From an optimization exercise on the open Yosys and OpenROAD flow, aimed at a short achievable clock period; shortcuts taken in it are not production practice.
Where RTL was checked, it was by simulation tests only, not by an equivalence proof against the original.
Not every run is shown, and edits may drop behaviour that the tests do not exercise.
The RTL of runs 2, 3 and 11 was laid out without a check of its function.
In every run shown here, the design's own scripts or RTL, not TritonCTS, make the clock network.
The clock port is modelled as an ideal driver, which makes a skipped or thinned clock tree look cheaper than it is; a real chip needs a root buffer or a tree.

==> run_1/clock_wires.png <==
Drawn at 2 px/micron.
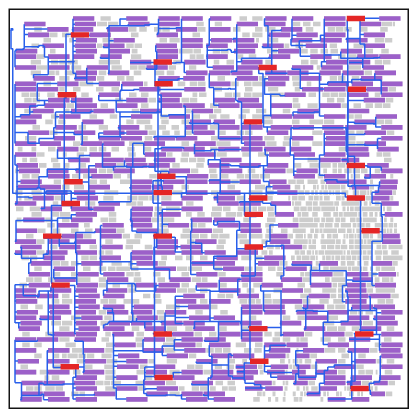
==> run_1/class_map.png <==
Drawn at 2 px/micron.
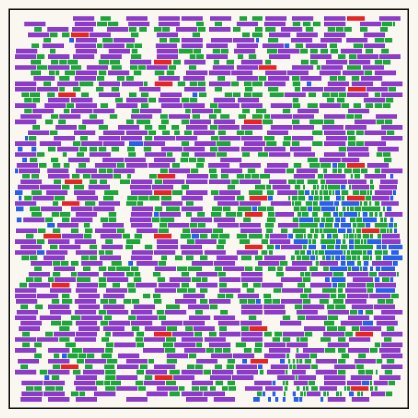
==> run_1/floorplan.png <==
Drawn at 2 px/micron. Pins as bars on the die edge. Tap cells in gray.
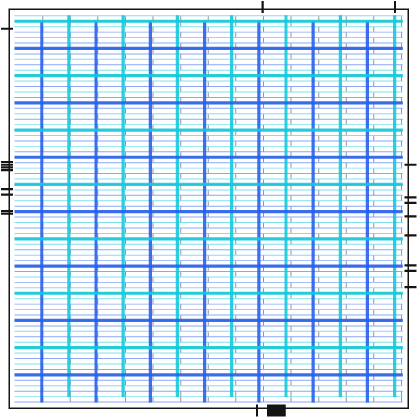
==> run_1/m3.png <==
Drawn at 3 px/micron. Cells faint in the background.
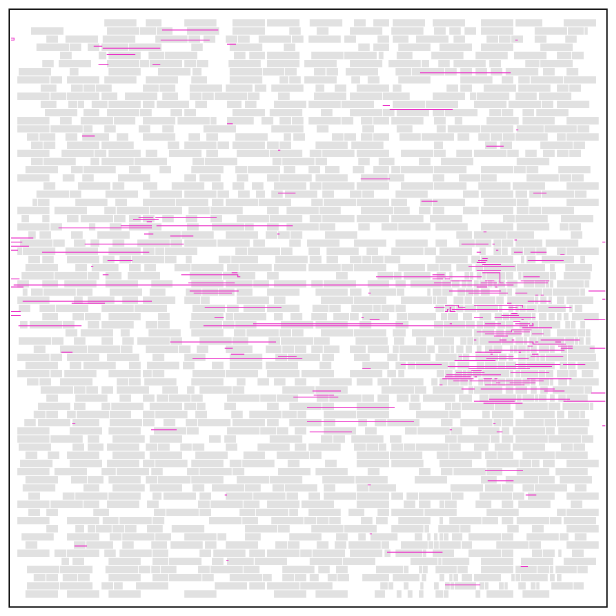
### design/flow/design.v
module Fifo
(
input clk,rst, wr_en, rd_en,
input           [7:0] buf_in,
output reg      [7:0] buf_out,
output          [7:0] fifo_counter,
output          buf_empty,
output reg      buf_full
);
reg  [6:0]  cnt_o;    
reg         ne_o;     
reg  [7:0]  lo_r;     
reg  [8:0]  hi_r;     
reg         sh;       
reg  [7:0]  ent [63:0];
assign fifo_counter = {1'b0, cnt_o};
assign buf_empty    = ~ne_o;
wire [7:0] lo = {lo_r[7:1], ~lo_r[0]};
wire [8:0] hi = {hi_r[8:1], ~hi_r[0]};
wire empty = lo[0] & hi[0];      
wire full  = hi[8];              
wire at1   = lo[1] & hi[0];      
wire at63  = lo[7] & hi[7];      
wire [7:0] lo_inc = {lo[6:0], lo[7]};
wire [7:0] lo_dec = {lo[0], lo[7:1]};
wire [8:0] hi_inc = lo[7] ? {hi[7:0], 1'b0} : hi;
wire [8:0] hi_dec = lo[0] ? {1'b0, hi[8:1]} : hi;
function [6:0] enc;
     input [7:0] l;
     input [8:0] h;
     begin
          enc[0] = l[1] | l[3] | l[5] | l[7];
          enc[1] = l[2] | l[3] | l[6] | l[7];
          enc[2] = l[4] | l[5] | l[6] | l[7];
          enc[3] = h[1] | h[3] | h[5] | h[7];
          enc[4] = h[2] | h[3] | h[6] | h[7];
          enc[5] = h[4] | h[5] | h[6] | h[7];
          enc[6] = h[8];
     end
endfunction
wire [6:0] b_hold = enc(lo, hi);
wire [6:0] b_inc  = enc(lo_inc, hi_inc);
wire [6:0] b_dec  = enc(lo_dec, hi_dec);
wire [7:0] lo_10 = full  ? lo : lo_inc;
wire [8:0] hi_10 = full  ? hi : hi_inc;
wire [6:0] b_10  = full  ? b_hold : b_inc;
wire       f_10  = full | at63;
wire [7:0] lo_01 = empty ? lo : lo_dec;
wire [8:0] hi_01 = empty ? hi : hi_dec;
wire [6:0] b_01  = empty ? b_hold : b_dec;
wire       ne_01 = ~(empty | at1);
wire [7:0] lo_11 = full ? lo_dec : (empty ? lo_inc : lo);
wire [8:0] hi_11 = full ? hi_dec : (empty ? hi_inc : hi);
wire [6:0] b_11  = full ? b_dec  : (empty ? b_inc  : b_hold);
reg  [7:0] lo_nx;
reg  [8:0] hi_nx;
reg  [6:0] b_nx;
reg        ne_nx, f_nx;
always @*
begin
     case ({wr_en, rd_en})
     2'b10:   begin lo_nx = lo_10; hi_nx = hi_10; b_nx = b_10;   ne_nx = 1'b1;   f_nx = f_10; end
     2'b01:   begin lo_nx = lo_01; hi_nx = hi_01; b_nx = b_01;   ne_nx = ne_01;  f_nx = 1'b0; end
     2'b11:   begin lo_nx = lo_11; hi_nx = hi_11; b_nx = b_11;   ne_nx = 1'b1;   f_nx = 1'b0; end
     default: begin lo_nx = lo;    hi_nx = hi;    b_nx = b_hold; ne_nx = ~empty; f_nx = full; end
     endcase
end
always @(posedge clk or posedge rst)
begin
if (rst) begin
     cnt_o    <= 7'd0;
     ne_o     <= 1'b0;
     buf_full <= 1'b0;
     lo_r     <= 8'd0;
     hi_r     <= 9'd0;
end else begin
     cnt_o    <= b_nx;
     ne_o     <= ne_nx;
     buf_full <= f_nx;
     lo_r     <= {lo_nx[7:1], ~lo_nx[0]};
     hi_r     <= {hi_nx[8:1], ~hi_nx[0]};
end
end
wire [7:0] head = sh ? ent[1] : ent[0];
wire       re   = rd_en & ~empty;
always @(posedge clk or posedge rst)
begin
if (rst) begin
     buf_out <= 8'd0;
     sh      <= 1'b0;
end else begin
     if (re)
          buf_out <= head;
     sh <= re;
end
end
integer i;
always @(posedge clk)
begin
     for (i = 0; i < 64; i = i + 1)
          if (wr_en && lo[i % 8] && hi[i / 8])
               ent[i] <= buf_in;
          else if (sh && i < 63)
               ent[i] <= ent[i + 1];
end
endmodule
### design/flow/flow/run.sh
#!/bin/bash
# The standard layout (standard.sh), except that the clock tree is built
# by flow/mycts.tcl (hooked in through ORFS's PRE_CTS_TCL): the clock port
# drives MY_CTS_COLS clkbuf_16 roots, each driving MY_CTS_ROWS clkbuf_16
# leaves, each driving an equal group of nearby flip-flops.
set -euo pipefail
export PRE_CTS_TCL=$PWD/flow/pre_cts.tcl
export MY_CTS_COLS=4
export MY_CTS_ROWS=6
bash standard.sh > standard.log 2>&1
### design/flow/flow/mycts.tcl
proc my_clock_tree {ncol nrow} {
  set block [ord::get_db_block]
  set db [ord::get_db]
  set master [$db findMaster sky130_fd_sc_hd__clkbuf_16]
  set clk [$block findNet clk]
  set sinks {}
  foreach it [$clk getITerms] {
    set inst [$it getInst]
    set bb [$inst getBBox]
    set x [expr {([$bb xMin] + [$bb xMax]) / 2}]
    set y [expr {([$bb yMin] + [$bb yMax]) / 2}]
    lappend sinks [list $x $y $it]
  }
  set n [llength $sinks]
  # columns by x, equal counts
  set sx [lsort -integer -index 0 $sinks]
  set per_col [expr {($n + $ncol - 1) / $ncol}]
  set root_i 0
  set leaf_i 0
  for {set c 0} {$c < $ncol} {incr c} {
    set col [lrange $sx [expr {$c * $per_col}] [expr {($c + 1) * $per_col - 1}]]
    if {[llength $col] == 0} continue
    set rnet [odb::dbNet_create $block "clknet_root_$c"]
    $rnet setSigType CLOCK
    set rinst [odb::dbInst_create $block $master "clkbuf_root_$c"]
    [$rinst findITerm A] connect $clk
    [$rinst findITerm X] connect $rnet
    set sy [lsort -integer -index 1 $col]
    set m [llength $sy]
    set per_row [expr {($m + $nrow - 1) / $nrow}]
    set lx 0; set ly 0; set nl 0
    for {set r 0} {$r < $nrow} {incr r} {
      set grp [lrange $sy [expr {$r * $per_row}] [expr {($r + 1) * $per_row - 1}]]
      if {[llength $grp] == 0} continue
      set lnet [odb::dbNet_create $block "clknet_leaf_${c}_$r"]
      $lnet setSigType CLOCK
      set linst [odb::dbInst_create $block $master "clkbuf_leaf_${c}_$r"]
      [$linst findITerm A] connect $rnet
      [$linst findITerm X] connect $lnet
      set gx 0; set gy 0
      foreach s $grp {
        lassign $s x y it
        $it disconnect
        $it connect $lnet
        set gx [expr {$gx + $x}]; set gy [expr {$gy + $y}]
      }
      set gx [expr {$gx / [llength $grp]}]
      set gy [expr {$gy / [llength $grp]}]
      $linst setLocation $gx $gy
      $linst setPlacementStatus PLACED
      set lx [expr {$lx + $gx}]; set ly [expr {$ly + $gy}]; incr nl
    }
    $rinst setLocation [expr {$lx / $nl}] [expr {$ly / $nl}]
    $rinst setPlacementStatus PLACED
  }
  $clk setSigType CLOCK
  puts "my_clock_tree: $n sinks, $ncol roots, $ncol x $nrow leaves"
}
### design/flow/flow/pre_cts.tcl
# Sourced by ORFS's cts.tcl (PRE_CTS_TCL) just before it builds the clock
# tree: replace TritonCTS with the two-level tree of mycts.tcl. The rest of
# cts.tcl (legalisation, timing repair) runs as usual.
source [file join [file dirname [info script]] mycts.tcl]
rename clock_tree_synthesis _tritoncts
proc clock_tree_synthesis {args} {
  my_clock_tree $::env(MY_CTS_COLS) $::env(MY_CTS_ROWS)
}
### design/flow/standard.sh
#!/bin/bash
# synth_recipe.tcl (not shown) runs the flow's synth.tcl, then flattens the netlist and writes it again
# the make line also repeats each setting of config.mk as NAME=value (left out here)
make -C /OpenROAD-flow-scripts/flow DESIGN_CONFIG=/design/flow/config.mk WORK_HOME=/design/flow/orfs CLKGATE_MAP_FILE= SYNTH_SCRIPT=/design/flow/synth_recipe.tcl "${@:-finish}"
### design/flow/config.mk
export PLATFORM = sky130hd
export DESIGN_NAME = Fifo
export DESIGN_NICKNAME = Fifo
export VERILOG_FILES = /design/flow/design.v
export SDC_FILE = /design/flow/constraint.sdc
export NUM_CORES = 4
export LEC_CHECK = 0
export ABC_CLOCK_PERIOD_IN_PS = 1000
export CAP_MARGIN = 20
export CORE_MARGIN = 2
export CORE_UTILIZATION = 65
export SETUP_SLACK_MARGIN = 2.7
export SLEW_MARGIN = 20
export TNS_END_PERCENT = 5
### design/flow/constraint.sdc
create_clock -name core_clock -period 4.0 [get_ports {clk}]
set_input_delay 0.8000 -clock core_clock [delete_from_list [all_inputs] [get_ports {clk}]]
set_output_delay 0.8000 -clock core_clock [all_outputs]
set_load 0.01 [all_outputs]
==> results.toml, run 1 <==
[global_route]
grt_pass1_vias = 12203
globalRouteTotalUtil = 0.240
grt_pass1_wl_microns = 72400
grtUsageMet3 = 0.00882
grt-ovfl-total = 0
grt.busiest_layer = "met2"
grtUsageMet2 = 0.390
gr-usage-met1 = 0.370
grt_max_degree = 50
antenna_found_initial = 0

[finish]
fin_nets = 1523
n_antenna_cell = 0
area_growth_pct = 11.5
final_layout_size_suffix_gt1_frac = 0.533

[synth]
ys_seq_area_frac = 0.656
synthCells = 1473
synth_area_leaders = "edfxtp_1 61%, mux2_2 20%, mux2_4 3.9%, dfrtp_1 3.6%, nand2b_1 1.6%"
yosysTopAreaCellShare = 0.614
ys.flop_type = "edfxtp_1"
synth_edf_count = 504
synth_top_area_cell = "edfxtp_1"
synth_most_common_cell = "edfxtp_1"
synth_cell_types = 68
synth_area_sq_um = 24700
syn-num-nets = 1485
async_flop_share = 0.0640
ys_ff_latch = 547
ys_warn_count = 2
syn_area_per_cell_sq_um = 16.7
yosys-top-cells-count = "504 x edfxtp_1, 428 x mux2_2, 64 x mux2_4, 64 x nand2b_1, 60 x clkbuf_1"

[setup_path]
reg2reg_slack_ns = 2.19
cp_max_fo = 15
worstPathArrival_ns = 2.02
reg2reg_depth = 3
cp.required_ns = 4.22
startpoint = "hi_r[1]$_DFFE_PP0P_"
crit_path_start_kind = "register"
critical_path_class = "reg -> reg"
end_kind = "register"
reg2reg_from = "hi_r[1]$_DFFE_PP0P_"
r2r_end = "cnt_o[3]$_DFF_PP0_"
endpoint = "cnt_o[3]$_DFF_PP0_"

[timing]
relSlewSlack = 0.545
max_freq_mhz = 553
final.min_clock_period_ns = 1.81
finalSetupViolations = 0
final.setup.tns_ns = 0
timing.final.crit_share = 0.452
rsz0062_at_grt = "yes"
finalHoldViolations = 0
tightest_slew_ns = 0.682
slew_viol_final = 0

[detailed_routing]
route.detailed.drc = 0
wl_per_cell_microns = 24.6
vias = 12614
dr.pass1.iters = 6
vias_per_cell = 6.24
antenna_left = 0
drtIter0Drc = 1112
drt_wl_total_microns = 49600

[die]
dieArea_sq_um = 39500
io_pins = 30
die_h_microns = 199
dieWidth_microns = 199
initial_core_util = 0.658

[placed_design]
gp_congestion = 0.813
io_buffers = 28
dp_hpwl_microns = 28900

[worst_hold_path]
hold_depth = 2
whs_endpoint = "buf_out[1]$_DFFE_PP0P_"
hp-class = "reg -> reg"
hold_start = "buf_out[1]$_DFFE_PP0P_"

[clocking]
path_clk_slew_ns = 0.10

[run_status]
status = "complete, no violations"

[run]
maxCapViolations = 0
## Picture notes: clock_wires.png
[flip-flops] purple | count: 547
[clock-net drivers] red | count: 28
[clock wires] blue | length: 5200 microns
routed clock nets	29
flops lie	widely spread
Max Clock Skew: 0.0186 ns
clk latency of the worst-skew pair: 0.35 ns

## Picture notes: class_map.png
class	color	cells	share of their area
remaining buffers and delay cells	blue	113	4.0%
remaining logic cells	green	821	33%
registers	purple	547	60%
clock-net drivers	red	28	2.6%
core box area: 37500 sq um
fraction of area in registers: 0.589
FP Rows: 71
Design Area, Final: 27500 sq um
Final Util: 0.734

## Picture notes: floorplan.png
net	color
VDD	cyan
VSS	blue
tap cells	511
met4 straps	14
met1 rails	72

## Picture notes: m3.png
share of all routed wire	4.1%
main direction	horizontal
nets with wire on the layer	125
wire length on this layer	2030 microns

run 1: layout by cell type, fill, tap and decap left out, types with 8 or more instances in the layout:
cell type and count:
mux2i_1 11, buf_12 11, edfxtp_1 504, nand2_1 21, clkbuf_2 15, nand2b_2 52
clkbuf_16 31, nand2b_4 8, mux2_4 103, dfrtp_1 23, nor2_1 19, nand2_8 19
mux2_2 392, a21oi_1 20, buf_6 11, nand2_4 42, o21ai_0 12, a221o_1 8
buf_4 63, dfxtp_1 8
run 1: cell families after synthesis:
logic type,Yosys count,synth area share
flip-flops,547,0.656
multiplexers,507,0.241
AND/OR/NAND/NOR,224,0.0578
buffers and inverters,117,0.0227
AO/OA/AOI/OAI,77,0.0227
other,1,0.000152
run 1: worst max-delay path, cell delays in order, from the launching register on:
cell and delay, ns:
dfrtp_4 0.67, or4_1 0.63, o211ai_1 0.23, o211ai_1 0.16
run 1: what timing repair did:
| action | in CTS | in global routing |
|---|---|---|
| gates cloned | 1 | 4 |
| pin swaps | 3 | 11 |
| resized for setup | 124 | 110 |
| endpoints found under the setup margin | 1103 | 1099 |
| buffers inserted | 11 | 40 |
| hold buffers | 0 | 0 |
| endpoints found under the hold margin | 0 | 0 |
run 1: metrics by stage:
step / std cells / setup slack [ns] / util / cell area (sq um) / hold slack, ns
2_1_floorplan: 1473 / 2.07 / - / 25000 / 0.504
3_3_place_gp: 1935 / 0.731 / 0.683 / 25600 / 0.466
3_5_place_dp: 1936 / 0.678 / 0.684 / 25600 / 0.471
4_1_cts: 1976 / 1.88 / 0.716 / 26900 / 0.471
5_1_grt: 2020 / 2.13 / 0.734 / 27500 / 0.559
6_report: 2020 / 2.19 / 0.734 / 27500 / 0.507
run 1: sequential cells by signal, summed over array words and instances, names as in the netlist, named ones only:
signal	flops
cnt_o	7
ent	512
buf_out	8
sh	1
lo_r	7
ne_o	1
buf_full	1
hi_r	8
run 1: metal layers:
metal  share of wire  vias up
met4           0.027        0
li1                -     5690
met1            0.46     6494
met5               0        -
met2            0.47      350
met3           0.041       80
run 1: cell type report:
type                       instances  area [sq um]
buffer                            28           701
fill                            2281          9990
multi-input combinational        811          8810
tap                              511           639
sequential                       547         16200
timing repair buffer             113          1090
inverter                          10          55.1
## Run 2: what changed since run 1
--- a/design/flow/design.v
+++ b/design/flow/design.v
@@ -12,6 +12,8 @@
 reg  [7:0]  lo_r;     
 reg  [8:0]  hi_r;     
 reg         sh;       
+reg         wq;       
+reg  [7:0]  din_q;    
 reg  [7:0]  ent [63:0];
 assign fifo_counter = {1'b0, cnt_o};
 assign buf_empty    = ~ne_o;
@@ -81,25 +83,30 @@
      hi_r     <= {hi_nx[8:1], ~hi_nx[0]};
 end
 end
-wire [7:0] head = sh ? ent[1] : ent[0];
+wire [7:0] head = (wq && at1) ? din_q : (sh ? ent[1] : ent[0]);
 wire       re   = rd_en & ~empty;
+wire       we   = wr_en & ~full;
 always @(posedge clk or posedge rst)
 begin
 if (rst) begin
      buf_out <= 8'd0;
      sh      <= 1'b0;
+     wq      <= 1'b0;
 end else begin
      if (re)
           buf_out <= head;
      sh <= re;
+     wq <= we;
 end
 end
+always @(posedge clk)
+     din_q <= buf_in;
 integer i;
 always @(posedge clk)
 begin
      for (i = 0; i < 64; i = i + 1)
-          if (wr_en && lo[i % 8] && hi[i / 8])
-               ent[i] <= buf_in;
+          if (wq && lo_dec[i % 8] && hi_dec[i / 8])
+               ent[i] <= din_q;
           else if (sh && i < 63)
                ent[i] <= ent[i + 1];
 end
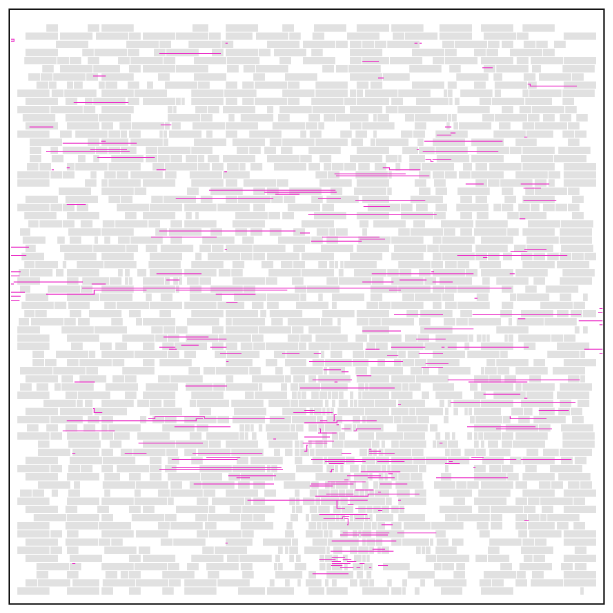
(run_2/m3.png)
Drawn at 3 px/micron. Cells faint in the background.
main direction	horizontal
wire length on this layer	2550 microns

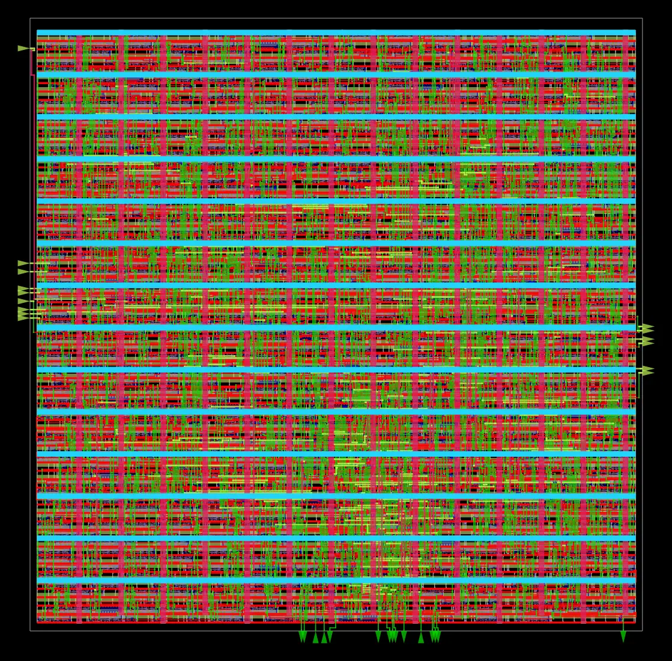
(run_2/top_view.png)
Die Ht: 198 microns
Design Area, Final: 27300 sq um

==> results.toml, run 2 <==
[run_status]
status = "complete, no violations"

[finish]
final_cells = 2046
final_layout_size_suffix_gt1_frac = 0.509
fin_nets = 1591
largest-register = "ent"
final_util = 0.742
nFillCells = 2238
area_growth_pct = 11.9
layout_common_cells = "504 x edfxtp_1, 465 x mux2_2, 66 x nand2_1, 65 x nor2_4, 55 x o21ai_0"
multi_input_area_sq_um = 8460
largest_register_ffs = 512
final_common_cell = "edfxtp_1"
ff_latch_area_sq_um = 16400

[detailed_routing]
wl_per_cell_microns = 24.9
vias_per_cell = 6.36
drt_wl_total_microns = 50900
route.detailed.drc = 0
vias = 13006
dr.pass1.iters = 5
drtIter0Drc = 941
antenna_left = 0

[die]
initial_core_util = 0.663
dieArea_sq_um = 39100
rows = 70
io_pins = 30
core_area_sq_um = 36800
dieWidth_microns = 198

[global_route]
antenna_found_initial = 3
grt_pass1_vias = 13233
grt_max_degree = 58
grt-ovfl-total = 0
globalRouteTotalUtil = 0.260
grt_pass1_wl_microns = 77200

[timing]
final.min_clock_period_ns = 1.99
setup_slack_ns = 2.01
tightest_slew_ns = 0.892
finalSetupViolations = 0
timing.final.crit_share = 0.497
finalHoldViolations = 0
rsz0062_at_grt = "yes"
max_freq_mhz = 503
relSlewSlack = 0.405
fin_worst_skew_ns = 0.0251
slew_viol_final = 0
final.setup.tns_ns = 0
holdWs_ns = 0.521

[run]
maxCapViolations = 0

[setup_path]
cp.required_ns = 4.11
cpMaxStageDelayCell = "dfrtp_4"
worstPathArrival_ns = 2.09
cp_num_cells = 6
endpoint = "ent[2][7]$_DFFE_PP_"
reg2reg_depth = 6
crit_buf_inv = 2
reg2reg_slack_ns = 2.01
critical_path_class = "reg -> reg"
max_stage_delay_ns = 0.54
crit_path_cell_trace = "buf_12 > nor2b_4 > a21oi_4 > buf_12 > nor2_2 > mux2_2"
r2r_end = "ent[2][7]$_DFFE_PP_"
cp_max_fo = 7
cpMostUsedCell = "buf_12"
end_kind = "register"
crit_path_start_kind = "register"
cpLargestDelayFamily = "flip-flops"

[synth]
synth_top_area_cell = "edfxtp_1"
yosys-top-cells-count = "504 x edfxtp_1, 474 x mux2_2, 80 x clkbuf_1, 80 x nand2_1, 58 x o21ai_0"
ys_warn_count = 2
syn-num-nets = 1534
synth_cell_types = 55
ys_ff_latch = 556
synth_edf_count = 504
synth_area_leaders = "edfxtp_1 62%, mux2_2 22%, dfrtp_1 3.7%, nor2_2 1.4%, or2_2 1.4%"
async_flop_share = 0.0647
ys_seq_area_frac = 0.670
syn_area_per_cell_sq_um = 16.0
synth_area_sq_um = 24400
yosysTopAreaCellShare = 0.620
synthCells = 1522
synth_most_common_cell = "edfxtp_1"
ys.flop_type = "edfxtp_1"

[clocking]
clock_latency_ns = 0.35
cts_hold_buf = 0
path_clk_slew_ns = 0.10

[placed_design]
io_buffers = 28
placed_cells = 1941
post_dp_cell_area_sq_um = 25100
dp_hpwl_microns = 30100
dp_slack_ns = 1.12
gp_congestion = 0.823

[worst_hold_path]
hold_depth = 2
hp-class = "reg -> reg"
run 2: cell count changes after synthesis, sizes merged, moves of 7 or more:
cell	previous run	this run
or2	2	55
nand2b	64	12
nor2	24	69
o21ai	15	59
buf	45	18
mux2	496	476
clkbuf	62	80
mux2i	11	22
dfxtp	8	16
o221ai	1	8
run 2: layer usage:
metal  track usage  vias to the layer above  wire length [microns]
met1         0.367                     6677                  21700
met2         0.439                      397                  25000
met3        0.0220                       84                   2550
met4        0.0744                        0                   1590
li1              -                     5848                      -
met5             0                        -                      0
run 2: cell type report:
| cell class | count | area share |
|---|---|---|
| repair buffers | 105 | 0.0407 |
| plain buffers | 28 | 0.0257 |
| flip-flops and latches | 556 | 0.600 |
| well taps | 468 | 0.0214 |
| inverters | 16 | 0.00243 |
| diodes | 1 | 0.0000916 |
| multi-input cells | 872 | 0.310 |
run 2: worst register-to-register path, cell delays in order (launching register included):
cell and delay, ns:
dfrtp_4 0.54, buf_12 0.17, nor2b_4 0.25, a21oi_4 0.06
buf_12 0.16, nor2_2 0.20, mux2_2 0.36
run 2: worst min path at each step:
| stage | start | endpoint | slack (ns) |
|---|---|---|---|
| after floorplan | din_q[0]$_DFF_P_ | ent[63][0]$_DFFE_PP_ | 0.41 |
| after global placement | buf_out[1]$_DFFE_PP0P_ | buf_out[1]$_DFFE_PP0P_ | 0.48 |
| after detailed placement | buf_out[1]$_DFFE_PP0P_ | buf_out[1]$_DFFE_PP0P_ | 0.50 |
| after CTS | buf_out[1]$_DFFE_PP0P_ | buf_out[1]$_DFFE_PP0P_ | 0.51 |
| after global routing | ent[40][4]$_DFFE_PP_ | ent[39][4]$_DFFE_PP_ | 0.55 |
| final | ent[40][4]$_DFFE_PP_ | ent[39][4]$_DFFE_PP_ | 0.52 |
run 2: repair_timing:
| item | in CTS | in global routing |
|---|---|---|
| endpoints found under the setup margin | 1108 | 1099 |
| setup buffers | 36 | 16 |
| cloned | 17 | 7 |
| gates resized for setup | 166 | 56 |
| pin swaps | 27 | 12 |
run 2: cell families (layout without fill, tap and decap cells):
logic type,after synthesis,after routing,share of synthesized area
other cells,1,2,0.000154
buf+inv,114,149,0.0188
mux,498,498,0.230
flops,556,556,0.670
simple gates,248,267,0.0543
compound gates,105,106,0.0260
## Run 3: what changed since run 2
--- a/design/flow/flow/run.sh
+++ b/design/flow/flow/run.sh
@@ -6,5 +6,5 @@
 set -euo pipefail
 export PRE_CTS_TCL=$PWD/flow/pre_cts.tcl
 export MY_CTS_COLS=4
-export MY_CTS_ROWS=6
+export MY_CTS_ROWS=8
 bash standard.sh > standard.log 2>&1
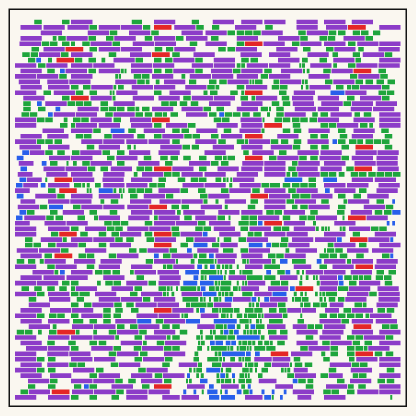
(run_3/class_map.png)
Drawn at 2 px/micron.
class	color	cells	share of their area
remaining logic cells	green	888	32%
remaining buffers and delay cells	blue	98	4.0%
clock-net drivers	red	36	3.4%
registers	purple	556	61%

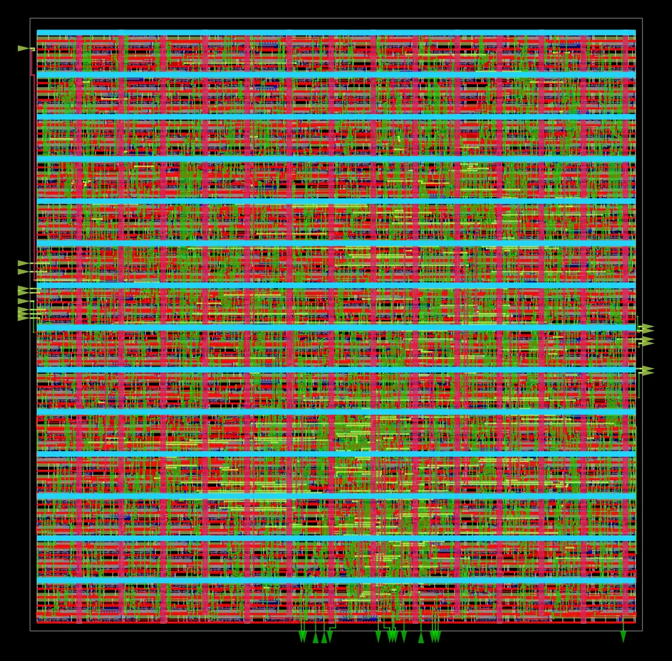
(run_3/top_view.png)
die extent in x: 198 microns
FP Rows: 70
final wirelength: 51100 microns
Final Non-Filler Cells: 2046
Final Util: 0.746

==> results.toml, run 3 <==
[synth]
synth_cell_types = 55
synth_edf_count = 504
yosysTopAreaCellShare = 0.620
ys_ff_latch = 556
syn-num-nets = 1534
synth_area_sq_um = 24400
synth_top_area_cell = "edfxtp_1"
ys.flop_type = "edfxtp_1"
ys_warn_count = 2
yosys-top-cells-count = "504 x edfxtp_1, 474 x mux2_2, 80 x clkbuf_1, 80 x nand2_1, 58 x o21ai_0"
syn_area_per_cell_sq_um = 16.0
async_flop_share = 0.0647
synth_area_leaders = "edfxtp_1 62%, mux2_2 22%, dfrtp_1 3.7%, nor2_2 1.4%, or2_2 1.4%"
ys_seq_area_frac = 0.670
synth_most_common_cell = "edfxtp_1"
synthCells = 1522

[finish]
nFillCells = 2229
largest-register = "ent"
fin_nets = 1592
fin_area_sq_um = 27400
final_layout_size_suffix_gt1_frac = 0.508
layout_common_cells = "504 x edfxtp_1, 468 x mux2_2, 66 x nand2_1, 62 x nor2_4, 55 x o21ai_0"
ff_latch_area_sq_um = 16400
largest_register_ffs = 512
multi_input_area_sq_um = 8430
area_growth_pct = 12.4
final_common_cell = "edfxtp_1"
n_antenna_cell = 0

[die]
core_area_sq_um = 36800
dieArea_sq_um = 39100
initial_core_util = 0.663
io_pins = 30

[timing]
finalHoldViolations = 0
tightest_slew_ns = 0.908
slew_viol_final = 0
finalSetupViolations = 0
setup_slack_ns = 1.99
fin_worst_skew_ns = 0.0314
final.setup.tns_ns = 0
final.min_clock_period_ns = 2.01
relSlewSlack = 0.395
rsz0062_at_grt = "yes"
timing.final.crit_share = 0.502
holdWs_ns = 0.518
max_freq_mhz = 498

[placed_design]
post_dp_cell_area_sq_um = 25100
placed_cells = 1941
gp_congestion = 0.823
dp_slack_ns = 1.12
dp_hpwl_microns = 30100
io_buffers = 28

[global_route]
grt_pass1_vias = 13356
grt-ovfl-total = 0
globalRouteTotalUtil = 0.262
antenna_found_initial = 0
grt_max_degree = 58
grt_pass1_wl_microns = 77700

[setup_path]
crit_path_start_kind = "register"
end_kind = "register"
critical_path_class = "reg -> reg"
worstPathArrival_ns = 2.10
cp.required_ns = 4.09
cp_max_fo = 9
reg2reg_depth = 6

[run_status]
status = "complete, no violations"

[detailed_routing]
antenna_left = 0
route.detailed.drc = 0
vias_per_cell = 6.41
wl_per_cell_microns = 25.0
drtIter0Drc = 939
dr.pass1.iters = 5
vias = 13105

[clocking]
cts_hold_buf = 0
clock_latency_ns = 0.36
path_clk_slew_ns = 0.08

[worst_hold_path]
hp-class = "reg -> reg"
hold_depth = 2

[run]
maxCapViolations = 0
[run 3: cell counts after synthesis]
No cell type changed its count.
[run 3: final timing paths]
check	start	end	slack, ns
min in group asynchronous	rst	buf_out[2]$_DFFE_PP0P_	0.85
max	register	ent[12][1]$_DFFE_PP_	1.99
max reg2reg	register	ent[12][1]$_DFFE_PP_	1.99
max in group asynchronous	rst	wq$_DFF_PP0_	2.50
min	buf_out[1]$_DFFE_PP0P_	buf_out[1]$_DFFE_PP0P_	0.52
min reg2reg	buf_out[1]$_DFFE_PP0P_	buf_out[1]$_DFFE_PP0P_	0.52
[run 3: worst max-delay path: stages (launching register included)]
cell and delay [ns]:
dfrtp_4 0.55, buf_12 0.18, mux2i_4 0.21, buf_12 0.19, nor2_4 0.13, buf_12 0.14, mux2_2 0.33
[run 3: layout make-up]
type / instances / share of cell area
well taps: 468 / 0.0214
multi-input cells: 872 / 0.308
inverters: 16 / 0.00228
repair buffers: 98 / 0.0387
plain buffers: 36 / 0.0328
flip-flops and latches: 556 / 0.597
[run 3: repair_timing]
action | 4_1_cts | 5_1_grt
resized for setup | 167 | 48
endpoints found under the setup margin | 1108 | 1099
pin swaps | 30 | 9
setup buffers | 35 | 10
cloned | 18 | 6
[run 3: cell families after synthesis]
logic type,Yosys count,synth area share
flip-flops,556,0.670
multiplexers,498,0.230
AND/OR/NAND/NOR,248,0.0543
buffers and inverters,114,0.0188
AO/OA/AOI/OAI,105,0.0260
other,1,0.000154
[run 3: metrics by stage]
step           utilization
6_report             0.746
5_1_grt              0.746
4_1_cts              0.742
3_5_place_dp         0.683
3_3_place_gp         0.682
2_1_floorplan            -
[run 3: per-layer routing]
| metal | track usage | part of all wire | up-vias |
|---|---|---|---|
| met5 | 0 | 0 | - |
| met4 | 0.0757 | 0.033 | 0 |
| met3 | 0.0242 | 0.053 | 98 |
| met2 | 0.439 | 0.49 | 433 |
| met1 | 0.370 | 0.42 | 6717 |
| li1 | - | - | 5857 |
## Run 4: what changed since run 3
--- a/design/flow/design.v
+++ b/design/flow/design.v
@@ -14,6 +14,8 @@
 reg         sh;       
 reg         wq;       
 reg  [7:0]  din_q;    
+reg  [7:0]  wlo;      
+reg  [7:0]  whi;      
 reg  [7:0]  ent [63:0];
 assign fifo_counter = {1'b0, cnt_o};
 assign buf_empty    = ~ne_o;
@@ -92,11 +94,15 @@
      buf_out <= 8'd0;
      sh      <= 1'b0;
      wq      <= 1'b0;
+     wlo     <= 8'd0;
+     whi     <= 8'd0;
 end else begin
      if (re)
           buf_out <= head;
-     sh <= re;
-     wq <= we;
+     sh  <= re;
+     wq  <= we;
+     wlo <= re ? lo_dec : lo;
+     whi <= we ? (re ? hi_dec[7:0] : hi[7:0]) : 8'd0;
 end
 end
 always @(posedge clk)
@@ -105,7 +111,7 @@
 always @(posedge clk)
 begin
      for (i = 0; i < 64; i = i + 1)
-          if (wq && lo_dec[i % 8] && hi_dec[i / 8])
+          if (wlo[i % 8] && whi[i / 8])
                ent[i] <= din_q;
           else if (sh && i < 63)
                ent[i] <= ent[i + 1];
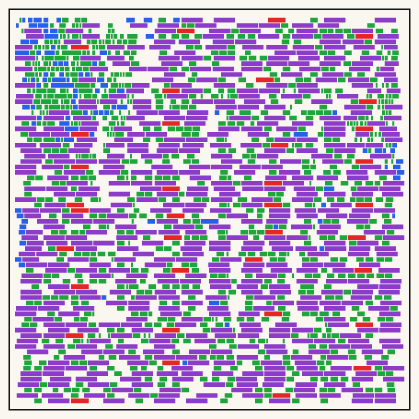
(run_4/class_map.png)
Drawn at 2 px/micron.
class	color	cells	share of their area
remaining buffers and delay cells	blue	94	3.5%
remaining logic cells	green	866	30%
clock-net drivers	red	36	3.4%
registers	purple	572	63%
core box area: 37700 sq um
fraction of area in registers: 0.613
Design Area, Final: 27400 sq um

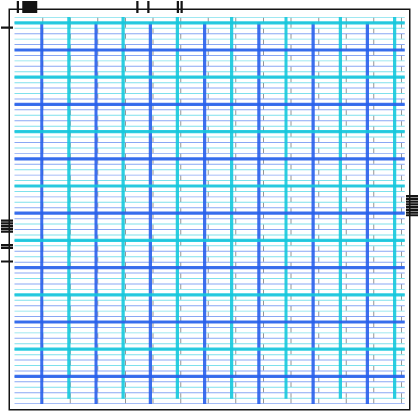
(run_4/floorplan.png)
Drawn at 2 px/micron. Pins as bars on the die edge. Tap cells in gray.
die extent in x: 200 microns
Die Ht: 200 microns

==> results.toml, run 4 <==
[finish]
multi_input_area_sq_um = 8060
largest_register_ffs = 512
final_layout_size_suffix_gt1_frac = 0.476
n_antenna_cell = 0
final_util = 0.728
final_common_cell = "edfxtp_1"
largest-register = "ent"
ff_latch_area_sq_um = 16800
area_growth_pct = 10.4
layout_common_cells = "504 x edfxtp_1, 496 x mux2_2, 97 x nand2_1, 54 x nand2b_2, 44 x buf_4"
fin_nets = 1582
nFillCells = 2390

[detailed_routing]
vias = 12984
vias_per_cell = 6.25
drtIter0Drc = 695
wl_per_cell_microns = 23.8
drt_wl_total_microns = 49500
antenna_left = 0
route.detailed.drc = 0
dr.pass1.iters = 5

[timing]
finalHoldViolations = 0
rsz0062_at_grt = "yes"
timing.final.crit_share = 0.433
max_freq_mhz = 577
tightest_slew_ns = 0.894
finalSetupViolations = 0
relSlewSlack = 0.401
slew_viol_final = 0
final.setup.tns_ns = 0
fin_worst_skew_ns = 0.0167
final.min_clock_period_ns = 1.73

[synth]
synth_top_family_by_area = "multiplexers"
synth_cell_types = 52
yosys-top-cells-count = "504 x edfxtp_1, 496 x mux2_2, 110 x nand2_1"
synth_edf_count = 504
ys_warn_count = 2
syn_area_per_cell_sq_um = 16.0
ys_seq_area_frac = 0.674
synth_area_leaders = "edfxtp_1 61%, mux2_2 22%, dfrtp_1 5.2%, nand2_1 1.7%, nand2b_1 1.6%"
synth_compound_area_frac = 0.0256
synth-xor-area-share = 0
synth_most_common_cell = "edfxtp_1"
synth_area_sq_um = 24900
synthMuxAreaShare = 0.233
yosysTopAreaCellShare = 0.609
synth_fa_ha_area_frac = 0
synth_top_area_cell = "edfxtp_1"
synthCells = 1551
async_flop_share = 0.0909
yosys.area_share.simple = 0.0470
syn-num-nets = 1563
ys_ff_latch = 572
ys.flop_type = "edfxtp_1"

[run]
maxCapViolations = 0

[global_route]
globalRouteTotalUtil = 0.247
grt_pass1_vias = 13450
grt_max_degree = 50
grt-ovfl-total = 0
grt_pass1_wl_microns = 75700
antenna_found_initial = 1

[setup_path]
cpLargestDelayFamily = "flip-flops"
worstPathArrival_ns = 0.93
cpMaxStageDelayCell = "dfrtp_1"
critical_path_class = "reg -> out"
cp_num_cells = 1
crit_buf_inv = 1
end_kind = "output port"
crit_path_cell_trace = "dlymetal6s2s_1"
reg2reg_slack_ns = 2.28
r2r_end = "lo_r[6]$_DFFE_PP0P_"
cp_max_fo = 1
max_stage_delay_ns = 0.39
crit_path_start_kind = "register"
cp.required_ns = 3.20
reg2reg_depth = 4

[run_status]
status = "complete, no violations"

[worst_hold_path]
hp-class = "reg -> reg"
hold_start = "buf_out[6]$_DFFE_PP0P_"
hold_depth = 2
whs_endpoint = "buf_out[6]$_DFFE_PP0P_"

[clocking]
path_clk_slew_ns = 0.08
clock_latency_ns = 0.36
cts_hold_buf = 0

[placed_design]
gp_congestion = 0.871
dp_hpwl_microns = 28600
io_buffers = 28

[die]
dieArea_sq_um = 39800
io_pins = 30
initial_core_util = 0.660
rows = 71
-- run 4: cell count changes after synthesis, moves of 16 or more --
cell | before | now
nand2b_1 | 12 | 65
o21ai_0 | 58 | 21
nand2_1 | 80 | 110
mux2_2 | 474 | 496
clkbuf_1 | 80 | 100
or2_2 | 55 | 0
nor2_1 | 13 | 36
dfrtp_1 | 36 | 52
nor2_2 | 56 | 0
-- run 4: what timing repair did --
action	4_1_cts	5_1_grt
buffers inserted	26	24
gates cloned	4	2
endpoints found under the setup margin	1144	1130
resized for setup	83	153
pin swaps	22	2
-- run 4: cell families (layout without fill, tap and decap cells) --
group,after synthesis,in the layout
AND/OR/NAND/NOR,246,246
flip-flops,572,572
multiplexers,516,516
buffers and inverters,124,140
other,1,1
AO/OA/AOI/OAI,92,93
-- run 4: layer usage --
layer	wire length (microns)	GRT usage	vias up
met5	0	0	-
met4	1280	0.0494	0
met3	2160	0.0170	95
met2	24400	0.426	354
met1	21600	0.350	6632
li1	-	-	5903
-- run 4: final cells by class --
class,instances,share of cell area
sequential,572,0.613
multi-input combinational,856,0.294
timing repair buffer,94,0.0347
buffer,36,0.0328
tap,511,0.0233
inverter,9,0.00201
timing repair inverter,1,0.000182
-- run 4: how the worst max path moves through the flow --
stage                            start                   end  slack (ns)
finish              cnt_o[1]$_DFF_PP0_       fifo_counter[1]        2.27
global route                  register      whi[5]$_DFF_PP0_        2.23
CTS                   wlo[0]$_DFF_PP0_  ent[16][5]$_DFFE_PP_        2.00
detailed placement               rd_en   lo_r[6]$_DFFE_PP0P_        0.95
global placement                 rd_en   lo_r[2]$_DFFE_PP0P_        0.99
floorplan                        wr_en   lo_r[7]$_DFFE_PP0P_        2.07
-- run 4: metrics by stage --
step                hold slack, ns  worst slack, ns  std cells  instance area [sq um]
floorplan                    0.406             2.07       1551                  24900
CTS                          0.485             2.00       2053                  26800
global route                 0.559             2.23       2079                  27400
detailed placement           0.485            0.955       1987                  25400
global placement             0.483            0.990       1987                  25400
finish                       0.536             2.27       2079                  27400
-- run 4: worst register-to-register path: stages, from the launching register on --
cell,delay (ns)
dfrtp_4,0.57
o21ai_4,0.27
nor2_4,0.09
or2_4,0.30
a221o_1,0.37
## Run 5: what changed since run 4
--- a/design/flow/config.mk
+++ b/design/flow/config.mk
@@ -11,4 +11,4 @@
 export CORE_UTILIZATION = 65
 export SETUP_SLACK_MARGIN = 2.7
 export SLEW_MARGIN = 20
-export TNS_END_PERCENT = 5
+export TNS_END_PERCENT = 30
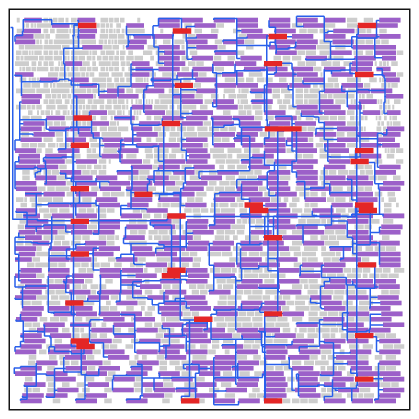
(run_5/clock_wires.png)
Drawn at 2 px/micron.
[clock wires] blue | length: 5660 microns
[flip-flops] purple | count: 572
[clock-net drivers] red | count: 36
flops lie	widely spread

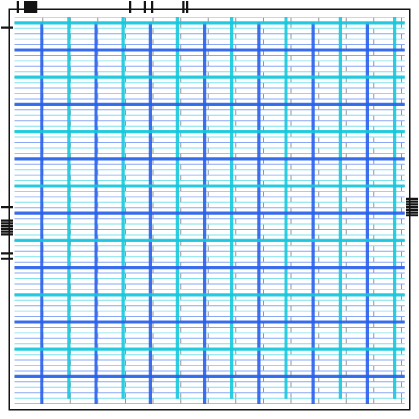
(run_5/floorplan.png)
Drawn at 2 px/micron. Pins as bars on the die edge. Tap cells in gray.

==> results.toml, run 5 <==
[synth]
synth_compound_area_frac = 0.0256
synth-xor-area-share = 0
synth_top_area_cell = "edfxtp_1"
synthCells = 1551
synth_fa_ha_area_frac = 0
syn_area_per_cell_sq_um = 16.0
yosys.area_share.simple = 0.0470
async_flop_share = 0.0909
ys_ff_latch = 572
yosysTopAreaCellShare = 0.609
synthMuxAreaShare = 0.233
ys_seq_area_frac = 0.674
synth_area_leaders = "edfxtp_1 61%, mux2_2 22%, dfrtp_1 5.2%, nand2_1 1.7%, nand2b_1 1.6%"
yosys-top-cells-count = "504 x edfxtp_1, 496 x mux2_2, 110 x nand2_1"
synth_cell_types = 52
syn-num-nets = 1563
synth_area_sq_um = 24900
synth_edf_count = 504
synth_most_common_cell = "edfxtp_1"
synth_top_family_by_area = "multiplexers"
ys.flop_type = "edfxtp_1"
ys_warn_count = 2

[detailed_routing]
route.detailed.drc = 0
vias = 14600
wl_per_cell_microns = 27.4
routed.top_layer = "met4"
drtIter0Drc = 1030
wl_met3_microns = 3570
vias_per_cell = 6.39
wl_met2_microns = 30900
drt_wl_total_microns = 62700
dr.pass1.iters = 5
antenna_left = 0
met1_length_microns = 26400

[die]
dieArea_sq_um = 39800
rows = 71
core_area_sq_um = 37700
initial_core_util = 0.660
die_h_microns = 200
io_pins = 30
dieWidth_microns = 200

[setup_path]
cpMaxStageDelayCell = "dfrtp_1"
max_stage_delay_ns = 0.44
reg2reg_from = "lo_r[7]$_DFFE_PP0P_"
reg2reg_depth = 5
crit_path_start_kind = "register"
cp_max_fo = 2
crit_path_cell_trace = "clkbuf_2"
cpLargestDelayFamily = "flip-flops"
end_kind = "output port"
cp.required_ns = 3.20
worstPathArrival_ns = 0.97
reg2reg_slack_ns = 2.25
critical_path_class = "reg -> out"
cp_num_cells = 1
crit_buf_inv = 1
r2r_end = "cnt_o[5]$_DFF_PP0_"

[placed_design]
dp_hpwl_microns = 29400
io_buffers = 28
gp_congestion = 0.861

[global_route]
grt-ovfl-total = 0
grt_pass1_vias = 13735
grt_pass1_wl_microns = 81700
antenna_found_initial = 0
grt_max_degree = 38
globalRouteTotalUtil = 0.274

[finish]
layout_common_cells = "504 x edfxtp_1, 349 x mux2_2, 147 x mux2_4, 136 x buf_4, 62 x nand2b_4"
area_growth_pct = 26.5
final_common_cell = "edfxtp_1"
largest-register = "ent"
fin_nets = 1787
largest_register_ffs = 512
final_layout_size_suffix_gt1_frac = 0.582

[timing]
slew_viol_final = 0
final.min_clock_period_ns = 1.77
relSlewSlack = 0.425
fin_worst_skew_ns = 0.0211
finalHoldViolations = 0
final.setup.tns_ns = 0
tightest_slew_ns = 0.858
finalSetupViolations = 0
timing.final.crit_share = 0.443
max_freq_mhz = 564
rsz0062_at_grt = "yes"

[worst_hold_path]
hp-class = "in -> async"

[run]
maxCapViolations = 0

[clocking]
cts_hold_buf = 0
clock_latency_ns = 0.37
path_clk_slew_ns = 0.08

[run_status]
status = "complete, no violations"
[run 5: cell types whose count changed in the layout (fill, tap and decap cells not counted), moves of 14 or more]
cell      before  now
nand2_1       97   48
nand2_8        1   48
buf_8          7   21
buf_12         5   31
nand2b_2      54    0
buf_4         44  136
mux2_2       496  349
buf_6         12   59
mux2_4         0  147
nand2b_4       9   62
[run 5: kinds of logic after synthesis]
group / count (synthesis)
buffers and inverters: 124
and+or+nand+nor: 246
DFF: 572
other: 1
AOI/OAI and AO/OA: 92
muxes: 516
[run 5: final cells by class]
cell class / count / area (sq um)
Tap cell: 511 / 639
Timing Repair inverter: 1 / 5.00
Buffer: 36 / 901
Sequential cell: 572 / 16900
Timing Repair Buffer: 277 / 2980
Antenna cell: 1 / 2.50
Multi-Input combinational cell: 878 / 10000
Inverter: 9 / 50.0
Fill cell: 1799 / 6230
[run 5: how the worst max path moves through the flow]
stage	start	to
after detailed placement	rd_en	hi_r[1]$_DFFE_PP0P_
after global routing	lo_r[7]$_DFFE_PP0P_	cnt_o[5]$_DFF_PP0_
after global placement	wr_en	lo_r[4]$_DFFE_PP0P_
after CTS	wr_en	cnt_o[5]$_DFF_PP0_
after floorplan	wr_en	lo_r[7]$_DFFE_PP0P_
final	buf_out[7]$_DFFE_PP0P_	buf_out[7]
[run 5: metrics by stage]
stage          utilization  cell area [sq um]  worst slack, ns  hold slack (ns)  cells
2_1_floorplan            -              25200             2.07            0.406   1551
3_3_place_gp         0.683              25700             1.17            0.474   1990
3_5_place_dp         0.683              25700             1.14            0.477   1990
4_1_cts              0.758              28500             2.02            0.477   2111
5_1_grt              0.835              31400             2.21            0.431   2284
6_report             0.835              31400             2.23            0.430   2285
[run 5: what timing repair did]
action	CTS	global route
resized for setup	290	375
setup endpoints to repair	1142	1049
setup buffers	73	154
pin swaps	19	33
cloned	12	19
[run 5: metal layers]
| layer | GRT usage | vias up |
|---|---|---|
| met2 | 0.464 | 526 |
| met1 | 0.394 | 7607 |
| met4 | 0.0584 | 0 |
| li1 | - | 6340 |
| met5 | 0 | - |
| met3 | 0.0214 | 127 |
## Run 6: what changed since run 5
==> design/flow/flow/run.sh (replaced) <==
#!/bin/bash
# The standard layout (standard.sh), except that:
# - the clock tree is built by flow/mycts.tcl (hooked in through ORFS's
#   PRE_CTS_TCL): the clock port drives MY_CTS_COLS roots, each driving
#   MY_CTS_ROWS leaves, each driving an equal group of nearby flip-flops;
# - the port buffers that ORFS adds to every input and output are
#   BUFFER_CELL instead of the smallest buffer.
# Everything standard.sh runs logs to standard.log and ORFS's own logs.
set -euo pipefail
export PRE_CTS_TCL=$PWD/flow/pre_cts.tcl
export MY_CTS_COLS=4
export MY_CTS_ROWS=10
export MY_CTS_ROOT_CELL=sky130_fd_sc_hd__buf_16
export MY_CTS_LEAF_CELL=sky130_fd_sc_hd__clkbuf_8
export BUFFER_PORTS_ARGS="-buffer_cell sky130_fd_sc_hd__buf_6"
bash standard.sh > standard.log 2>&1
--- a/design/flow/flow/mycts.tcl
+++ b/design/flow/flow/mycts.tcl
@@ -1,7 +1,12 @@
 proc my_clock_tree {ncol nrow} {
   set block [ord::get_db_block]
   set db [ord::get_db]
-  set master [$db findMaster sky130_fd_sc_hd__clkbuf_16]
+  set rcell sky130_fd_sc_hd__clkbuf_16
+  set lcell sky130_fd_sc_hd__clkbuf_16
+  if {[info exists ::env(MY_CTS_ROOT_CELL)]} { set rcell $::env(MY_CTS_ROOT_CELL) }
+  if {[info exists ::env(MY_CTS_LEAF_CELL)]} { set lcell $::env(MY_CTS_LEAF_CELL) }
+  set rmaster [$db findMaster $rcell]
+  set lmaster [$db findMaster $lcell]
   set clk [$block findNet clk]
   set sinks {}
   foreach it [$clk getITerms] {
@@ -22,7 +27,7 @@
     if {[llength $col] == 0} continue
     set rnet [odb::dbNet_create $block "clknet_root_$c"]
     $rnet setSigType CLOCK
-    set rinst [odb::dbInst_create $block $master "clkbuf_root_$c"]
+    set rinst [odb::dbInst_create $block $rmaster "clkbuf_root_$c"]
     [$rinst findITerm A] connect $clk
     [$rinst findITerm X] connect $rnet
     set sy [lsort -integer -index 1 $col]
@@ -34,7 +39,7 @@
       if {[llength $grp] == 0} continue
       set lnet [odb::dbNet_create $block "clknet_leaf_${c}_$r"]
       $lnet setSigType CLOCK
-      set linst [odb::dbInst_create $block $master "clkbuf_leaf_${c}_$r"]
+      set linst [odb::dbInst_create $block $lmaster "clkbuf_leaf_${c}_$r"]
       [$linst findITerm A] connect $rnet
       [$linst findITerm X] connect $lnet
       set gx 0; set gy 0
--- a/design/flow/config.mk
+++ b/design/flow/config.mk
@@ -11,4 +11,4 @@
 export CORE_UTILIZATION = 65
 export SETUP_SLACK_MARGIN = 2.7
 export SLEW_MARGIN = 20
-export TNS_END_PERCENT = 30
+export TNS_END_PERCENT = 5
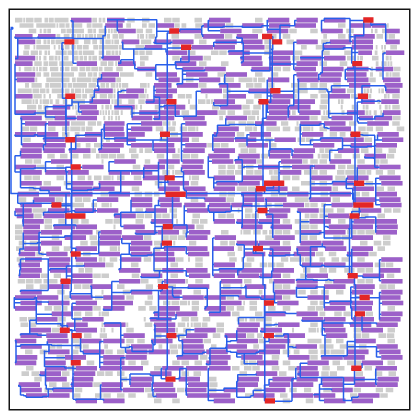
(run_6/clock_wires.png)
Drawn at 2 px/micron.
[flip-flops] purple | count: 572
[clock wires] blue | length: 5570 microns
[clock-net drivers] red | count: 44
routed clock nets	45
flops lie	widely spread
Max Clock Skew: 0.0333 ns
clk latency of the worst-skew pair: 0.32 ns

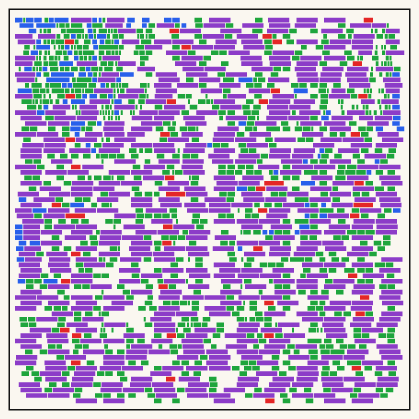
(run_6/class_map.png)
Drawn at 2 px/micron.
class	color	cells	share of their area
remaining buffers and delay cells	blue	107	4.5%
registers	purple	572	62%
remaining logic cells	green	870	31%
clock-net drivers	red	44	2.4%
fraction of area in registers: 0.609
FP Rows: 71

==> results.toml, run 6 <==
[synth]
ys.flop_type = "edfxtp_1"
synth_edf_count = 504
ys_ff_latch = 572
async_flop_share = 0.0909
syn-num-nets = 1563
synth_cell_types = 52
synth_fa_ha_area_frac = 0
yosys.area_share.simple = 0.0470
synth_top_area_cell = "edfxtp_1"
synth_area_sq_um = 24900
synthMuxAreaShare = 0.233
synthCells = 1551
synth_most_common_cell = "edfxtp_1"
synth-xor-area-share = 0
yosys-top-cells-count = "504 x edfxtp_1, 496 x mux2_2, 110 x nand2_1"
synth_area_leaders = "edfxtp_1 61%, mux2_2 22%, dfrtp_1 5.2%, nand2_1 1.7%, nand2b_1 1.6%"
ys_warn_count = 2
synth_top_family_by_area = "multiplexers"

[timing]
slew_viol_final = 0
max_freq_mhz = 547
finalHoldViolations = 0
relSlewSlack = 0.521
final.setup.tns_ns = 0
finalSetupViolations = 0
tightest_slew_ns = 0.718
final.min_clock_period_ns = 1.83
timing.final.crit_share = 0.457
rsz0062_at_grt = "yes"

[die]
die_h_microns = 200
initial_core_util = 0.660
dieArea_sq_um = 39800
io_pins = 30
dieWidth_microns = 200

[setup_path]
reg2reg_slack_ns = 2.17
cp_max_fo = 10
cpLargestDelayFamily = "compound AO/OA/AOI/OAI gates"
worstPathArrival_ns = 2.04
crit_path_cell_trace = "buf_2 > clkbuf_4 > a21boi_0 > o32ai_1 > a31oi_1"
critical_path_class = "reg -> reg"
end_kind = "register"
reg2reg_depth = 5
crit_buf_inv = 2
max_stage_delay_ns = 0.49
cpMaxStageDelayCell = "dfrtp_4"
crit_path_start_kind = "register"

[clocking]
path_clk_slew_ns = 0.10

[global_route]
grt-ovfl-total = 0
globalRouteTotalUtil = 0.246
grt_pass1_vias = 13127
grtUsageMet2 = 0.407
grt_pass1_wl_microns = 74800
grt.busiest_layer = "met2"
grtUsageMet3 = 0.0197
grt_max_degree = 53
antenna_found_initial = 0

[finish]
largest-register = "ent"
fin_nets = 1607
final_layout_size_suffix_gt1_frac = 0.488
n_antenna_cell = 0
largest_register_ffs = 512
layout_common_cells = "504 x edfxtp_1, 491 x mux2_2, 91 x nand2_1, 48 x buf_4, 41 x clkbuf_8"

[worst_hold_path]
hp-class = "reg -> reg"
hold_start = "buf_out[2]$_DFFE_PP0P_"
hold_depth = 2
whs_endpoint = "buf_out[2]$_DFFE_PP0P_"

[detailed_routing]
vias_per_cell = 6.34
wl_per_cell_microns = 24.4
drt_wl_total_microns = 51400
route.detailed.drc = 0
dr.pass1.iters = 6
antenna_left = 0
vias = 13336
drtIter0Drc = 1034

[run]
maxCapViolations = 0

[placed_design]
dp_hpwl_microns = 28400
gp_congestion = 0.859
io_buffers = 28

[run_status]
status = "complete, no violations"
-- run 6: cell counts after synthesis --
No cell type changed its count.
-- run 6: cells by family (layout without fill, tap and decap cells) --
logic type	Yosys count	after routing
flops	572	572
other cells	1	1
buf+inv	124	160
simple gates	246	251
compound gates	92	93
mux	516	516
-- run 6: worst max-delay path by stage --
stage             start                   to  slack [ns]  depth (start not counted)
6_report       register             register        2.17                          5
5_1_grt        register             register        2.15                          5
4_1_cts           wr_en  lo_r[1]$_DFFE_PP0P_        2.09                          6
3_5_place_dp   register  lo_r[1]$_DFFE_PP0P_        1.42                          5
3_3_place_gp   register  lo_r[7]$_DFFE_PP0P_        1.46                          5
2_1_floorplan     wr_en  lo_r[7]$_DFFE_PP0P_        2.07                          8
-- run 6: per-stage QoR --
step                area (sq um)  cells   util  worst slack (ns)
floorplan                  24900   1551      -              2.07
global placement           25400   1985  0.675              1.46
global route               27700   2104  0.734              2.15
finish                     27700   2104  0.734              2.17
CTS                        26700   2058  0.709              2.09
detailed placement         25500   1986  0.676              1.42
-- run 6: routing by layer --
metal | wire length (microns) | up-vias
met5 | 0 | -
met4 | 1460 | 0
met3 | 2550 | 117
met2 | 24600 | 431
met1 | 22700 | 6846
li1 | - | 5942
-- run 6: layout make-up --
type                       count  area [sq um]
sequential                   572         16800
fill                        2381         10000
multi-input combinational    861          8250
timing repair buffer         107          1200
buffer                        44           661
tap                          511           639
inverter                       9          47.5
-- run 6: worst register-to-register path, stage by stage (launching register included) --
cell and delay, ns:
dfrtp_4 0.49, buf_2 0.20, clkbuf_4 0.24, a21boi_0 0.42
o32ai_1 0.19, a31oi_1 0.21
-- run 6: repair_timing --
item,4_1_cts,5_1_grt
setup endpoints to repair,1127,1087
buffers inserted,25,41
hold buffers,0,0
cloned,3,5
pin swaps,15,18
gates resized for setup,77,131
## Run 7: what changed since run 6
==> design/flow/flow/run.sh (replaced) <==
#!/bin/bash
# The standard layout (standard.sh), except that:
# - the clock tree is built by flow/mycts.tcl (hooked in through ORFS's
#   PRE_CTS_TCL): the clock port drives MY_CTS_COLS roots, each driving
#   MY_CTS_ROWS leaves, each driving an equal group of nearby flip-flops;
# - the port buffers that ORFS adds to every input and output are
#   buf_6 instead of the smallest buffer;
# - timing repair may resize a cell to one of another footprint
#   (MATCH_CELL_FOOTPRINT=0; the platform sets 1).
# Everything standard.sh runs logs to standard.log and ORFS's own logs.
set -euo pipefail
export PRE_CTS_TCL=$PWD/flow/pre_cts.tcl
export MY_CTS_COLS=4
export MY_CTS_ROWS=8
export MY_CTS_ROOT_CELL=sky130_fd_sc_hd__buf_16
export MY_CTS_LEAF_CELL=sky130_fd_sc_hd__clkbuf_16
export BUFFER_PORTS_ARGS="-buffer_cell sky130_fd_sc_hd__buf_6"
bash standard.sh MATCH_CELL_FOOTPRINT=0 finish > standard.log 2>&1
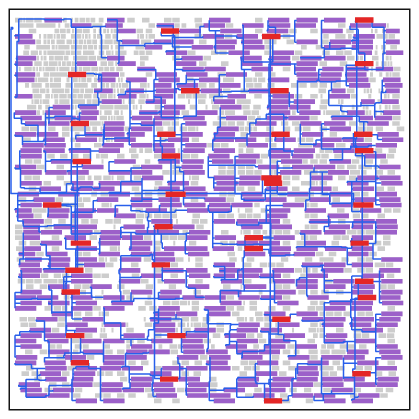
(run_7/clock_wires.png)
Drawn at 2 px/micron.
Max Clock Skew: 0.0122 ns

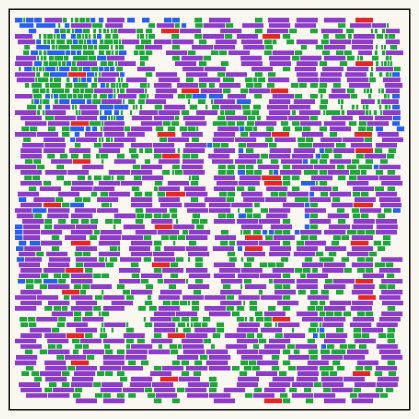
(run_7/class_map.png)
Drawn at 2 px/micron.
class	color	cells	share of their area
remaining logic cells	green	870	30%
registers	purple	572	62%
clock-net drivers	red	36	3.3%
remaining buffers and delay cells	blue	111	4.5%
Final Util: 0.741
Design Area, Final: 27900 sq um
fraction of area in registers: 0.603

==> results.toml, run 7 <==
[run_status]
status = "complete, no violations"

[synth]
ys.flop_type = "edfxtp_1"
yosys-top-cells-count = "504 x edfxtp_1, 496 x mux2_2, 110 x nand2_1"
synth_top_area_cell = "edfxtp_1"
ys_ff_latch = 572
yosys.area_share.simple = 0.0470
synth_edf_count = 504
async_flop_share = 0.0909
synth_top_family_by_area = "multiplexers"
synthCells = 1551
synth_area_sq_um = 24900
syn-num-nets = 1563
synth_area_leaders = "edfxtp_1 61%, mux2_2 22%, dfrtp_1 5.2%, nand2_1 1.7%, nand2b_1 1.6%"
synth_fa_ha_area_frac = 0
synth_cell_types = 52
ys_seq_area_frac = 0.674
ys_warn_count = 2
synth_compound_area_frac = 0.0256
synth-xor-area-share = 0
synthMuxAreaShare = 0.233

[die]
initial_core_util = 0.660
io_pins = 30
die_h_microns = 200
dieArea_sq_um = 39800
dieWidth_microns = 200
core_area_sq_um = 37700

[global_route]
grtUsageMet3 = 0.0206
grt_max_degree = 53
grt_pass1_vias = 13027
globalRouteTotalUtil = 0.246
grt-ovfl-total = 0
grtUsageMet2 = 0.411

[clocking]
cts_hold_buf = 0
path_clk_slew_ns = 0.08

[setup_path]
max_stage_delay_ns = 0.54
cp_max_fo = 7
worstPathArrival_ns = 2.03
critical_path_class = "reg -> reg"
crit_path_cell_trace = "o21ai_4 > buf_6 > nor2_4 > buf_4 > o31ai_2 > o221ai_1"
end_kind = "register"
reg2reg_slack_ns = 2.14
cpLargestDelayFamily = "compound AO/OA/AOI/OAI gates"
crit_path_start_kind = "register"
cpMaxStageDelayCell = "dfrtp_4"
cp.required_ns = 4.18

[detailed_routing]
route.detailed.drc = 0
vias = 13263
vias_per_cell = 6.32
drt_wl_total_microns = 51200
drtIter0Drc = 901
dr.pass1.iters = 6
antenna_left = 0
wl_per_cell_microns = 24.4

[finish]
largest-register = "ent"
largest_register_ffs = 512
fin_nets = 1603
multi_input_area_sq_um = 8260
final_layout_size_suffix_gt1_frac = 0.489
area_growth_pct = 12.4
layout_common_cells = "504 x edfxtp_1, 492 x mux2_2, 89 x nand2_1, 54 x buf_4"

[timing]
final.setup.tns_ns = 0
rsz0062_at_grt = "yes"
relSlewSlack = 0.513
tightest_slew_ns = 0.730
max_freq_mhz = 538
slew_viol_final = 0
finalHoldViolations = 0
final.min_clock_period_ns = 1.86

[placed_design]
dp_hpwl_microns = 28400
gp_congestion = 0.859
io_buffers = 28
post_dp_cell_area_sq_um = 25500

[run]
maxCapViolations = 0
-- run 7: area by class of cell --
class,instances,area share
plain buffers,36,0.0326
flip-flops and latches,572,0.603
inverters,9,0.00179
repair buffers,111,0.0438
well taps,511,0.0229
multi-input cells,861,0.296
-- run 7: layer usage --
layer / vias to the layer above / share of wire
met5: - / 0
met4: 0 / 0.027
li1: 5941 / -
met2: 364 / 0.49
met1: 6867 / 0.44
met3: 91 / 0.047
-- run 7: worst reg2reg max path: stages (launching register included) --
cell and delay [ns]:
dfrtp_4 0.54, o21ai_4 0.28, buf_6 0.16, nor2_4 0.04, buf_4 0.15, o31ai_2 0.31
o221ai_1 0.22
-- run 7: path summary, 6_finish.rpt --
check	startpoint	endpoint	cells past startpoint
min in group asynchronous	rst	hi_r[5]$_DFFE_PP0P_	3
worst max register to register	register	hi_r[1]$_DFFE_PP0P_	6
max in group asynchronous	rst	wlo[6]$_DFF_PP0_	3
worst max-delay path	register	hi_r[1]$_DFFE_PP0P_	6
worst min register to register	buf_out[2]$_DFFE_PP0P_	buf_out[2]$_DFFE_PP0P_	2
worst min-delay path	buf_out[2]$_DFFE_PP0P_	buf_out[2]$_DFFE_PP0P_	2
-- run 7: repair_timing --
item	in CTS	in global routing
pin swaps	16	24
setup buffers	24	46
setup endpoints to repair	1127	1090
gates resized for setup	68	153
gates cloned	3	5
endpoints found under the hold margin	0	0
-- run 7: per-stage QoR --
| stage | utilization | instances | hold slack, ns | setup WS, ns |
|---|---|---|---|---|
| after floorplan | - | 1551 | 0.406 | 2.07 |
| after global placement | 0.675 | 1985 | 0.492 | 1.46 |
| after detailed placement | 0.676 | 1986 | 0.497 | 1.42 |
| after CTS | 0.714 | 2049 | 0.497 | 2.04 |
| after global routing | 0.741 | 2100 | 0.532 | 2.14 |
| final | 0.741 | 2100 | 0.512 | 2.14 |
-- run 7: cell families (layout without fill, tap and decap cells) --
kind of cell,Yosys count,in the layout
DFF,572,572
other,1,1
and+or+nand+nor,246,251
muxes,516,516
buffers and inverters,124,156
AOI/OAI and AO/OA,92,93
## Run 8: what changed since run 7
--- a/design/flow/config.mk
+++ b/design/flow/config.mk
@@ -5,7 +5,7 @@
 export SDC_FILE = /design/flow/constraint.sdc
 export NUM_CORES = 4
 export LEC_CHECK = 0
-export ABC_CLOCK_PERIOD_IN_PS = 1000
+export ABC_CLOCK_PERIOD_IN_PS = 150
 export CAP_MARGIN = 20
 export CORE_MARGIN = 2
 export CORE_UTILIZATION = 65
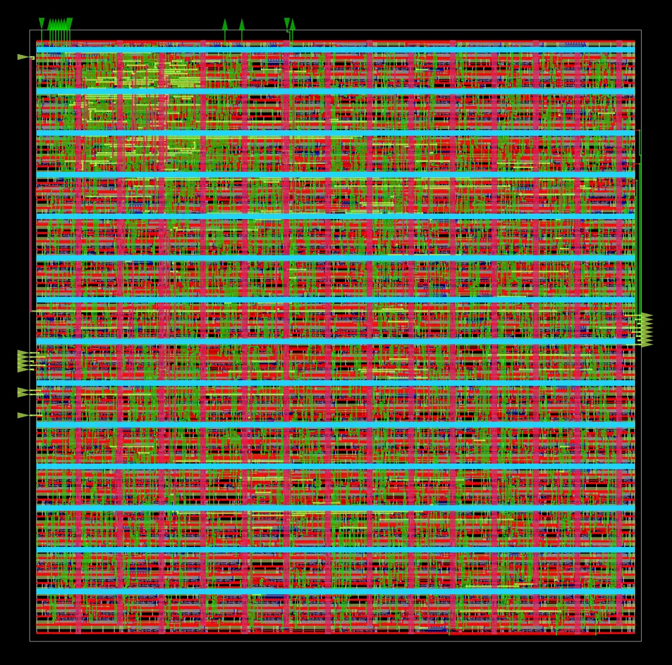
(run_8/top_view.png)
Final Non-Filler Cells: 2100
Ports: 30

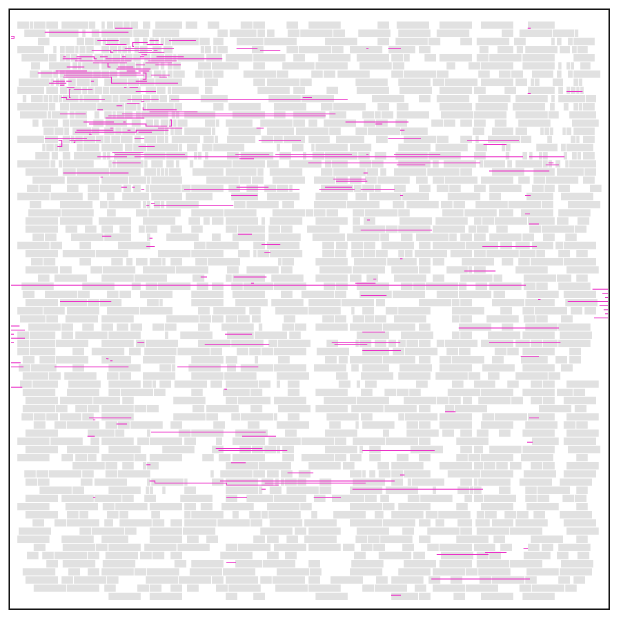
(run_8/m3.png)
Drawn at 3 px/micron. Cells faint in the background.
wire length on this layer	2410 microns
longest straight run	171 microns

==> results.toml, run 8 <==
[placed_design]
gp_congestion = 0.859
io_buffers = 28
dp_slack_ns = 1.42
dp_hpwl_microns = 28400
post_dp_cell_area_sq_um = 25500
placed_cells = 1986

[finish]
ff_latch_area_sq_um = 16800
multi_input_area_sq_um = 8260
n_antenna_cell = 0
area_growth_pct = 12.4
largest-register = "ent"
fin_nets = 1603
layout_common_cells = "504 x edfxtp_1, 492 x mux2_2, 89 x nand2_1, 54 x buf_4"
final_util = 0.741
final_common_cell = "edfxtp_1"
nFillCells = 2293
final_layout_size_suffix_gt1_frac = 0.489
largest_register_ffs = 512

[global_route]
grt_pass1_wl_microns = 74900
grt_pass1_vias = 13027
globalRouteTotalUtil = 0.246
antenna_found_initial = 1

[timing]
relSlewSlack = 0.513
fin_worst_skew_ns = 0.0122
rsz0062_at_grt = "yes"
holdWs_ns = 0.512
timing.final.crit_share = 0.464
final.setup.tns_ns = 0
max_freq_mhz = 538
tightest_slew_ns = 0.730
slew_viol_final = 0

[detailed_routing]
wl_per_cell_microns = 24.4
antenna_left = 0
vias_per_cell = 6.32
wl_met2_microns = 25000
dr.pass1.iters = 6
route.detailed.drc = 0
vias = 13263
wl_met3_microns = 2410
drt_wl_total_microns = 51200

[die]
rows = 71
dieWidth_microns = 200
die_h_microns = 200
dieArea_sq_um = 39800

[synth]
yosys-top-cells-count = "504 x edfxtp_1, 496 x mux2_2, 110 x nand2_1"
synth_area_sq_um = 24900
ys.flop_type = "edfxtp_1"
async_flop_share = 0.0909
ys_ff_latch = 572
synth_area_leaders = "edfxtp_1 61%, mux2_2 22%, dfrtp_1 5.2%, nand2_1 1.7%, nand2b_1 1.6%"
ys_seq_area_frac = 0.674
synth_most_common_cell = "edfxtp_1"
syn-num-nets = 1563
syn_area_per_cell_sq_um = 16.0
yosysTopAreaCellShare = 0.609
synthCells = 1551
synth_top_area_cell = "edfxtp_1"
synth_edf_count = 504

[setup_path]
r2r_end = "hi_r[1]$_DFFE_PP0P_"
max_stage_delay_ns = 0.54
crit_path_cell_trace = "o21ai_4 > buf_6 > nor2_4 > buf_4 > o31ai_2 > o221ai_1"
reg2reg_depth = 6
cpMaxStageDelayCell = "dfrtp_4"
worstPathArrival_ns = 2.03
endpoint = "hi_r[1]$_DFFE_PP0P_"
reg2reg_slack_ns = 2.14

[clocking]
clock_latency_ns = 0.33
path_clk_slew_ns = 0.08

[worst_hold_path]
hp-class = "reg -> reg"
hold_depth = 2

[run_status]
status = "complete, no violations"

[run]
maxCapViolations = 0
## run 8: cell type report
cell class,instances,area share
Buffer,36,0.0326
Inverter,9,0.00179
Multi-Input combinational cell,861,0.296
Sequential cell,572,0.603
Tap cell,511,0.0229
Timing Repair Buffer,111,0.0438
## run 8: timing repair
item                                     CTS  global route
setup buffers                             24            46
gates resized for setup                   68           153
cloned                                     3             5
pin swaps                                 16            24
endpoints found under the setup margin  1127          1090
## run 8: worst min path at each step
| stage | start | endpoint | slack [ns] |
|---|---|---|---|
| final | buf_out[2]$_DFFE_PP0P_ | buf_out[2]$_DFFE_PP0P_ | 0.51 |
| after global routing | buf_out[2]$_DFFE_PP0P_ | buf_out[2]$_DFFE_PP0P_ | 0.53 |
| after CTS | buf_out[2]$_DFFE_PP0P_ | buf_out[2]$_DFFE_PP0P_ | 0.50 |
| after detailed placement | buf_out[2]$_DFFE_PP0P_ | buf_out[2]$_DFFE_PP0P_ | 0.50 |
| after global placement | buf_out[2]$_DFFE_PP0P_ | buf_out[2]$_DFFE_PP0P_ | 0.49 |
| after floorplan | din_q[0]$_DFF_P_ | ent[63][0]$_DFFE_PP_ | 0.41 |
## run 8: kinds of logic after synthesis
kind of cell,synth area share
buf+inv,0.0201
mux,0.233
compound gates,0.0256
other cells,0.000151
flops,0.674
simple gates,0.0470
## run 8: critical path, delay by kind of cell (launching register included)
kind	cells	cell delay, ns
DFF	1	0.54
AOI/OAI and AO/OA	3	0.81
buffers and inverters	2	0.31
and+or+nand+nor	1	0.04
## run 8: layer usage
| layer | vias to the layer above | GRT usage |
|---|---|---|
| met5 | - | 0 |
| met4 | 0 | 0.0486 |
| met3 | 91 | 0.0206 |
| met2 | 364 | 0.411 |
| met1 | 6867 | 0.360 |
| li1 | 5941 | - |
## Run 9: what changed since run 8
--- a/design/flow/config.mk
+++ b/design/flow/config.mk
@@ -5,7 +5,7 @@
 export SDC_FILE = /design/flow/constraint.sdc
 export NUM_CORES = 4
 export LEC_CHECK = 0
-export ABC_CLOCK_PERIOD_IN_PS = 150
+export ABC_CLOCK_PERIOD_IN_PS = 400
 export CAP_MARGIN = 20
 export CORE_MARGIN = 2
 export CORE_UTILIZATION = 65
==> results.toml, run 9 <==
[placed_design]
dp_slack_ns = 1.42
gp_congestion = 0.859
post_dp_cell_area_sq_um = 25500
dp_hpwl_microns = 28400
io_buffers = 28

[setup_path]
cp.required_ns = 4.18
reg2reg_depth = 6
worstPathArrival_ns = 2.03
critical_path_class = "reg -> reg"
crit_path_start_kind = "register"
end_kind = "register"
cp_max_fo = 7

[timing]
setup_slack_ns = 2.14
slew_viol_final = 0
fin_worst_skew_ns = 0.0122
finalSetupViolations = 0
finalHoldViolations = 0
max_freq_mhz = 538
timing.final.crit_share = 0.464
tightest_slew_ns = 0.730
rsz0062_at_grt = "yes"
relSlewSlack = 0.513
final.min_clock_period_ns = 1.86
final.setup.tns_ns = 0

[global_route]
grt_pass1_wl_microns = 74900
antenna_found_initial = 1
globalRouteTotalUtil = 0.246
gr-usage-met1 = 0.360
grtUsageMet3 = 0.0206
grt-ovfl-total = 0
grt_pass1_vias = 13027
grt_max_degree = 53
grt.busiest_layer = "met2"
grtUsageMet2 = 0.411

[finish]
nFillCells = 2293
layout_common_cells = "504 x edfxtp_1, 492 x mux2_2, 89 x nand2_1, 54 x buf_4"
n_antenna_cell = 0
area_growth_pct = 12.4
largest_register_ffs = 512
final_common_cell = "edfxtp_1"
largest-register = "ent"
fin_area_sq_um = 27900
final_layout_size_suffix_gt1_frac = 0.489
fin_nets = 1603

[die]
dieWidth_microns = 200
core_area_sq_um = 37700
dieArea_sq_um = 39800
die_h_microns = 200
initial_core_util = 0.660
io_pins = 30
rows = 71

[synth]
yosysTopAreaCellShare = 0.609
synth_cell_types = 52
ys_seq_area_frac = 0.674
synthCells = 1551
ys_ff_latch = 572
synth_area_sq_um = 24900
syn_area_per_cell_sq_um = 16.0
synth_area_leaders = "edfxtp_1 61%, mux2_2 22%, dfrtp_1 5.2%, nand2_1 1.7%, nand2b_1 1.6%"
ys.flop_type = "edfxtp_1"
async_flop_share = 0.0909
yosys-top-cells-count = "504 x edfxtp_1, 496 x mux2_2, 110 x nand2_1"
synth_most_common_cell = "edfxtp_1"
synth_edf_count = 504
ys_warn_count = 2
syn-num-nets = 1563
synth_top_area_cell = "edfxtp_1"

[detailed_routing]
antenna_left = 0
vias_per_cell = 6.32
met1_length_microns = 22300
drt_wl_total_microns = 51200
wl_met3_microns = 2410
routed.top_layer = "met4"
wl_per_cell_microns = 24.4
dr.pass1.iters = 6
route.detailed.drc = 0
wl_met2_microns = 25000
vias = 13263
drtIter0Drc = 901

[clocking]
clock_latency_ns = 0.33
cts_hold_buf = 0
path_clk_slew_ns = 0.08

[run]
maxCapViolations = 0

[worst_hold_path]
hold_depth = 2
hp-class = "reg -> reg"

[run_status]
status = "complete, no violations"
## run 9: cell counts in the layout (fill, tap and decap cells not counted)
No cell type changed its count.
## run 9: through the flow
| stage | instances | util | hold WS [ns] |
|---|---|---|---|
| 6_report | 2100 | 0.741 | 0.512 |
| 4_1_cts | 2049 | 0.714 | 0.497 |
| 5_1_grt | 2100 | 0.741 | 0.532 |
| 2_1_floorplan | 1551 | - | 0.406 |
| 3_5_place_dp | 1986 | 0.676 | 0.497 |
| 3_3_place_gp | 1985 | 0.675 | 0.492 |
## run 9: final cells by class
type,count,area [sq um],share of cell area
Buffer,36,911,0.0326
Sequential cell,572,16800,0.603
Tap cell,511,639,0.0229
Inverter,9,50.0,0.00179
Timing Repair Buffer,111,1220,0.0438
Multi-Input combinational cell,861,8260,0.296
## run 9: cells by family (layout without fill, tap and decap cells)
group / after synthesis / count (layout) / synth area share
flip-flops: 572 / 572 / 0.674
multiplexers: 516 / 516 / 0.233
AND/OR/NAND/NOR: 246 / 251 / 0.0470
buffers and inverters: 124 / 156 / 0.0201
AO/OA/AOI/OAI: 92 / 93 / 0.0256
other: 1 / 1 / 0.000151
## run 9: final timing paths
| path | start | endpoint | slack [ns] |
|---|---|---|---|
| max reg2reg | register | hi_r[1]$_DFFE_PP0P_ | 2.14 |
| max | register | hi_r[1]$_DFFE_PP0P_ | 2.14 |
| min in group asynchronous | rst | hi_r[5]$_DFFE_PP0P_ | 0.66 |
| min reg2reg | buf_out[2]$_DFFE_PP0P_ | buf_out[2]$_DFFE_PP0P_ | 0.51 |
| min | buf_out[2]$_DFFE_PP0P_ | buf_out[2]$_DFFE_PP0P_ | 0.51 |
| max in group asynchronous | rst | wlo[6]$_DFF_PP0_ | 2.77 |
## run 9: repair_timing
action / in CTS / in global routing
resized for setup: 68 / 153
setup endpoints to repair: 1127 / 1090
setup buffers: 24 / 46
cloned: 3 / 5
pin swaps: 16 / 24
## run 9: critical path, cell delays in order (launching register included)
cell	delay, ns
dfrtp_4	0.54
o21ai_4	0.28
buf_6	0.16
nor2_4	0.04
buf_4	0.15
o31ai_2	0.31
o221ai_1	0.22
## Run 10: what changed since run 9
--- a/design/flow/flow/run.sh
+++ b/design/flow/flow/run.sh
@@ -12,7 +12,7 @@
 export PRE_CTS_TCL=$PWD/flow/pre_cts.tcl
 export MY_CTS_COLS=4
 export MY_CTS_ROWS=8
-export MY_CTS_ROOT_CELL=sky130_fd_sc_hd__buf_16
+export MY_CTS_ROOT_CELL=sky130_fd_sc_hd__clkbuf_16
 export MY_CTS_LEAF_CELL=sky130_fd_sc_hd__clkbuf_16
 export BUFFER_PORTS_ARGS="-buffer_cell sky130_fd_sc_hd__buf_6"
 bash standard.sh MATCH_CELL_FOOTPRINT=0 finish > standard.log 2>&1
--- a/design/flow/config.mk
+++ b/design/flow/config.mk
@@ -5,7 +5,7 @@
 export SDC_FILE = /design/flow/constraint.sdc
 export NUM_CORES = 4
 export LEC_CHECK = 0
-export ABC_CLOCK_PERIOD_IN_PS = 400
+export ABC_CLOCK_PERIOD_IN_PS = 1000
 export CAP_MARGIN = 20
 export CORE_MARGIN = 2
 export CORE_UTILIZATION = 65
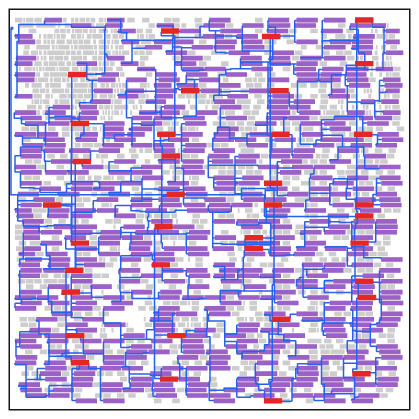
(run_10/clock_wires.png)
Drawn at 2 px/micron.
[clock-net drivers] red | count: 36
[flip-flops] purple | count: 572
[clock wires] blue | length: 5500 microns
flops lie	widely spread
routed clock nets	37

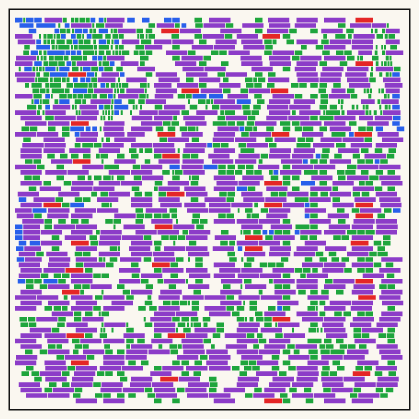
(run_10/class_map.png)
Drawn at 2 px/micron.
fraction of area in registers: 0.604
Design Area, Final: 27900 sq um
Final Util: 0.740

==> results.toml, run 10 <==
[detailed_routing]
vias_per_cell = 6.28
dr.pass1.iters = 5
antenna_left = 0
drt_wl_total_microns = 51200
route.detailed.drc = 0
wl_per_cell_microns = 24.4
vias = 13156
drtIter0Drc = 782

[setup_path]
cp_max_fo = 7
critical_path_class = "reg -> reg"
cp.required_ns = 4.29
crit_path_start_kind = "register"
end_kind = "register"
worstPathArrival_ns = 2.07

[worst_hold_path]
hp-class = "reg -> reg"
hold_start = "buf_out[2]$_DFFE_PP0P_"

[synth]
ys.flop_type = "edfxtp_1"
synth_edf_count = 504
synth_area_sq_um = 24900
yosysTopAreaCellShare = 0.609
synth_most_common_cell = "edfxtp_1"
yosys-top-cells-count = "504 x edfxtp_1, 496 x mux2_2, 110 x nand2_1"
synthCells = 1551
async_flop_share = 0.0909
syn_area_per_cell_sq_um = 16.0
syn-num-nets = 1563
ys_ff_latch = 572
synth_top_area_cell = "edfxtp_1"
synth_cell_types = 52
ys_seq_area_frac = 0.674
synth_area_leaders = "edfxtp_1 61%, mux2_2 22%, dfrtp_1 5.2%, nand2_1 1.7%, nand2b_1 1.6%"
ys_warn_count = 2

[global_route]
grtUsageMet2 = 0.412
grtUsageMet3 = 0.0211
grt_pass1_wl_microns = 74900
globalRouteTotalUtil = 0.246
antenna_found_initial = 1
gr-usage-met1 = 0.359
grt.busiest_layer = "met2"
grt_max_degree = 53
grt-ovfl-total = 0
grt_pass1_vias = 13002

[clocking]
clock_latency_ns = 0.36
cts_hold_buf = 0
path_clk_slew_ns = 0.08

[die]
io_pins = 30
die_h_microns = 200
initial_core_util = 0.660
core_area_sq_um = 37700
dieArea_sq_um = 39800
dieWidth_microns = 200
rows = 71

[finish]
n_antenna_cell = 0
layout_common_cells = "504 x edfxtp_1, 490 x mux2_2, 88 x nand2_1, 48 x buf_4, 38 x clkbuf_16"
largest_register_ffs = 512
area_growth_pct = 12.2
final_layout_size_suffix_gt1_frac = 0.481
final_common_cell = "edfxtp_1"
fin_nets = 1597
largest-register = "ent"

[timing]
rsz0062_at_grt = "yes"
finalSetupViolations = 0
fin_worst_skew_ns = 0.0128
setup_slack_ns = 2.21
relSlewSlack = 0.452
tightest_slew_ns = 0.822
finalHoldViolations = 0
final.min_clock_period_ns = 1.79
slew_viol_final = 0
final.setup.tns_ns = 0
timing.final.crit_share = 0.447
max_freq_mhz = 559

[run]
maxCapViolations = 0

[placed_design]
dp_slack_ns = 1.42
gp_congestion = 0.859
dp_hpwl_microns = 28400
io_buffers = 28

[run_status]
status = "complete, no violations"
==> run 10: cell counts after synthesis <==
Identical to the previous run, type by type.
==> run 10: worst max-delay path: stages, from the launching register on <==
cell and delay (ns):
dfrtp_4 0.54, o21ai_4 0.27, clkinv_4 0.12, a211oi_4 0.35, or2_4 0.26, a221o_1 0.17
==> run 10: through the flow <==
step	util	instances	hold slack [ns]	cell area [sq um]
after floorplan	-	1551	0.406	24900
after global placement	0.675	1985	0.492	25400
after detailed placement	0.676	1986	0.497	25500
after CTS	0.713	2049	0.497	26900
after global routing	0.740	2094	0.531	27900
final	0.740	2094	0.513	27900
==> run 10: cells by family after synthesis <==
logic type / Yosys count / share of synthesized area
DFF: 572 / 0.674
muxes: 516 / 0.233
and+or+nand+nor: 246 / 0.0470
buffers and inverters: 124 / 0.0201
AOI/OAI and AO/OA: 92 / 0.0256
other: 1 / 0.000151
==> run 10: final timing paths <==
path	end	slack [ns]	cells after the start
min	buf_out[2]$_DFFE_PP0P_	0.51	2
max in group asynchronous	wlo[4]$_DFF_PP0_	2.80	3
min reg2reg	buf_out[2]$_DFFE_PP0P_	0.51	2
max reg2reg	lo_r[1]$_DFFE_PP0P_	2.21	5
max	lo_r[1]$_DFFE_PP0P_	2.21	5
min in group asynchronous	hi_r[5]$_DFFE_PP0P_	0.63	3
==> run 10: routing by layer <==
layer | up-vias | part of all wire
met2 | 360 | 0.49
met3 | 91 | 0.050
met4 | 2 | 0.025
li1 | 5929 | -
met1 | 6774 | 0.43
met5 | - | 0.00025
==> run 10: layout make-up <==
| class | instances | area [sq um] |
|---|---|---|
| plain buffers | 36 | 901 |
| fillers | 2314 | 9780 |
| inverters | 9 | 50.0 |
| multi-input cells | 863 | 8290 |
| flip-flops and latches | 572 | 16800 |
| well taps | 511 | 639 |
| repair buffers | 103 | 1160 |
==> run 10: what timing repair did <==
action / in CTS / in global routing
cloned: 3 / 7
setup endpoints to repair: 1127 / 1083
buffers inserted: 24 / 38
pin swaps: 16 / 25
resized for setup: 68 / 152
## Run 11: what changed since run 10
--- a/design/flow/design.v
+++ b/design/flow/design.v
@@ -14,8 +14,7 @@
 reg         sh;       
 reg         wq;       
 reg  [7:0]  din_q;    
-reg  [7:0]  wlo;      
-reg  [7:0]  whi;      
+reg  [63:0] wsel;     
 reg  [7:0]  ent [63:0];
 assign fifo_counter = {1'b0, cnt_o};
 assign buf_empty    = ~ne_o;
@@ -85,6 +84,14 @@
      hi_r     <= {hi_nx[8:1], ~hi_nx[0]};
 end
 end
+wire [63:0] at, at_dec;
+genvar g;
+generate
+for (g = 0; g < 64; g = g + 1) begin : dec
+     assign at[g]     = lo[g % 8] & hi[g / 8];
+     assign at_dec[g] = lo[(g + 1) % 8] & hi[(g + 1) / 8];
+end
+endgenerate
 wire [7:0] head = (wq && at1) ? din_q : (sh ? ent[1] : ent[0]);
 wire       re   = rd_en & ~empty;
 wire       we   = wr_en & ~full;
@@ -94,15 +101,13 @@
      buf_out <= 8'd0;
      sh      <= 1'b0;
      wq      <= 1'b0;
-     wlo     <= 8'd0;
-     whi     <= 8'd0;
+     wsel    <= 64'd0;
 end else begin
      if (re)
           buf_out <= head;
      sh  <= re;
      wq  <= we;
-     wlo <= re ? lo_dec : lo;
-     whi <= we ? (re ? hi_dec[7:0] : hi[7:0]) : 8'd0;
+     wsel <= we ? (re ? at_dec : at) : 64'd0;
 end
 end
 always @(posedge clk)
@@ -111,7 +116,7 @@
 always @(posedge clk)
 begin
      for (i = 0; i < 64; i = i + 1)
-          if (wlo[i % 8] && whi[i / 8])
+          if (wsel[i])
                ent[i] <= din_q;
           else if (sh && i < 63)
                ent[i] <= ent[i + 1];
==> design/flow/flow/run.sh (replaced) <==
#!/bin/bash
# The standard layout (standard.sh), except that:
# - the clock tree is built by flow/mycts.tcl (hooked in through ORFS's
#   PRE_CTS_TCL): the clock port drives MY_CTS_COLS roots, each driving
#   MY_CTS_ROWS leaves, each driving an equal group of nearby flip-flops;
# - the port buffers that ORFS adds to every input and output are
#   BUFFER_CELL instead of the smallest buffer.
# Everything standard.sh runs logs to standard.log and ORFS's own logs.
set -euo pipefail
export PRE_CTS_TCL=$PWD/flow/pre_cts.tcl
export MY_CTS_COLS=4
export MY_CTS_ROWS=10
export MY_CTS_ROOT_CELL=sky130_fd_sc_hd__buf_16
export MY_CTS_LEAF_CELL=sky130_fd_sc_hd__clkbuf_8
export BUFFER_PORTS_ARGS="-buffer_cell sky130_fd_sc_hd__buf_6"
bash standard.sh > standard.log 2>&1
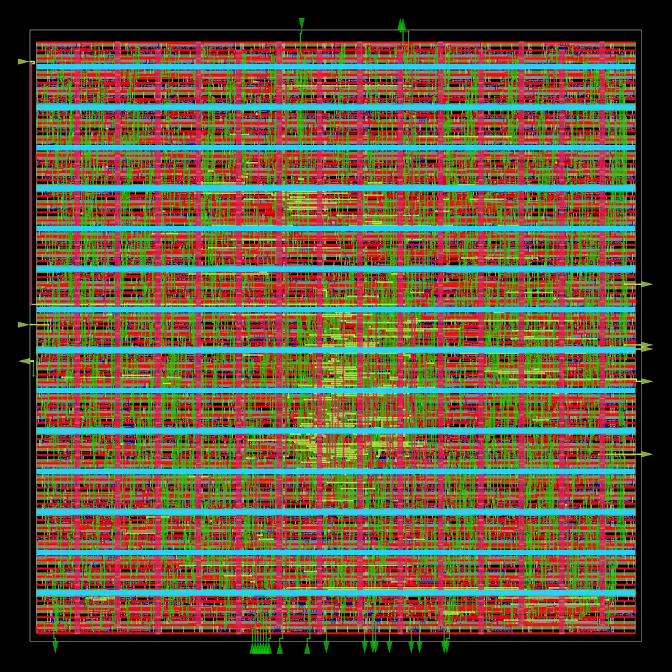
(run_11/top_view.png)
FP Rows: 73
die extent in x: 205 microns
final wirelength: 53500 microns

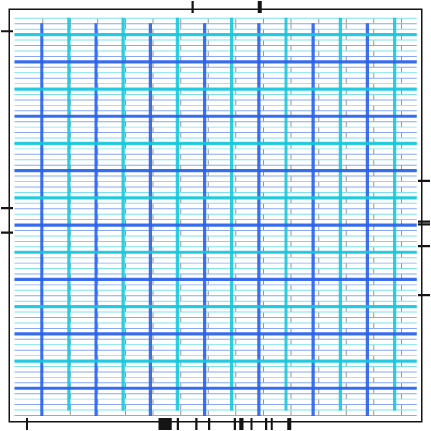
(run_11/floorplan.png)
Drawn at 2 px/micron. Pins as bars on the die edge. Tap cells in gray.
Die Ht: 205 microns
core box area: 39900 sq um

==> results.toml, run 11 <==
[finish]
final_common_cell = "mux2_2"
fin_nets = 1630
largest-register = "ent"
largest_register_ffs = 512
area_growth_pct = 8.86
final_layout_size_suffix_gt1_frac = 0.496
layout_common_cells = "510 x mux2_2, 504 x edfxtp_1, 83 x dfrtp_1, 57 x or2_2, 54 x buf_4"
nFillCells = 2448
reg_top3 = "ent: 512 flops, wsel: 64 flops"

[timing]
max_freq_mhz = 574
relSlewSlack = 0.519
finalSetupViolations = 0
rsz0062_at_grt = "yes"
final.setup.tns_ns = 0
timing.final.crit_share = 0.435
holdWs_ns = 0.464
slew_viol_final = 0
tightest_slew_ns = 0.721
finalHoldViolations = 0
final.min_clock_period_ns = 1.74
setup_slack_ns = 2.26
fin_worst_skew_ns = 0.0349

[global_route]
grt_pass1_wl_microns = 78300
grt_max_degree = 83
globalRouteTotalUtil = 0.241
antenna_found_initial = 1
grt-ovfl-total = 0
grt_pass1_vias = 13356

[setup_path]
end_kind = "register"
crit_path_start_kind = "register"
cpLargestDelayFamily = "compound AO/OA/AOI/OAI gates"
worstPathArrival_ns = 1.96
cpMaxStageDelayCell = "dfrtp_4"
max_stage_delay_ns = 0.56
cp.required_ns = 4.22
crit_path_cell_trace = "o21ai_4 > buf_12 > nor2_4 > a211o_4 > a221o_1"
cp_max_fo = 6
critical_path_class = "reg -> reg"
crit_buf_inv = 1

[synth]
synthCells = 1621
synth_cell_types = 58
syn_area_per_cell_sq_um = 16.3
synth_area_sq_um = 26400
synth_edf_count = 504
ys_warn_count = 2
yosysTopAreaCellShare = 0.574
ys.flop_type = "edfxtp_1"
ys_seq_area_frac = 0.681
ys_ff_latch = 620
async_flop_share = 0.161
synth_top_area_cell = "edfxtp_1"
yosys-top-cells-count = "510 x mux2_2, 504 x edfxtp_1, 100 x dfrtp_1"
synth_most_common_cell = "mux2_2"
syn-num-nets = 1633
synth_area_leaders = "edfxtp_1 57%, mux2_2 22%, dfrtp_1 9.5%, or2_2 1.5%, clkbuf_1 1.4%"

[detailed_routing]
vias_per_cell = 6.28
dr.pass1.iters = 8
vias = 13457
route.detailed.drc = 0
antenna_left = 0
wl_per_cell_microns = 24.9
drtIter0Drc = 1091

[die]
initial_core_util = 0.661
dieArea_sq_um = 42200
io_pins = 30

[clocking]
clock_latency_ns = 0.32
path_clk_slew_ns = 0.10

[placed_design]
dp_hpwl_microns = 30300
dp_slack_ns = 1.51
io_buffers = 28
gp_congestion = 0.865

[run_status]
status = "complete, no violations"

[worst_hold_path]
hp-class = "in -> async"

[run]
maxCapViolations = 0
## run 11: per-stage QoR
stage / cell area, sq um / utilization / instances
2_1_floorplan: 26400 / - / 1621
3_3_place_gp: 26800 / 0.672 / 2018
3_5_place_dp: 26800 / 0.672 / 2018
4_1_cts: 28000 / 0.702 / 2101
5_1_grt: 28700 / 0.719 / 2141
6_report: 28700 / 0.719 / 2143
## run 11: final cells by class
cell class | count | area (sq um) | area share
Antenna cell | 2 | 5.00 | 0.000174
Timing Repair Buffer | 115 | 1290 | 0.0449
Buffer | 44 | 661 | 0.0230
Inverter | 8 | 47.5 | 0.00166
Multi-Input combinational cell | 828 | 8030 | 0.280
Sequential cell | 620 | 18000 | 0.628
Tap cell | 525 | 657 | 0.0229
Timing Repair inverter | 1 | 6.26 | 0.000218
## run 11: repair_timing
item,in CTS,in global routing
endpoints found under the hold margin,0,0
hold buffers,0,0
endpoints found under the setup margin,1150,1174
setup buffers,35,39
gates resized for setup,50,74
pin swaps,17,16
cloned,4,1
## run 11: final timing paths
path	endpoint	slack, ns	depth (start not counted)
min in group core_clock	buf_out[5]$_DFFE_PP0P_	0.52	2
worst min register to register	buf_out[5]$_DFFE_PP0P_	0.52	2
worst max-delay path	cnt_o[4]$_DFF_PP0_	2.26	5
max in group asynchronous	asynchronous set/reset pin	2.76	3
worst max register to register	cnt_o[4]$_DFF_PP0_	2.26	5
worst min-delay path	wsel[57]$_DFF_PP0_	0.46	2
## run 11: kinds of logic after synthesis
family                 count (synthesis)  share of synthesized area
AO/OA/AOI/OAI                         81                     0.0213
buffers and inverters                175                     0.0260
flip-flops                           620                      0.681
multiplexers                         527                      0.224
other                                  1                   0.000142
AND/OR/NAND/NOR                      217                     0.0475
## run 11: routing by layer
metal  vias to the layer above  track usage  wire, microns
met3                       100       0.0141           2440
met2                       419        0.411          26300
li1                       5955            -              -
met5                         -            0              0
met1                      6983        0.352          23200
met4                         0       0.0411           1500
## Run 12: what changed since run 11
==> design/flow/design.v (replaced) <==
module Fifo
(
input clk,rst, wr_en, rd_en,
input           [7:0] buf_in,
output reg      [7:0] buf_out,
output          [7:0] fifo_counter,
output          buf_empty,
output reg      buf_full
);
reg  [6:0]  cnt_o;    
reg         ne_o;     
reg  [7:0]  lo_r;     
reg  [8:0]  hi_r;     
reg         sh;       
reg         wq;       
reg  [7:0]  din_q;    
reg  [7:0]  wlo;      
reg  [7:0]  whi;      
reg  [7:0]  ent [63:0];
assign fifo_counter = {1'b0, cnt_o};
assign buf_empty    = ~ne_o;
wire [7:0] lo = {lo_r[7:1], ~lo_r[0]};
wire [8:0] hi = {hi_r[8:1], ~hi_r[0]};
wire empty = lo[0] & hi[0];      
wire full  = hi[8];              
function [6:0] enc;
     input [7:0] l;
     input [8:0] h;
     begin
          enc[0] = l[1] | l[3] | l[5] | l[7];
          enc[1] = l[2] | l[3] | l[6] | l[7];
          enc[2] = l[4] | l[5] | l[6] | l[7];
          enc[3] = h[1] | h[3] | h[5] | h[7];
          enc[4] = h[2] | h[3] | h[6] | h[7];
          enc[5] = h[4] | h[5] | h[6] | h[7];
          enc[6] = h[8];
     end
endfunction
wire [7:0] lo_10 = {lo[6:1], lo[0] & ~full, lo[7] | full};
wire [7:0] lo_01 = {lo[0] & ~empty, lo[7:2], lo[1] | empty};
wire [7:0] lo_11 = {lo[7] | full, lo[6:2], lo[1] | empty, lo[0] & ~full & ~empty};
wire [8:0] hi_10 = lo[7] ? {hi[7:0], 1'b0} : hi;
wire [8:0] hi_01 = lo[0] ? {1'b0, hi[8:2], hi[1] | hi[0]} : hi;
wire [8:0] hi_11 = {1'b0, hi[7] | hi[8], hi[6:0]};
wire [6:0] b_10 = enc(lo_10, hi_10);
wire [6:0] b_01 = enc(lo_01, hi_01);
wire [6:0] b_11 = enc(lo_11, hi_11);
wire [6:0] b_00 = enc(lo, hi);
wire       ne_01 = ~(hi[0] & (lo[0] | lo[1]));
wire       f_10  = hi[8] | (lo[7] & hi[7]);
wire [7:0] wlo_1 = {lo[0] & ~empty, lo[7:2], lo[1] | empty};    
wire [7:0] whi_1 = {hi[7] & ~lo[0], lo[0] ? hi[7:2] : hi[6:1], lo[0] ? (hi[1] | hi[0]) : hi[0]};
always @(posedge clk or posedge rst)
begin
if (rst) begin
     cnt_o    <= 7'd0;
     ne_o     <= 1'b0;
     buf_full <= 1'b0;
     lo_r     <= 8'd0;
     hi_r     <= 9'd0;
     wlo      <= 8'd0;
     whi      <= 8'd0;
end else begin
     cnt_o    <= wr_en ? (rd_en ? b_11 : b_10) : (rd_en ? b_01 : b_00);
     ne_o     <= wr_en | (rd_en ? ne_01 : ~empty);
     buf_full <= ~rd_en & (wr_en ? f_10 : full);
     lo_r     <= wr_en ? (rd_en ? {lo_11[7:1], ~lo_11[0]} : {lo_10[7:1], ~lo_10[0]})
                       : (rd_en ? {lo_01[7:1], ~lo_01[0]} : lo_r);
     hi_r     <= wr_en ? (rd_en ? {hi_11[8:1], ~hi_11[0]} : {hi_10[8:1], ~hi_10[0]})
                       : (rd_en ? {hi_01[8:1], ~hi_01[0]} : hi_r);
     wlo      <= rd_en ? wlo_1 : lo;
     whi      <= wr_en ? (rd_en ? whi_1 : hi[7:0]) : 8'd0;
end
end
wire [7:0] head = (wq && lo[1] && hi[0]) ? din_q : (sh ? ent[1] : ent[0]);
wire       re   = rd_en & ~empty;
always @(posedge clk or posedge rst)
begin
if (rst) begin
     buf_out <= 8'd0;
     sh      <= 1'b0;
     wq      <= 1'b0;
end else begin
     if (re)
          buf_out <= head;
     sh <= re;
     wq <= wr_en & ~full;
end
end
always @(posedge clk)
     din_q <= buf_in;
integer i;
always @(posedge clk)
begin
     for (i = 0; i < 64; i = i + 1)
          if (wlo[i % 8] && whi[i / 8])
               ent[i] <= din_q;
          else if (sh && i < 63)
               ent[i] <= ent[i + 1];
end
endmodule
==> design/flow/flow/run.sh (replaced) <==
#!/bin/bash
# The standard layout (standard.sh), except that:
# - the clock tree is built by flow/mycts.tcl (hooked in through ORFS's
#   PRE_CTS_TCL): the clock port drives MY_CTS_COLS roots, each driving
#   MY_CTS_ROWS leaves, each driving an equal group of nearby flip-flops;
# - the port buffers that ORFS adds to every input and output are
#   buf_6 instead of the smallest buffer;
# - timing repair may resize a cell to one of another footprint
#   (MATCH_CELL_FOOTPRINT=0; the platform sets 1).
# Everything standard.sh runs logs to standard.log and ORFS's own logs.
set -euo pipefail
export PRE_CTS_TCL=$PWD/flow/pre_cts.tcl
export MY_CTS_COLS=4
export MY_CTS_ROWS=8
export MY_CTS_ROOT_CELL=sky130_fd_sc_hd__buf_16
export MY_CTS_LEAF_CELL=sky130_fd_sc_hd__clkbuf_16
export BUFFER_PORTS_ARGS="-buffer_cell sky130_fd_sc_hd__buf_6"
bash standard.sh MATCH_CELL_FOOTPRINT=0 finish > standard.log 2>&1
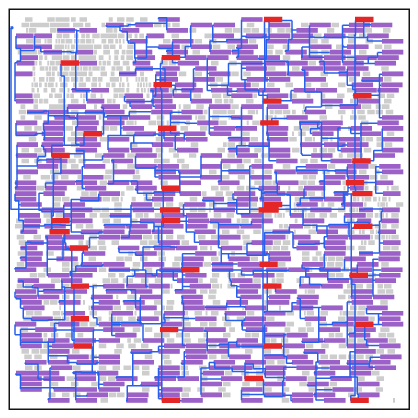
(run_12/clock_wires.png)
Drawn at 2 px/micron.
Max Clock Skew: 0.0129 ns
clk latency of the worst-skew pair: 0.33 ns

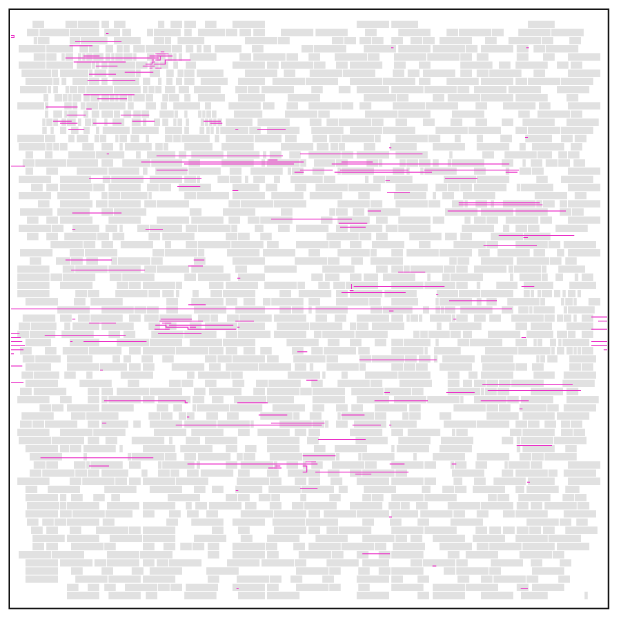
(run_12/m3.png)
Drawn at 3 px/micron. Cells faint in the background.
nets with wire on the layer	101
main direction	horizontal

==> results.toml, run 12 <==
[setup_path]
cp.required_ns = 4.20
crit_buf_inv = 2
reg2reg_depth = 2
cp_num_cells = 5
reg2reg_from = "wlo[5]$_DFF_PP0_"
end_kind = "register"
crit_path_cell_trace = "buf_16 > inv_12 > ha_4 > or3b_4 > a221o_1"
r2r_end = "ent[37][1]$_DFFE_PP_"
critical_path_class = "in -> reg"
worstPathArrival_ns = 1.96
max_stage_delay_ns = 0.42
reg2reg_slack_ns = 2.29
crit_path_start_kind = "input pin"
endpoint = "hi_r[4]$_DFFE_PP0P_"
cpMaxStageDelayCell = "or3b_4"
cpLargestDelayFamily = "simple AND/OR/NAND/NOR gates"
startpoint = "wr_en"
cp_max_fo = 6

[detailed_routing]
vias_per_cell = 6.17
drtIter0Drc = 723
wl_per_cell_microns = 22.7
route.detailed.drc = 0
vias = 12578
drt_wl_total_microns = 46200
dr.pass1.iters = 5
antenna_left = 0

[synth]
synthCells = 1526
synth_edf_count = 504
syn-num-nets = 1539
async_flop_share = 0.0909
synth_cell_types = 56
syn_area_per_cell_sq_um = 16.2
ys.flop_type = "edfxtp_1"
yosysTopAreaCellShare = 0.611
ys_ff_latch = 572
synth_area_sq_um = 24800
synth_most_common_cell = "edfxtp_1"
ys_warn_count = 2
synth_top_area_cell = "edfxtp_1"
synth_area_leaders = "edfxtp_1 61%, mux2_2 23%, dfrtp_1 5.3%, nand2b_1 1.6%, nand2_1 1.4%"
yosys-top-cells-count = "504 x edfxtp_1, 502 x mux2_2, 93 x nand2_1"
ys_seq_area_frac = 0.676

[placed_design]
io_buffers = 28
gp_congestion = 0.812
dp_slack_ns = 1.52
dp_hpwl_microns = 27500
placed_cells = 1968

[global_route]
antenna_found_initial = 0
grt_pass1_vias = 12430
globalRouteTotalUtil = 0.235
grt_max_degree = 53
grt_pass1_wl_microns = 72000
grt-ovfl-total = 0

[timing]
relSlewSlack = 0.521
setup_slack_ns = 2.25
finalSetupViolations = 0
timing.final.crit_share = 0.438
finalHoldViolations = 0
tightest_slew_ns = 0.718
rsz0062_at_grt = "yes"
max_freq_mhz = 570
slew_viol_final = 0
final.min_clock_period_ns = 1.75
holdWs_ns = 0.501
final.setup.tns_ns = 0

[finish]
final_cells = 2037
nFillCells = 2413
final_common_cell = "edfxtp_1"
largest-register = "ent"
n_antenna_cell = 0
layout_common_cells = "504 x edfxtp_1, 502 x mux2_2, 80 x nand2_1, 36 x dfrtp_1, 35 x clkbuf_16"
largest_register_ffs = 512
fin_nets = 1541
ff_latch_area_sq_um = 16800
area_growth_pct = 9.36
reg_top3 = "ent: 512 flops, hi_r: 9 flops"
multi_input_area_sq_um = 7860
final_layout_size_suffix_gt1_frac = 0.453

[die]
die_h_microns = 199
rows = 71
dieWidth_microns = 199
dieArea_sq_um = 39700
io_pins = 30
initial_core_util = 0.659
core_area_sq_um = 37600

[run]
maxCapViolations = 0

[clocking]
path_clk_slew_ns = 0.07

[run_status]
status = "complete, no violations"

[worst_hold_path]
hp-class = "reg -> reg"
[run 12: stage by stage]
step                      area [sq um]  utilization
after floorplan                  24900            -
after global placement           25500        0.677
after detailed placement         25500        0.677
after CTS                        26800        0.713
after global routing             27100        0.721
final                            27100        0.721
[run 12: tightest hold or removal path: cells and delay by family, from the launching register on]
family / cells / cell delay, ns
DFF: 1 / 0.36
AOI/OAI and AO/OA: 1 / 0.05
and+or+nand+nor: 1 / 0.05
[run 12: how the worst min path moves through the flow]
| stage | endpoint | cells past startpoint | start |
|---|---|---|---|
| floorplan | ent[63][0]$_DFFE_PP_ | 0 | din_q[0]$_DFF_P_ |
| global placement | buf_out[6]$_DFFE_PP0P_ | 2 | buf_out[6]$_DFFE_PP0P_ |
| detailed placement | buf_out[0]$_DFFE_PP0P_ | 2 | buf_out[0]$_DFFE_PP0P_ |
| CTS | buf_out[0]$_DFFE_PP0P_ | 2 | buf_out[0]$_DFFE_PP0P_ |
| global route | buf_out[3]$_DFFE_PP0P_ | 2 | buf_out[3]$_DFFE_PP0P_ |
| finish | buf_out[7]$_DFFE_PP0P_ | 2 | buf_out[7]$_DFFE_PP0P_ |
[run 12: kinds of logic (layout without fill, tap and decap cells)]
kind of cell               after synthesis  in the layout  synth area share
AOI/OAI and AO/OA                       81             81            0.0228
adders and majority gates                1              1          0.000505
buffers and inverters                  117            117            0.0186
DFF                                    572            572             0.676
muxes                                  514            514             0.233
other                                    1              1          0.000151
and+or+nand+nor                        240            240            0.0488
[run 12: cell type report]
cell class              instances  area share
repair buffers                 73      0.0300
flip-flops and latches        572       0.621
plain buffers                  36      0.0336
well taps                     511      0.0236
multi-input cells             837       0.290
inverters                       8     0.00199
[run 12: per-layer routing]
metal	routed length [microns]	track usage	up-vias
met3	1880	0.00827	47
met4	802	0.0362	0
met2	22500	0.389	288
met5	0	0	-
li1	-	-	5787
met1	21100	0.358	6456
[run 12: timing repair]
action / in CTS / in global routing
endpoints found under the hold margin: 0 / 0
pin swaps: 10 / 6
gates resized for setup: 59 / 63
cloned: 3 / 0
hold buffers: 0 / 0
setup endpoints to repair: 1121 / 1080
buffers inserted: 18 / 12
## Run 13: what changed since run 12
==> design/flow/flow/run.sh (replaced) <==
#!/bin/bash
# The standard layout (standard.sh), except that the clock tree is built
# by flow/mycts.tcl (hooked in through ORFS's PRE_CTS_TCL): the clock port
# drives MY_CTS_COLS clkbuf_16 roots, each driving MY_CTS_ROWS clkbuf_16
# leaves, each driving an equal group of nearby flip-flops.
set -euo pipefail
export PRE_CTS_TCL=$PWD/flow/pre_cts.tcl
export MY_CTS_COLS=4
export MY_CTS_ROWS=8
bash standard.sh > standard.log 2>&1
--- a/design/flow/flow/mycts.tcl
+++ b/design/flow/flow/mycts.tcl
@@ -1,12 +1,7 @@
 proc my_clock_tree {ncol nrow} {
   set block [ord::get_db_block]
   set db [ord::get_db]
-  set rcell sky130_fd_sc_hd__clkbuf_16
-  set lcell sky130_fd_sc_hd__clkbuf_16
-  if {[info exists ::env(MY_CTS_ROOT_CELL)]} { set rcell $::env(MY_CTS_ROOT_CELL) }
-  if {[info exists ::env(MY_CTS_LEAF_CELL)]} { set lcell $::env(MY_CTS_LEAF_CELL) }
-  set rmaster [$db findMaster $rcell]
-  set lmaster [$db findMaster $lcell]
+  set master [$db findMaster sky130_fd_sc_hd__clkbuf_16]
   set clk [$block findNet clk]
   set sinks {}
   foreach it [$clk getITerms] {
@@ -27,7 +22,7 @@
     if {[llength $col] == 0} continue
     set rnet [odb::dbNet_create $block "clknet_root_$c"]
     $rnet setSigType CLOCK
-    set rinst [odb::dbInst_create $block $rmaster "clkbuf_root_$c"]
+    set rinst [odb::dbInst_create $block $master "clkbuf_root_$c"]
     [$rinst findITerm A] connect $clk
     [$rinst findITerm X] connect $rnet
     set sy [lsort -integer -index 1 $col]
@@ -39,7 +34,7 @@
       if {[llength $grp] == 0} continue
       set lnet [odb::dbNet_create $block "clknet_leaf_${c}_$r"]
       $lnet setSigType CLOCK
-      set linst [odb::dbInst_create $block $lmaster "clkbuf_leaf_${c}_$r"]
+      set linst [odb::dbInst_create $block $master "clkbuf_leaf_${c}_$r"]
       [$linst findITerm A] connect $rnet
       [$linst findITerm X] connect $lnet
       set gx 0; set gy 0
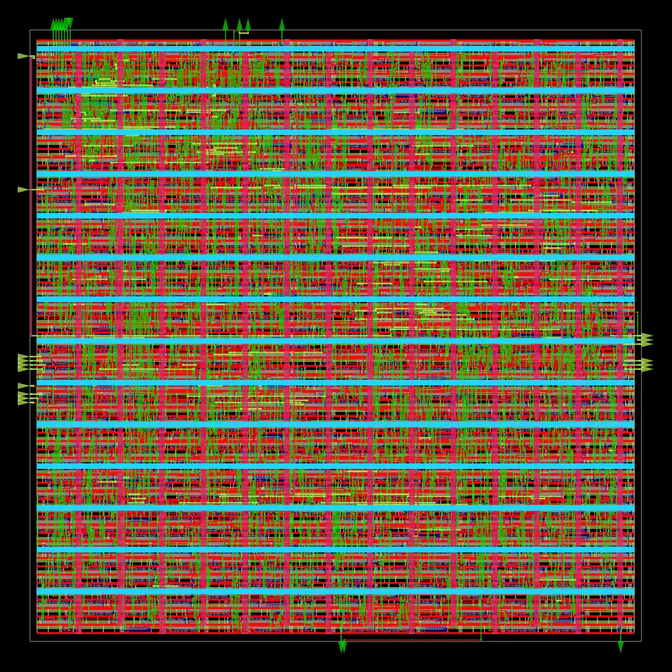
(run_13/top_view.png)
Die Ht: 199 microns
Design Area, Final: 27200 sq um
Final Non-Filler Cells: 2041
final wirelength: 46900 microns
die extent in x: 199 microns

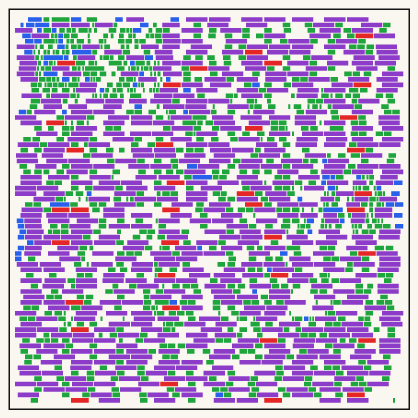
(run_13/class_map.png)
Drawn at 2 px/micron.
FP Rows: 71
fraction of area in registers: 0.618
Final Util: 0.724
core box area: 37600 sq um

==> results.toml, run 13 <==
[detailed_routing]
wl_met3_microns = 1880
met1_length_microns = 21400
antenna_left = 0
route.detailed.drc = 0
wl_per_cell_microns = 23.0
vias = 12709
wl_met2_microns = 22600
routed.top_layer = "met4"
dr.pass1.iters = 5

[clocking]
path_clk_slew_ns = 0.07
clock_latency_ns = 0.36

[synth]
synthCells = 1526
yosysTopAreaCellShare = 0.611
synth_most_common_cell = "edfxtp_1"
synth_edf_count = 504
ys.flop_type = "edfxtp_1"
ys_seq_area_frac = 0.676
synth_area_leaders = "edfxtp_1 61%, mux2_2 23%, dfrtp_1 5.3%, nand2b_1 1.6%, nand2_1 1.4%"
async_flop_share = 0.0909
ys_ff_latch = 572
synth_top_area_cell = "edfxtp_1"
synth_area_sq_um = 24800
ys_warn_count = 2
yosys-top-cells-count = "504 x edfxtp_1, 502 x mux2_2, 93 x nand2_1"
syn-num-nets = 1539

[setup_path]
cpLargestDelayFamily = "flip-flops"
end_kind = "output port"
critical_path_class = "reg -> out"
worstPathArrival_ns = 0.96
cpMaxStageDelayCell = "dfrtp_2"
crit_path_start_kind = "register"
cp.required_ns = 3.20
crit_buf_inv = 1
cp_max_fo = 2

[timing]
holdWs_ns = 0.479
tightest_slew_ns = 0.683
timing.final.crit_share = 0.440
final.setup.tns_ns = 0
final.min_clock_period_ns = 1.76
fin_worst_skew_ns = 0.0117
setup_slack_ns = 2.24
max_freq_mhz = 568
rsz0062_at_grt = "yes"
finalSetupViolations = 0
finalHoldViolations = 0
slew_viol_final = 0

[die]
dieArea_sq_um = 39700

[placed_design]
io_buffers = 28
dp_slack_ns = 1.13
gp_congestion = 0.781
dp_hpwl_microns = 27600

[global_route]
globalRouteTotalUtil = 0.237
grt_pass1_vias = 12849
grt_pass1_wl_microns = 72800
grt-ovfl-total = 0
antenna_found_initial = 0
grt_max_degree = 53

[finish]
area_growth_pct = 9.80
n_antenna_cell = 0
final_common_cell = "edfxtp_1"
fin_nets = 1545
layout_common_cells = "504 x edfxtp_1, 502 x mux2_2, 85 x nand2_1, 36 x clkbuf_16, 35 x nand2b_2"
largest-register = "ent"
reg_top3 = "ent: 512 flops, hi_r: 9 flops"
largest_register_ffs = 512
final_layout_size_suffix_gt1_frac = 0.450

[run]
maxCapViolations = 0

[run_status]
status = "complete, no violations"

[worst_hold_path]
hp-class = "reg -> reg"
-- run 13: cell types whose count changed in the layout (fill, tap and decap cells not counted), sizes merged --
cell	delta
buf	-23
clkbuf	+1
clkdlybuf4s15	+1
clkdlybuf4s50	+8
clkinvlp	+2
dlymetal6s2s	+14
nand2	+1
-- run 13: area by class of cell --
cell class,instances,area [sq um]
timing repair inverter,2,12.5
multi-input combinational,838,7930
buffer,36,901
inverter,8,53.8
fill,2339,10400
tap,511,639
timing repair buffer,74,848
sequential,572,16800
-- run 13: through the flow --
| step | cell area [sq um] | utilization | instances |
|---|---|---|---|
| floorplan | 24900 | - | 1526 |
| global placement | 25400 | 0.677 | 1969 |
| detailed placement | 25500 | 0.677 | 1970 |
| CTS | 26800 | 0.714 | 2033 |
| global route | 27200 | 0.724 | 2041 |
| finish | 27200 | 0.724 | 2041 |
-- run 13: cell families (layout without fill, tap and decap cells) --
| logic type | after synthesis | after routing | synth area share |
|---|---|---|---|
| buffers and inverters | 117 | 120 | 0.0186 |
| other | 1 | 1 | 0.000151 |
| and+or+nand+nor | 240 | 241 | 0.0488 |
| DFF | 572 | 572 | 0.676 |
| AOI/OAI and AO/OA | 81 | 81 | 0.0228 |
| adders and majority gates | 1 | 1 | 0.000505 |
| muxes | 514 | 514 | 0.233 |
-- run 13: per-layer routing --
metal  GRT usage  vias up
li1            -     5781
met1       0.354     6557
met2       0.392      313
met3      0.0138       58
met4      0.0500        0
met5           0        -
-- run 13: path summary, 6_finish.rpt --
check	endpoint	depth (start not counted)	slack, ns	from
min	buf_out[6]$_DFFE_PP0P_	2	0.48	buf_out[6]$_DFFE_PP0P_
min in group asynchronous	wlo[2]$_DFF_PP0_	2	0.55	rst
max	buf_out[4]	1	2.24	buf_out[4]$_DFFE_PP0P_
max in group asynchronous	whi[6]$_DFF_PP0_	2	2.98	rst
min reg2reg	buf_out[6]$_DFFE_PP0P_	2	0.48	buf_out[6]$_DFFE_PP0P_
max reg2reg	ent[43][5]$_DFFE_PP_	2	2.28	wlo[3]$_DFF_PP0_
-- run 13: timing repair --
action                                  4_1_cts  5_1_grt
hold buffers                                  0        0
gates resized for setup                      81      115
gates cloned                                  5        1
setup buffers                                22        7
pin swaps                                    15        0
endpoints found under the setup margin     1144     1070

## Gallery

Clock distribution.
Drawn at 2 px/micron.
picture 1
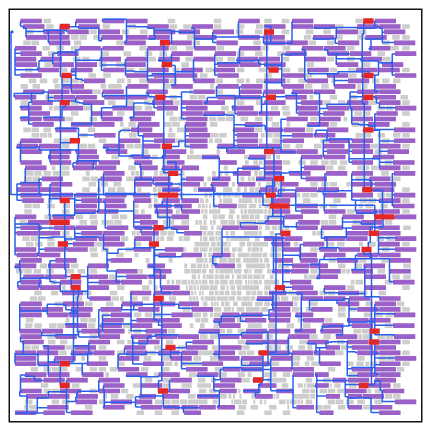
picture 2
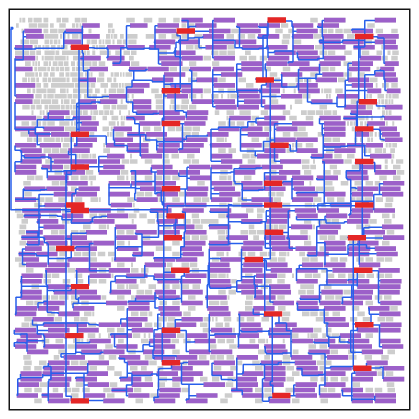
picture 3
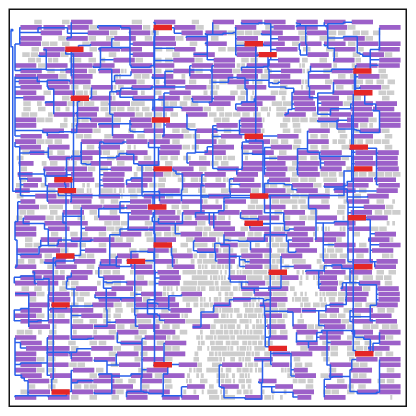
picture 1: run 11
picture 3: run 2
picture 2: run 4

separate check: timing with driven ports:
No port has a modelled driver above. Below, the same layouts with a new extraction and two added sets of constraints.
Step 1: set_driving_cell puts a clkbuf_16 on clk and a buf_2 on each other input, an assumption about the parent block.
Step 2 adds t to the input delays and takes it off the output delays; t is the mean of the earliest and latest rising clock arrival at the registers after step 1. Input paths then give back, and output paths get back, about the clock's delay inside the block.
Three values: ideal ports, drivers, drivers and shift; two values: the first two.
run | t (ns) | setup slack, ns | hold slack, ns | pins driven straight from the clock port
run 1 | 0.436 | 2.193 / 2.111 / 1.675 | 0.507 / 0.507 / 0.507 | 4
run 2 | 0.438 | 2.011 / 2.011 / 2.006 | 0.521 / 0.522 / 0.522 | 4
run 3 | 0.443 | 1.991 / 1.991 / 1.991 | 0.518 / 0.518 / 0.518 | 4
run 4 | 0.440 | 2.268 / 2.180 / 1.921 | 0.536 / 0.536 / 0.536 | 4
run 5 | 0.452 | 2.228 / 2.134 / 1.895 | 0.430 / 0.365 / 0.533 | 4
run 6 | 0.416 | 2.170 / 2.170 / 1.920 | 0.516 / 0.491 / 0.516 | 4
run 7 | 0.442 | 2.143 / 2.143 / 1.816 | 0.512 / 0.483 / 0.512 | 4
run 8 | 0.442 | 2.143 / 2.143 / 1.816 | 0.512 / 0.483 / 0.512 | 4
run 9 | 0.442 | 2.143 / 2.143 / 1.816 | 0.512 / 0.483 / 0.512 | 4
run 10 | 0.447 | 2.211 / 2.184 / 1.899 | 0.513 / 0.477 / 0.513 | 4
run 11 | 0.421 | 2.259 / 2.163 / 1.901 | 0.464 / 0.383 / 0.516 | 4
run 12 | 0.436 | 2.247 / 2.171 / 1.735 | 0.501 / 0.489 / 0.501 | 4
run 13 | 0.441 | 2.240 / 2.150 / 1.859 | 0.479 / 0.479 / 0.479 | 4
After both steps every run listed still meets setup and hold. The setup slack of run 1, which loses most, moves by -0.082 ns with the drivers and by -0.518 ns with both steps.
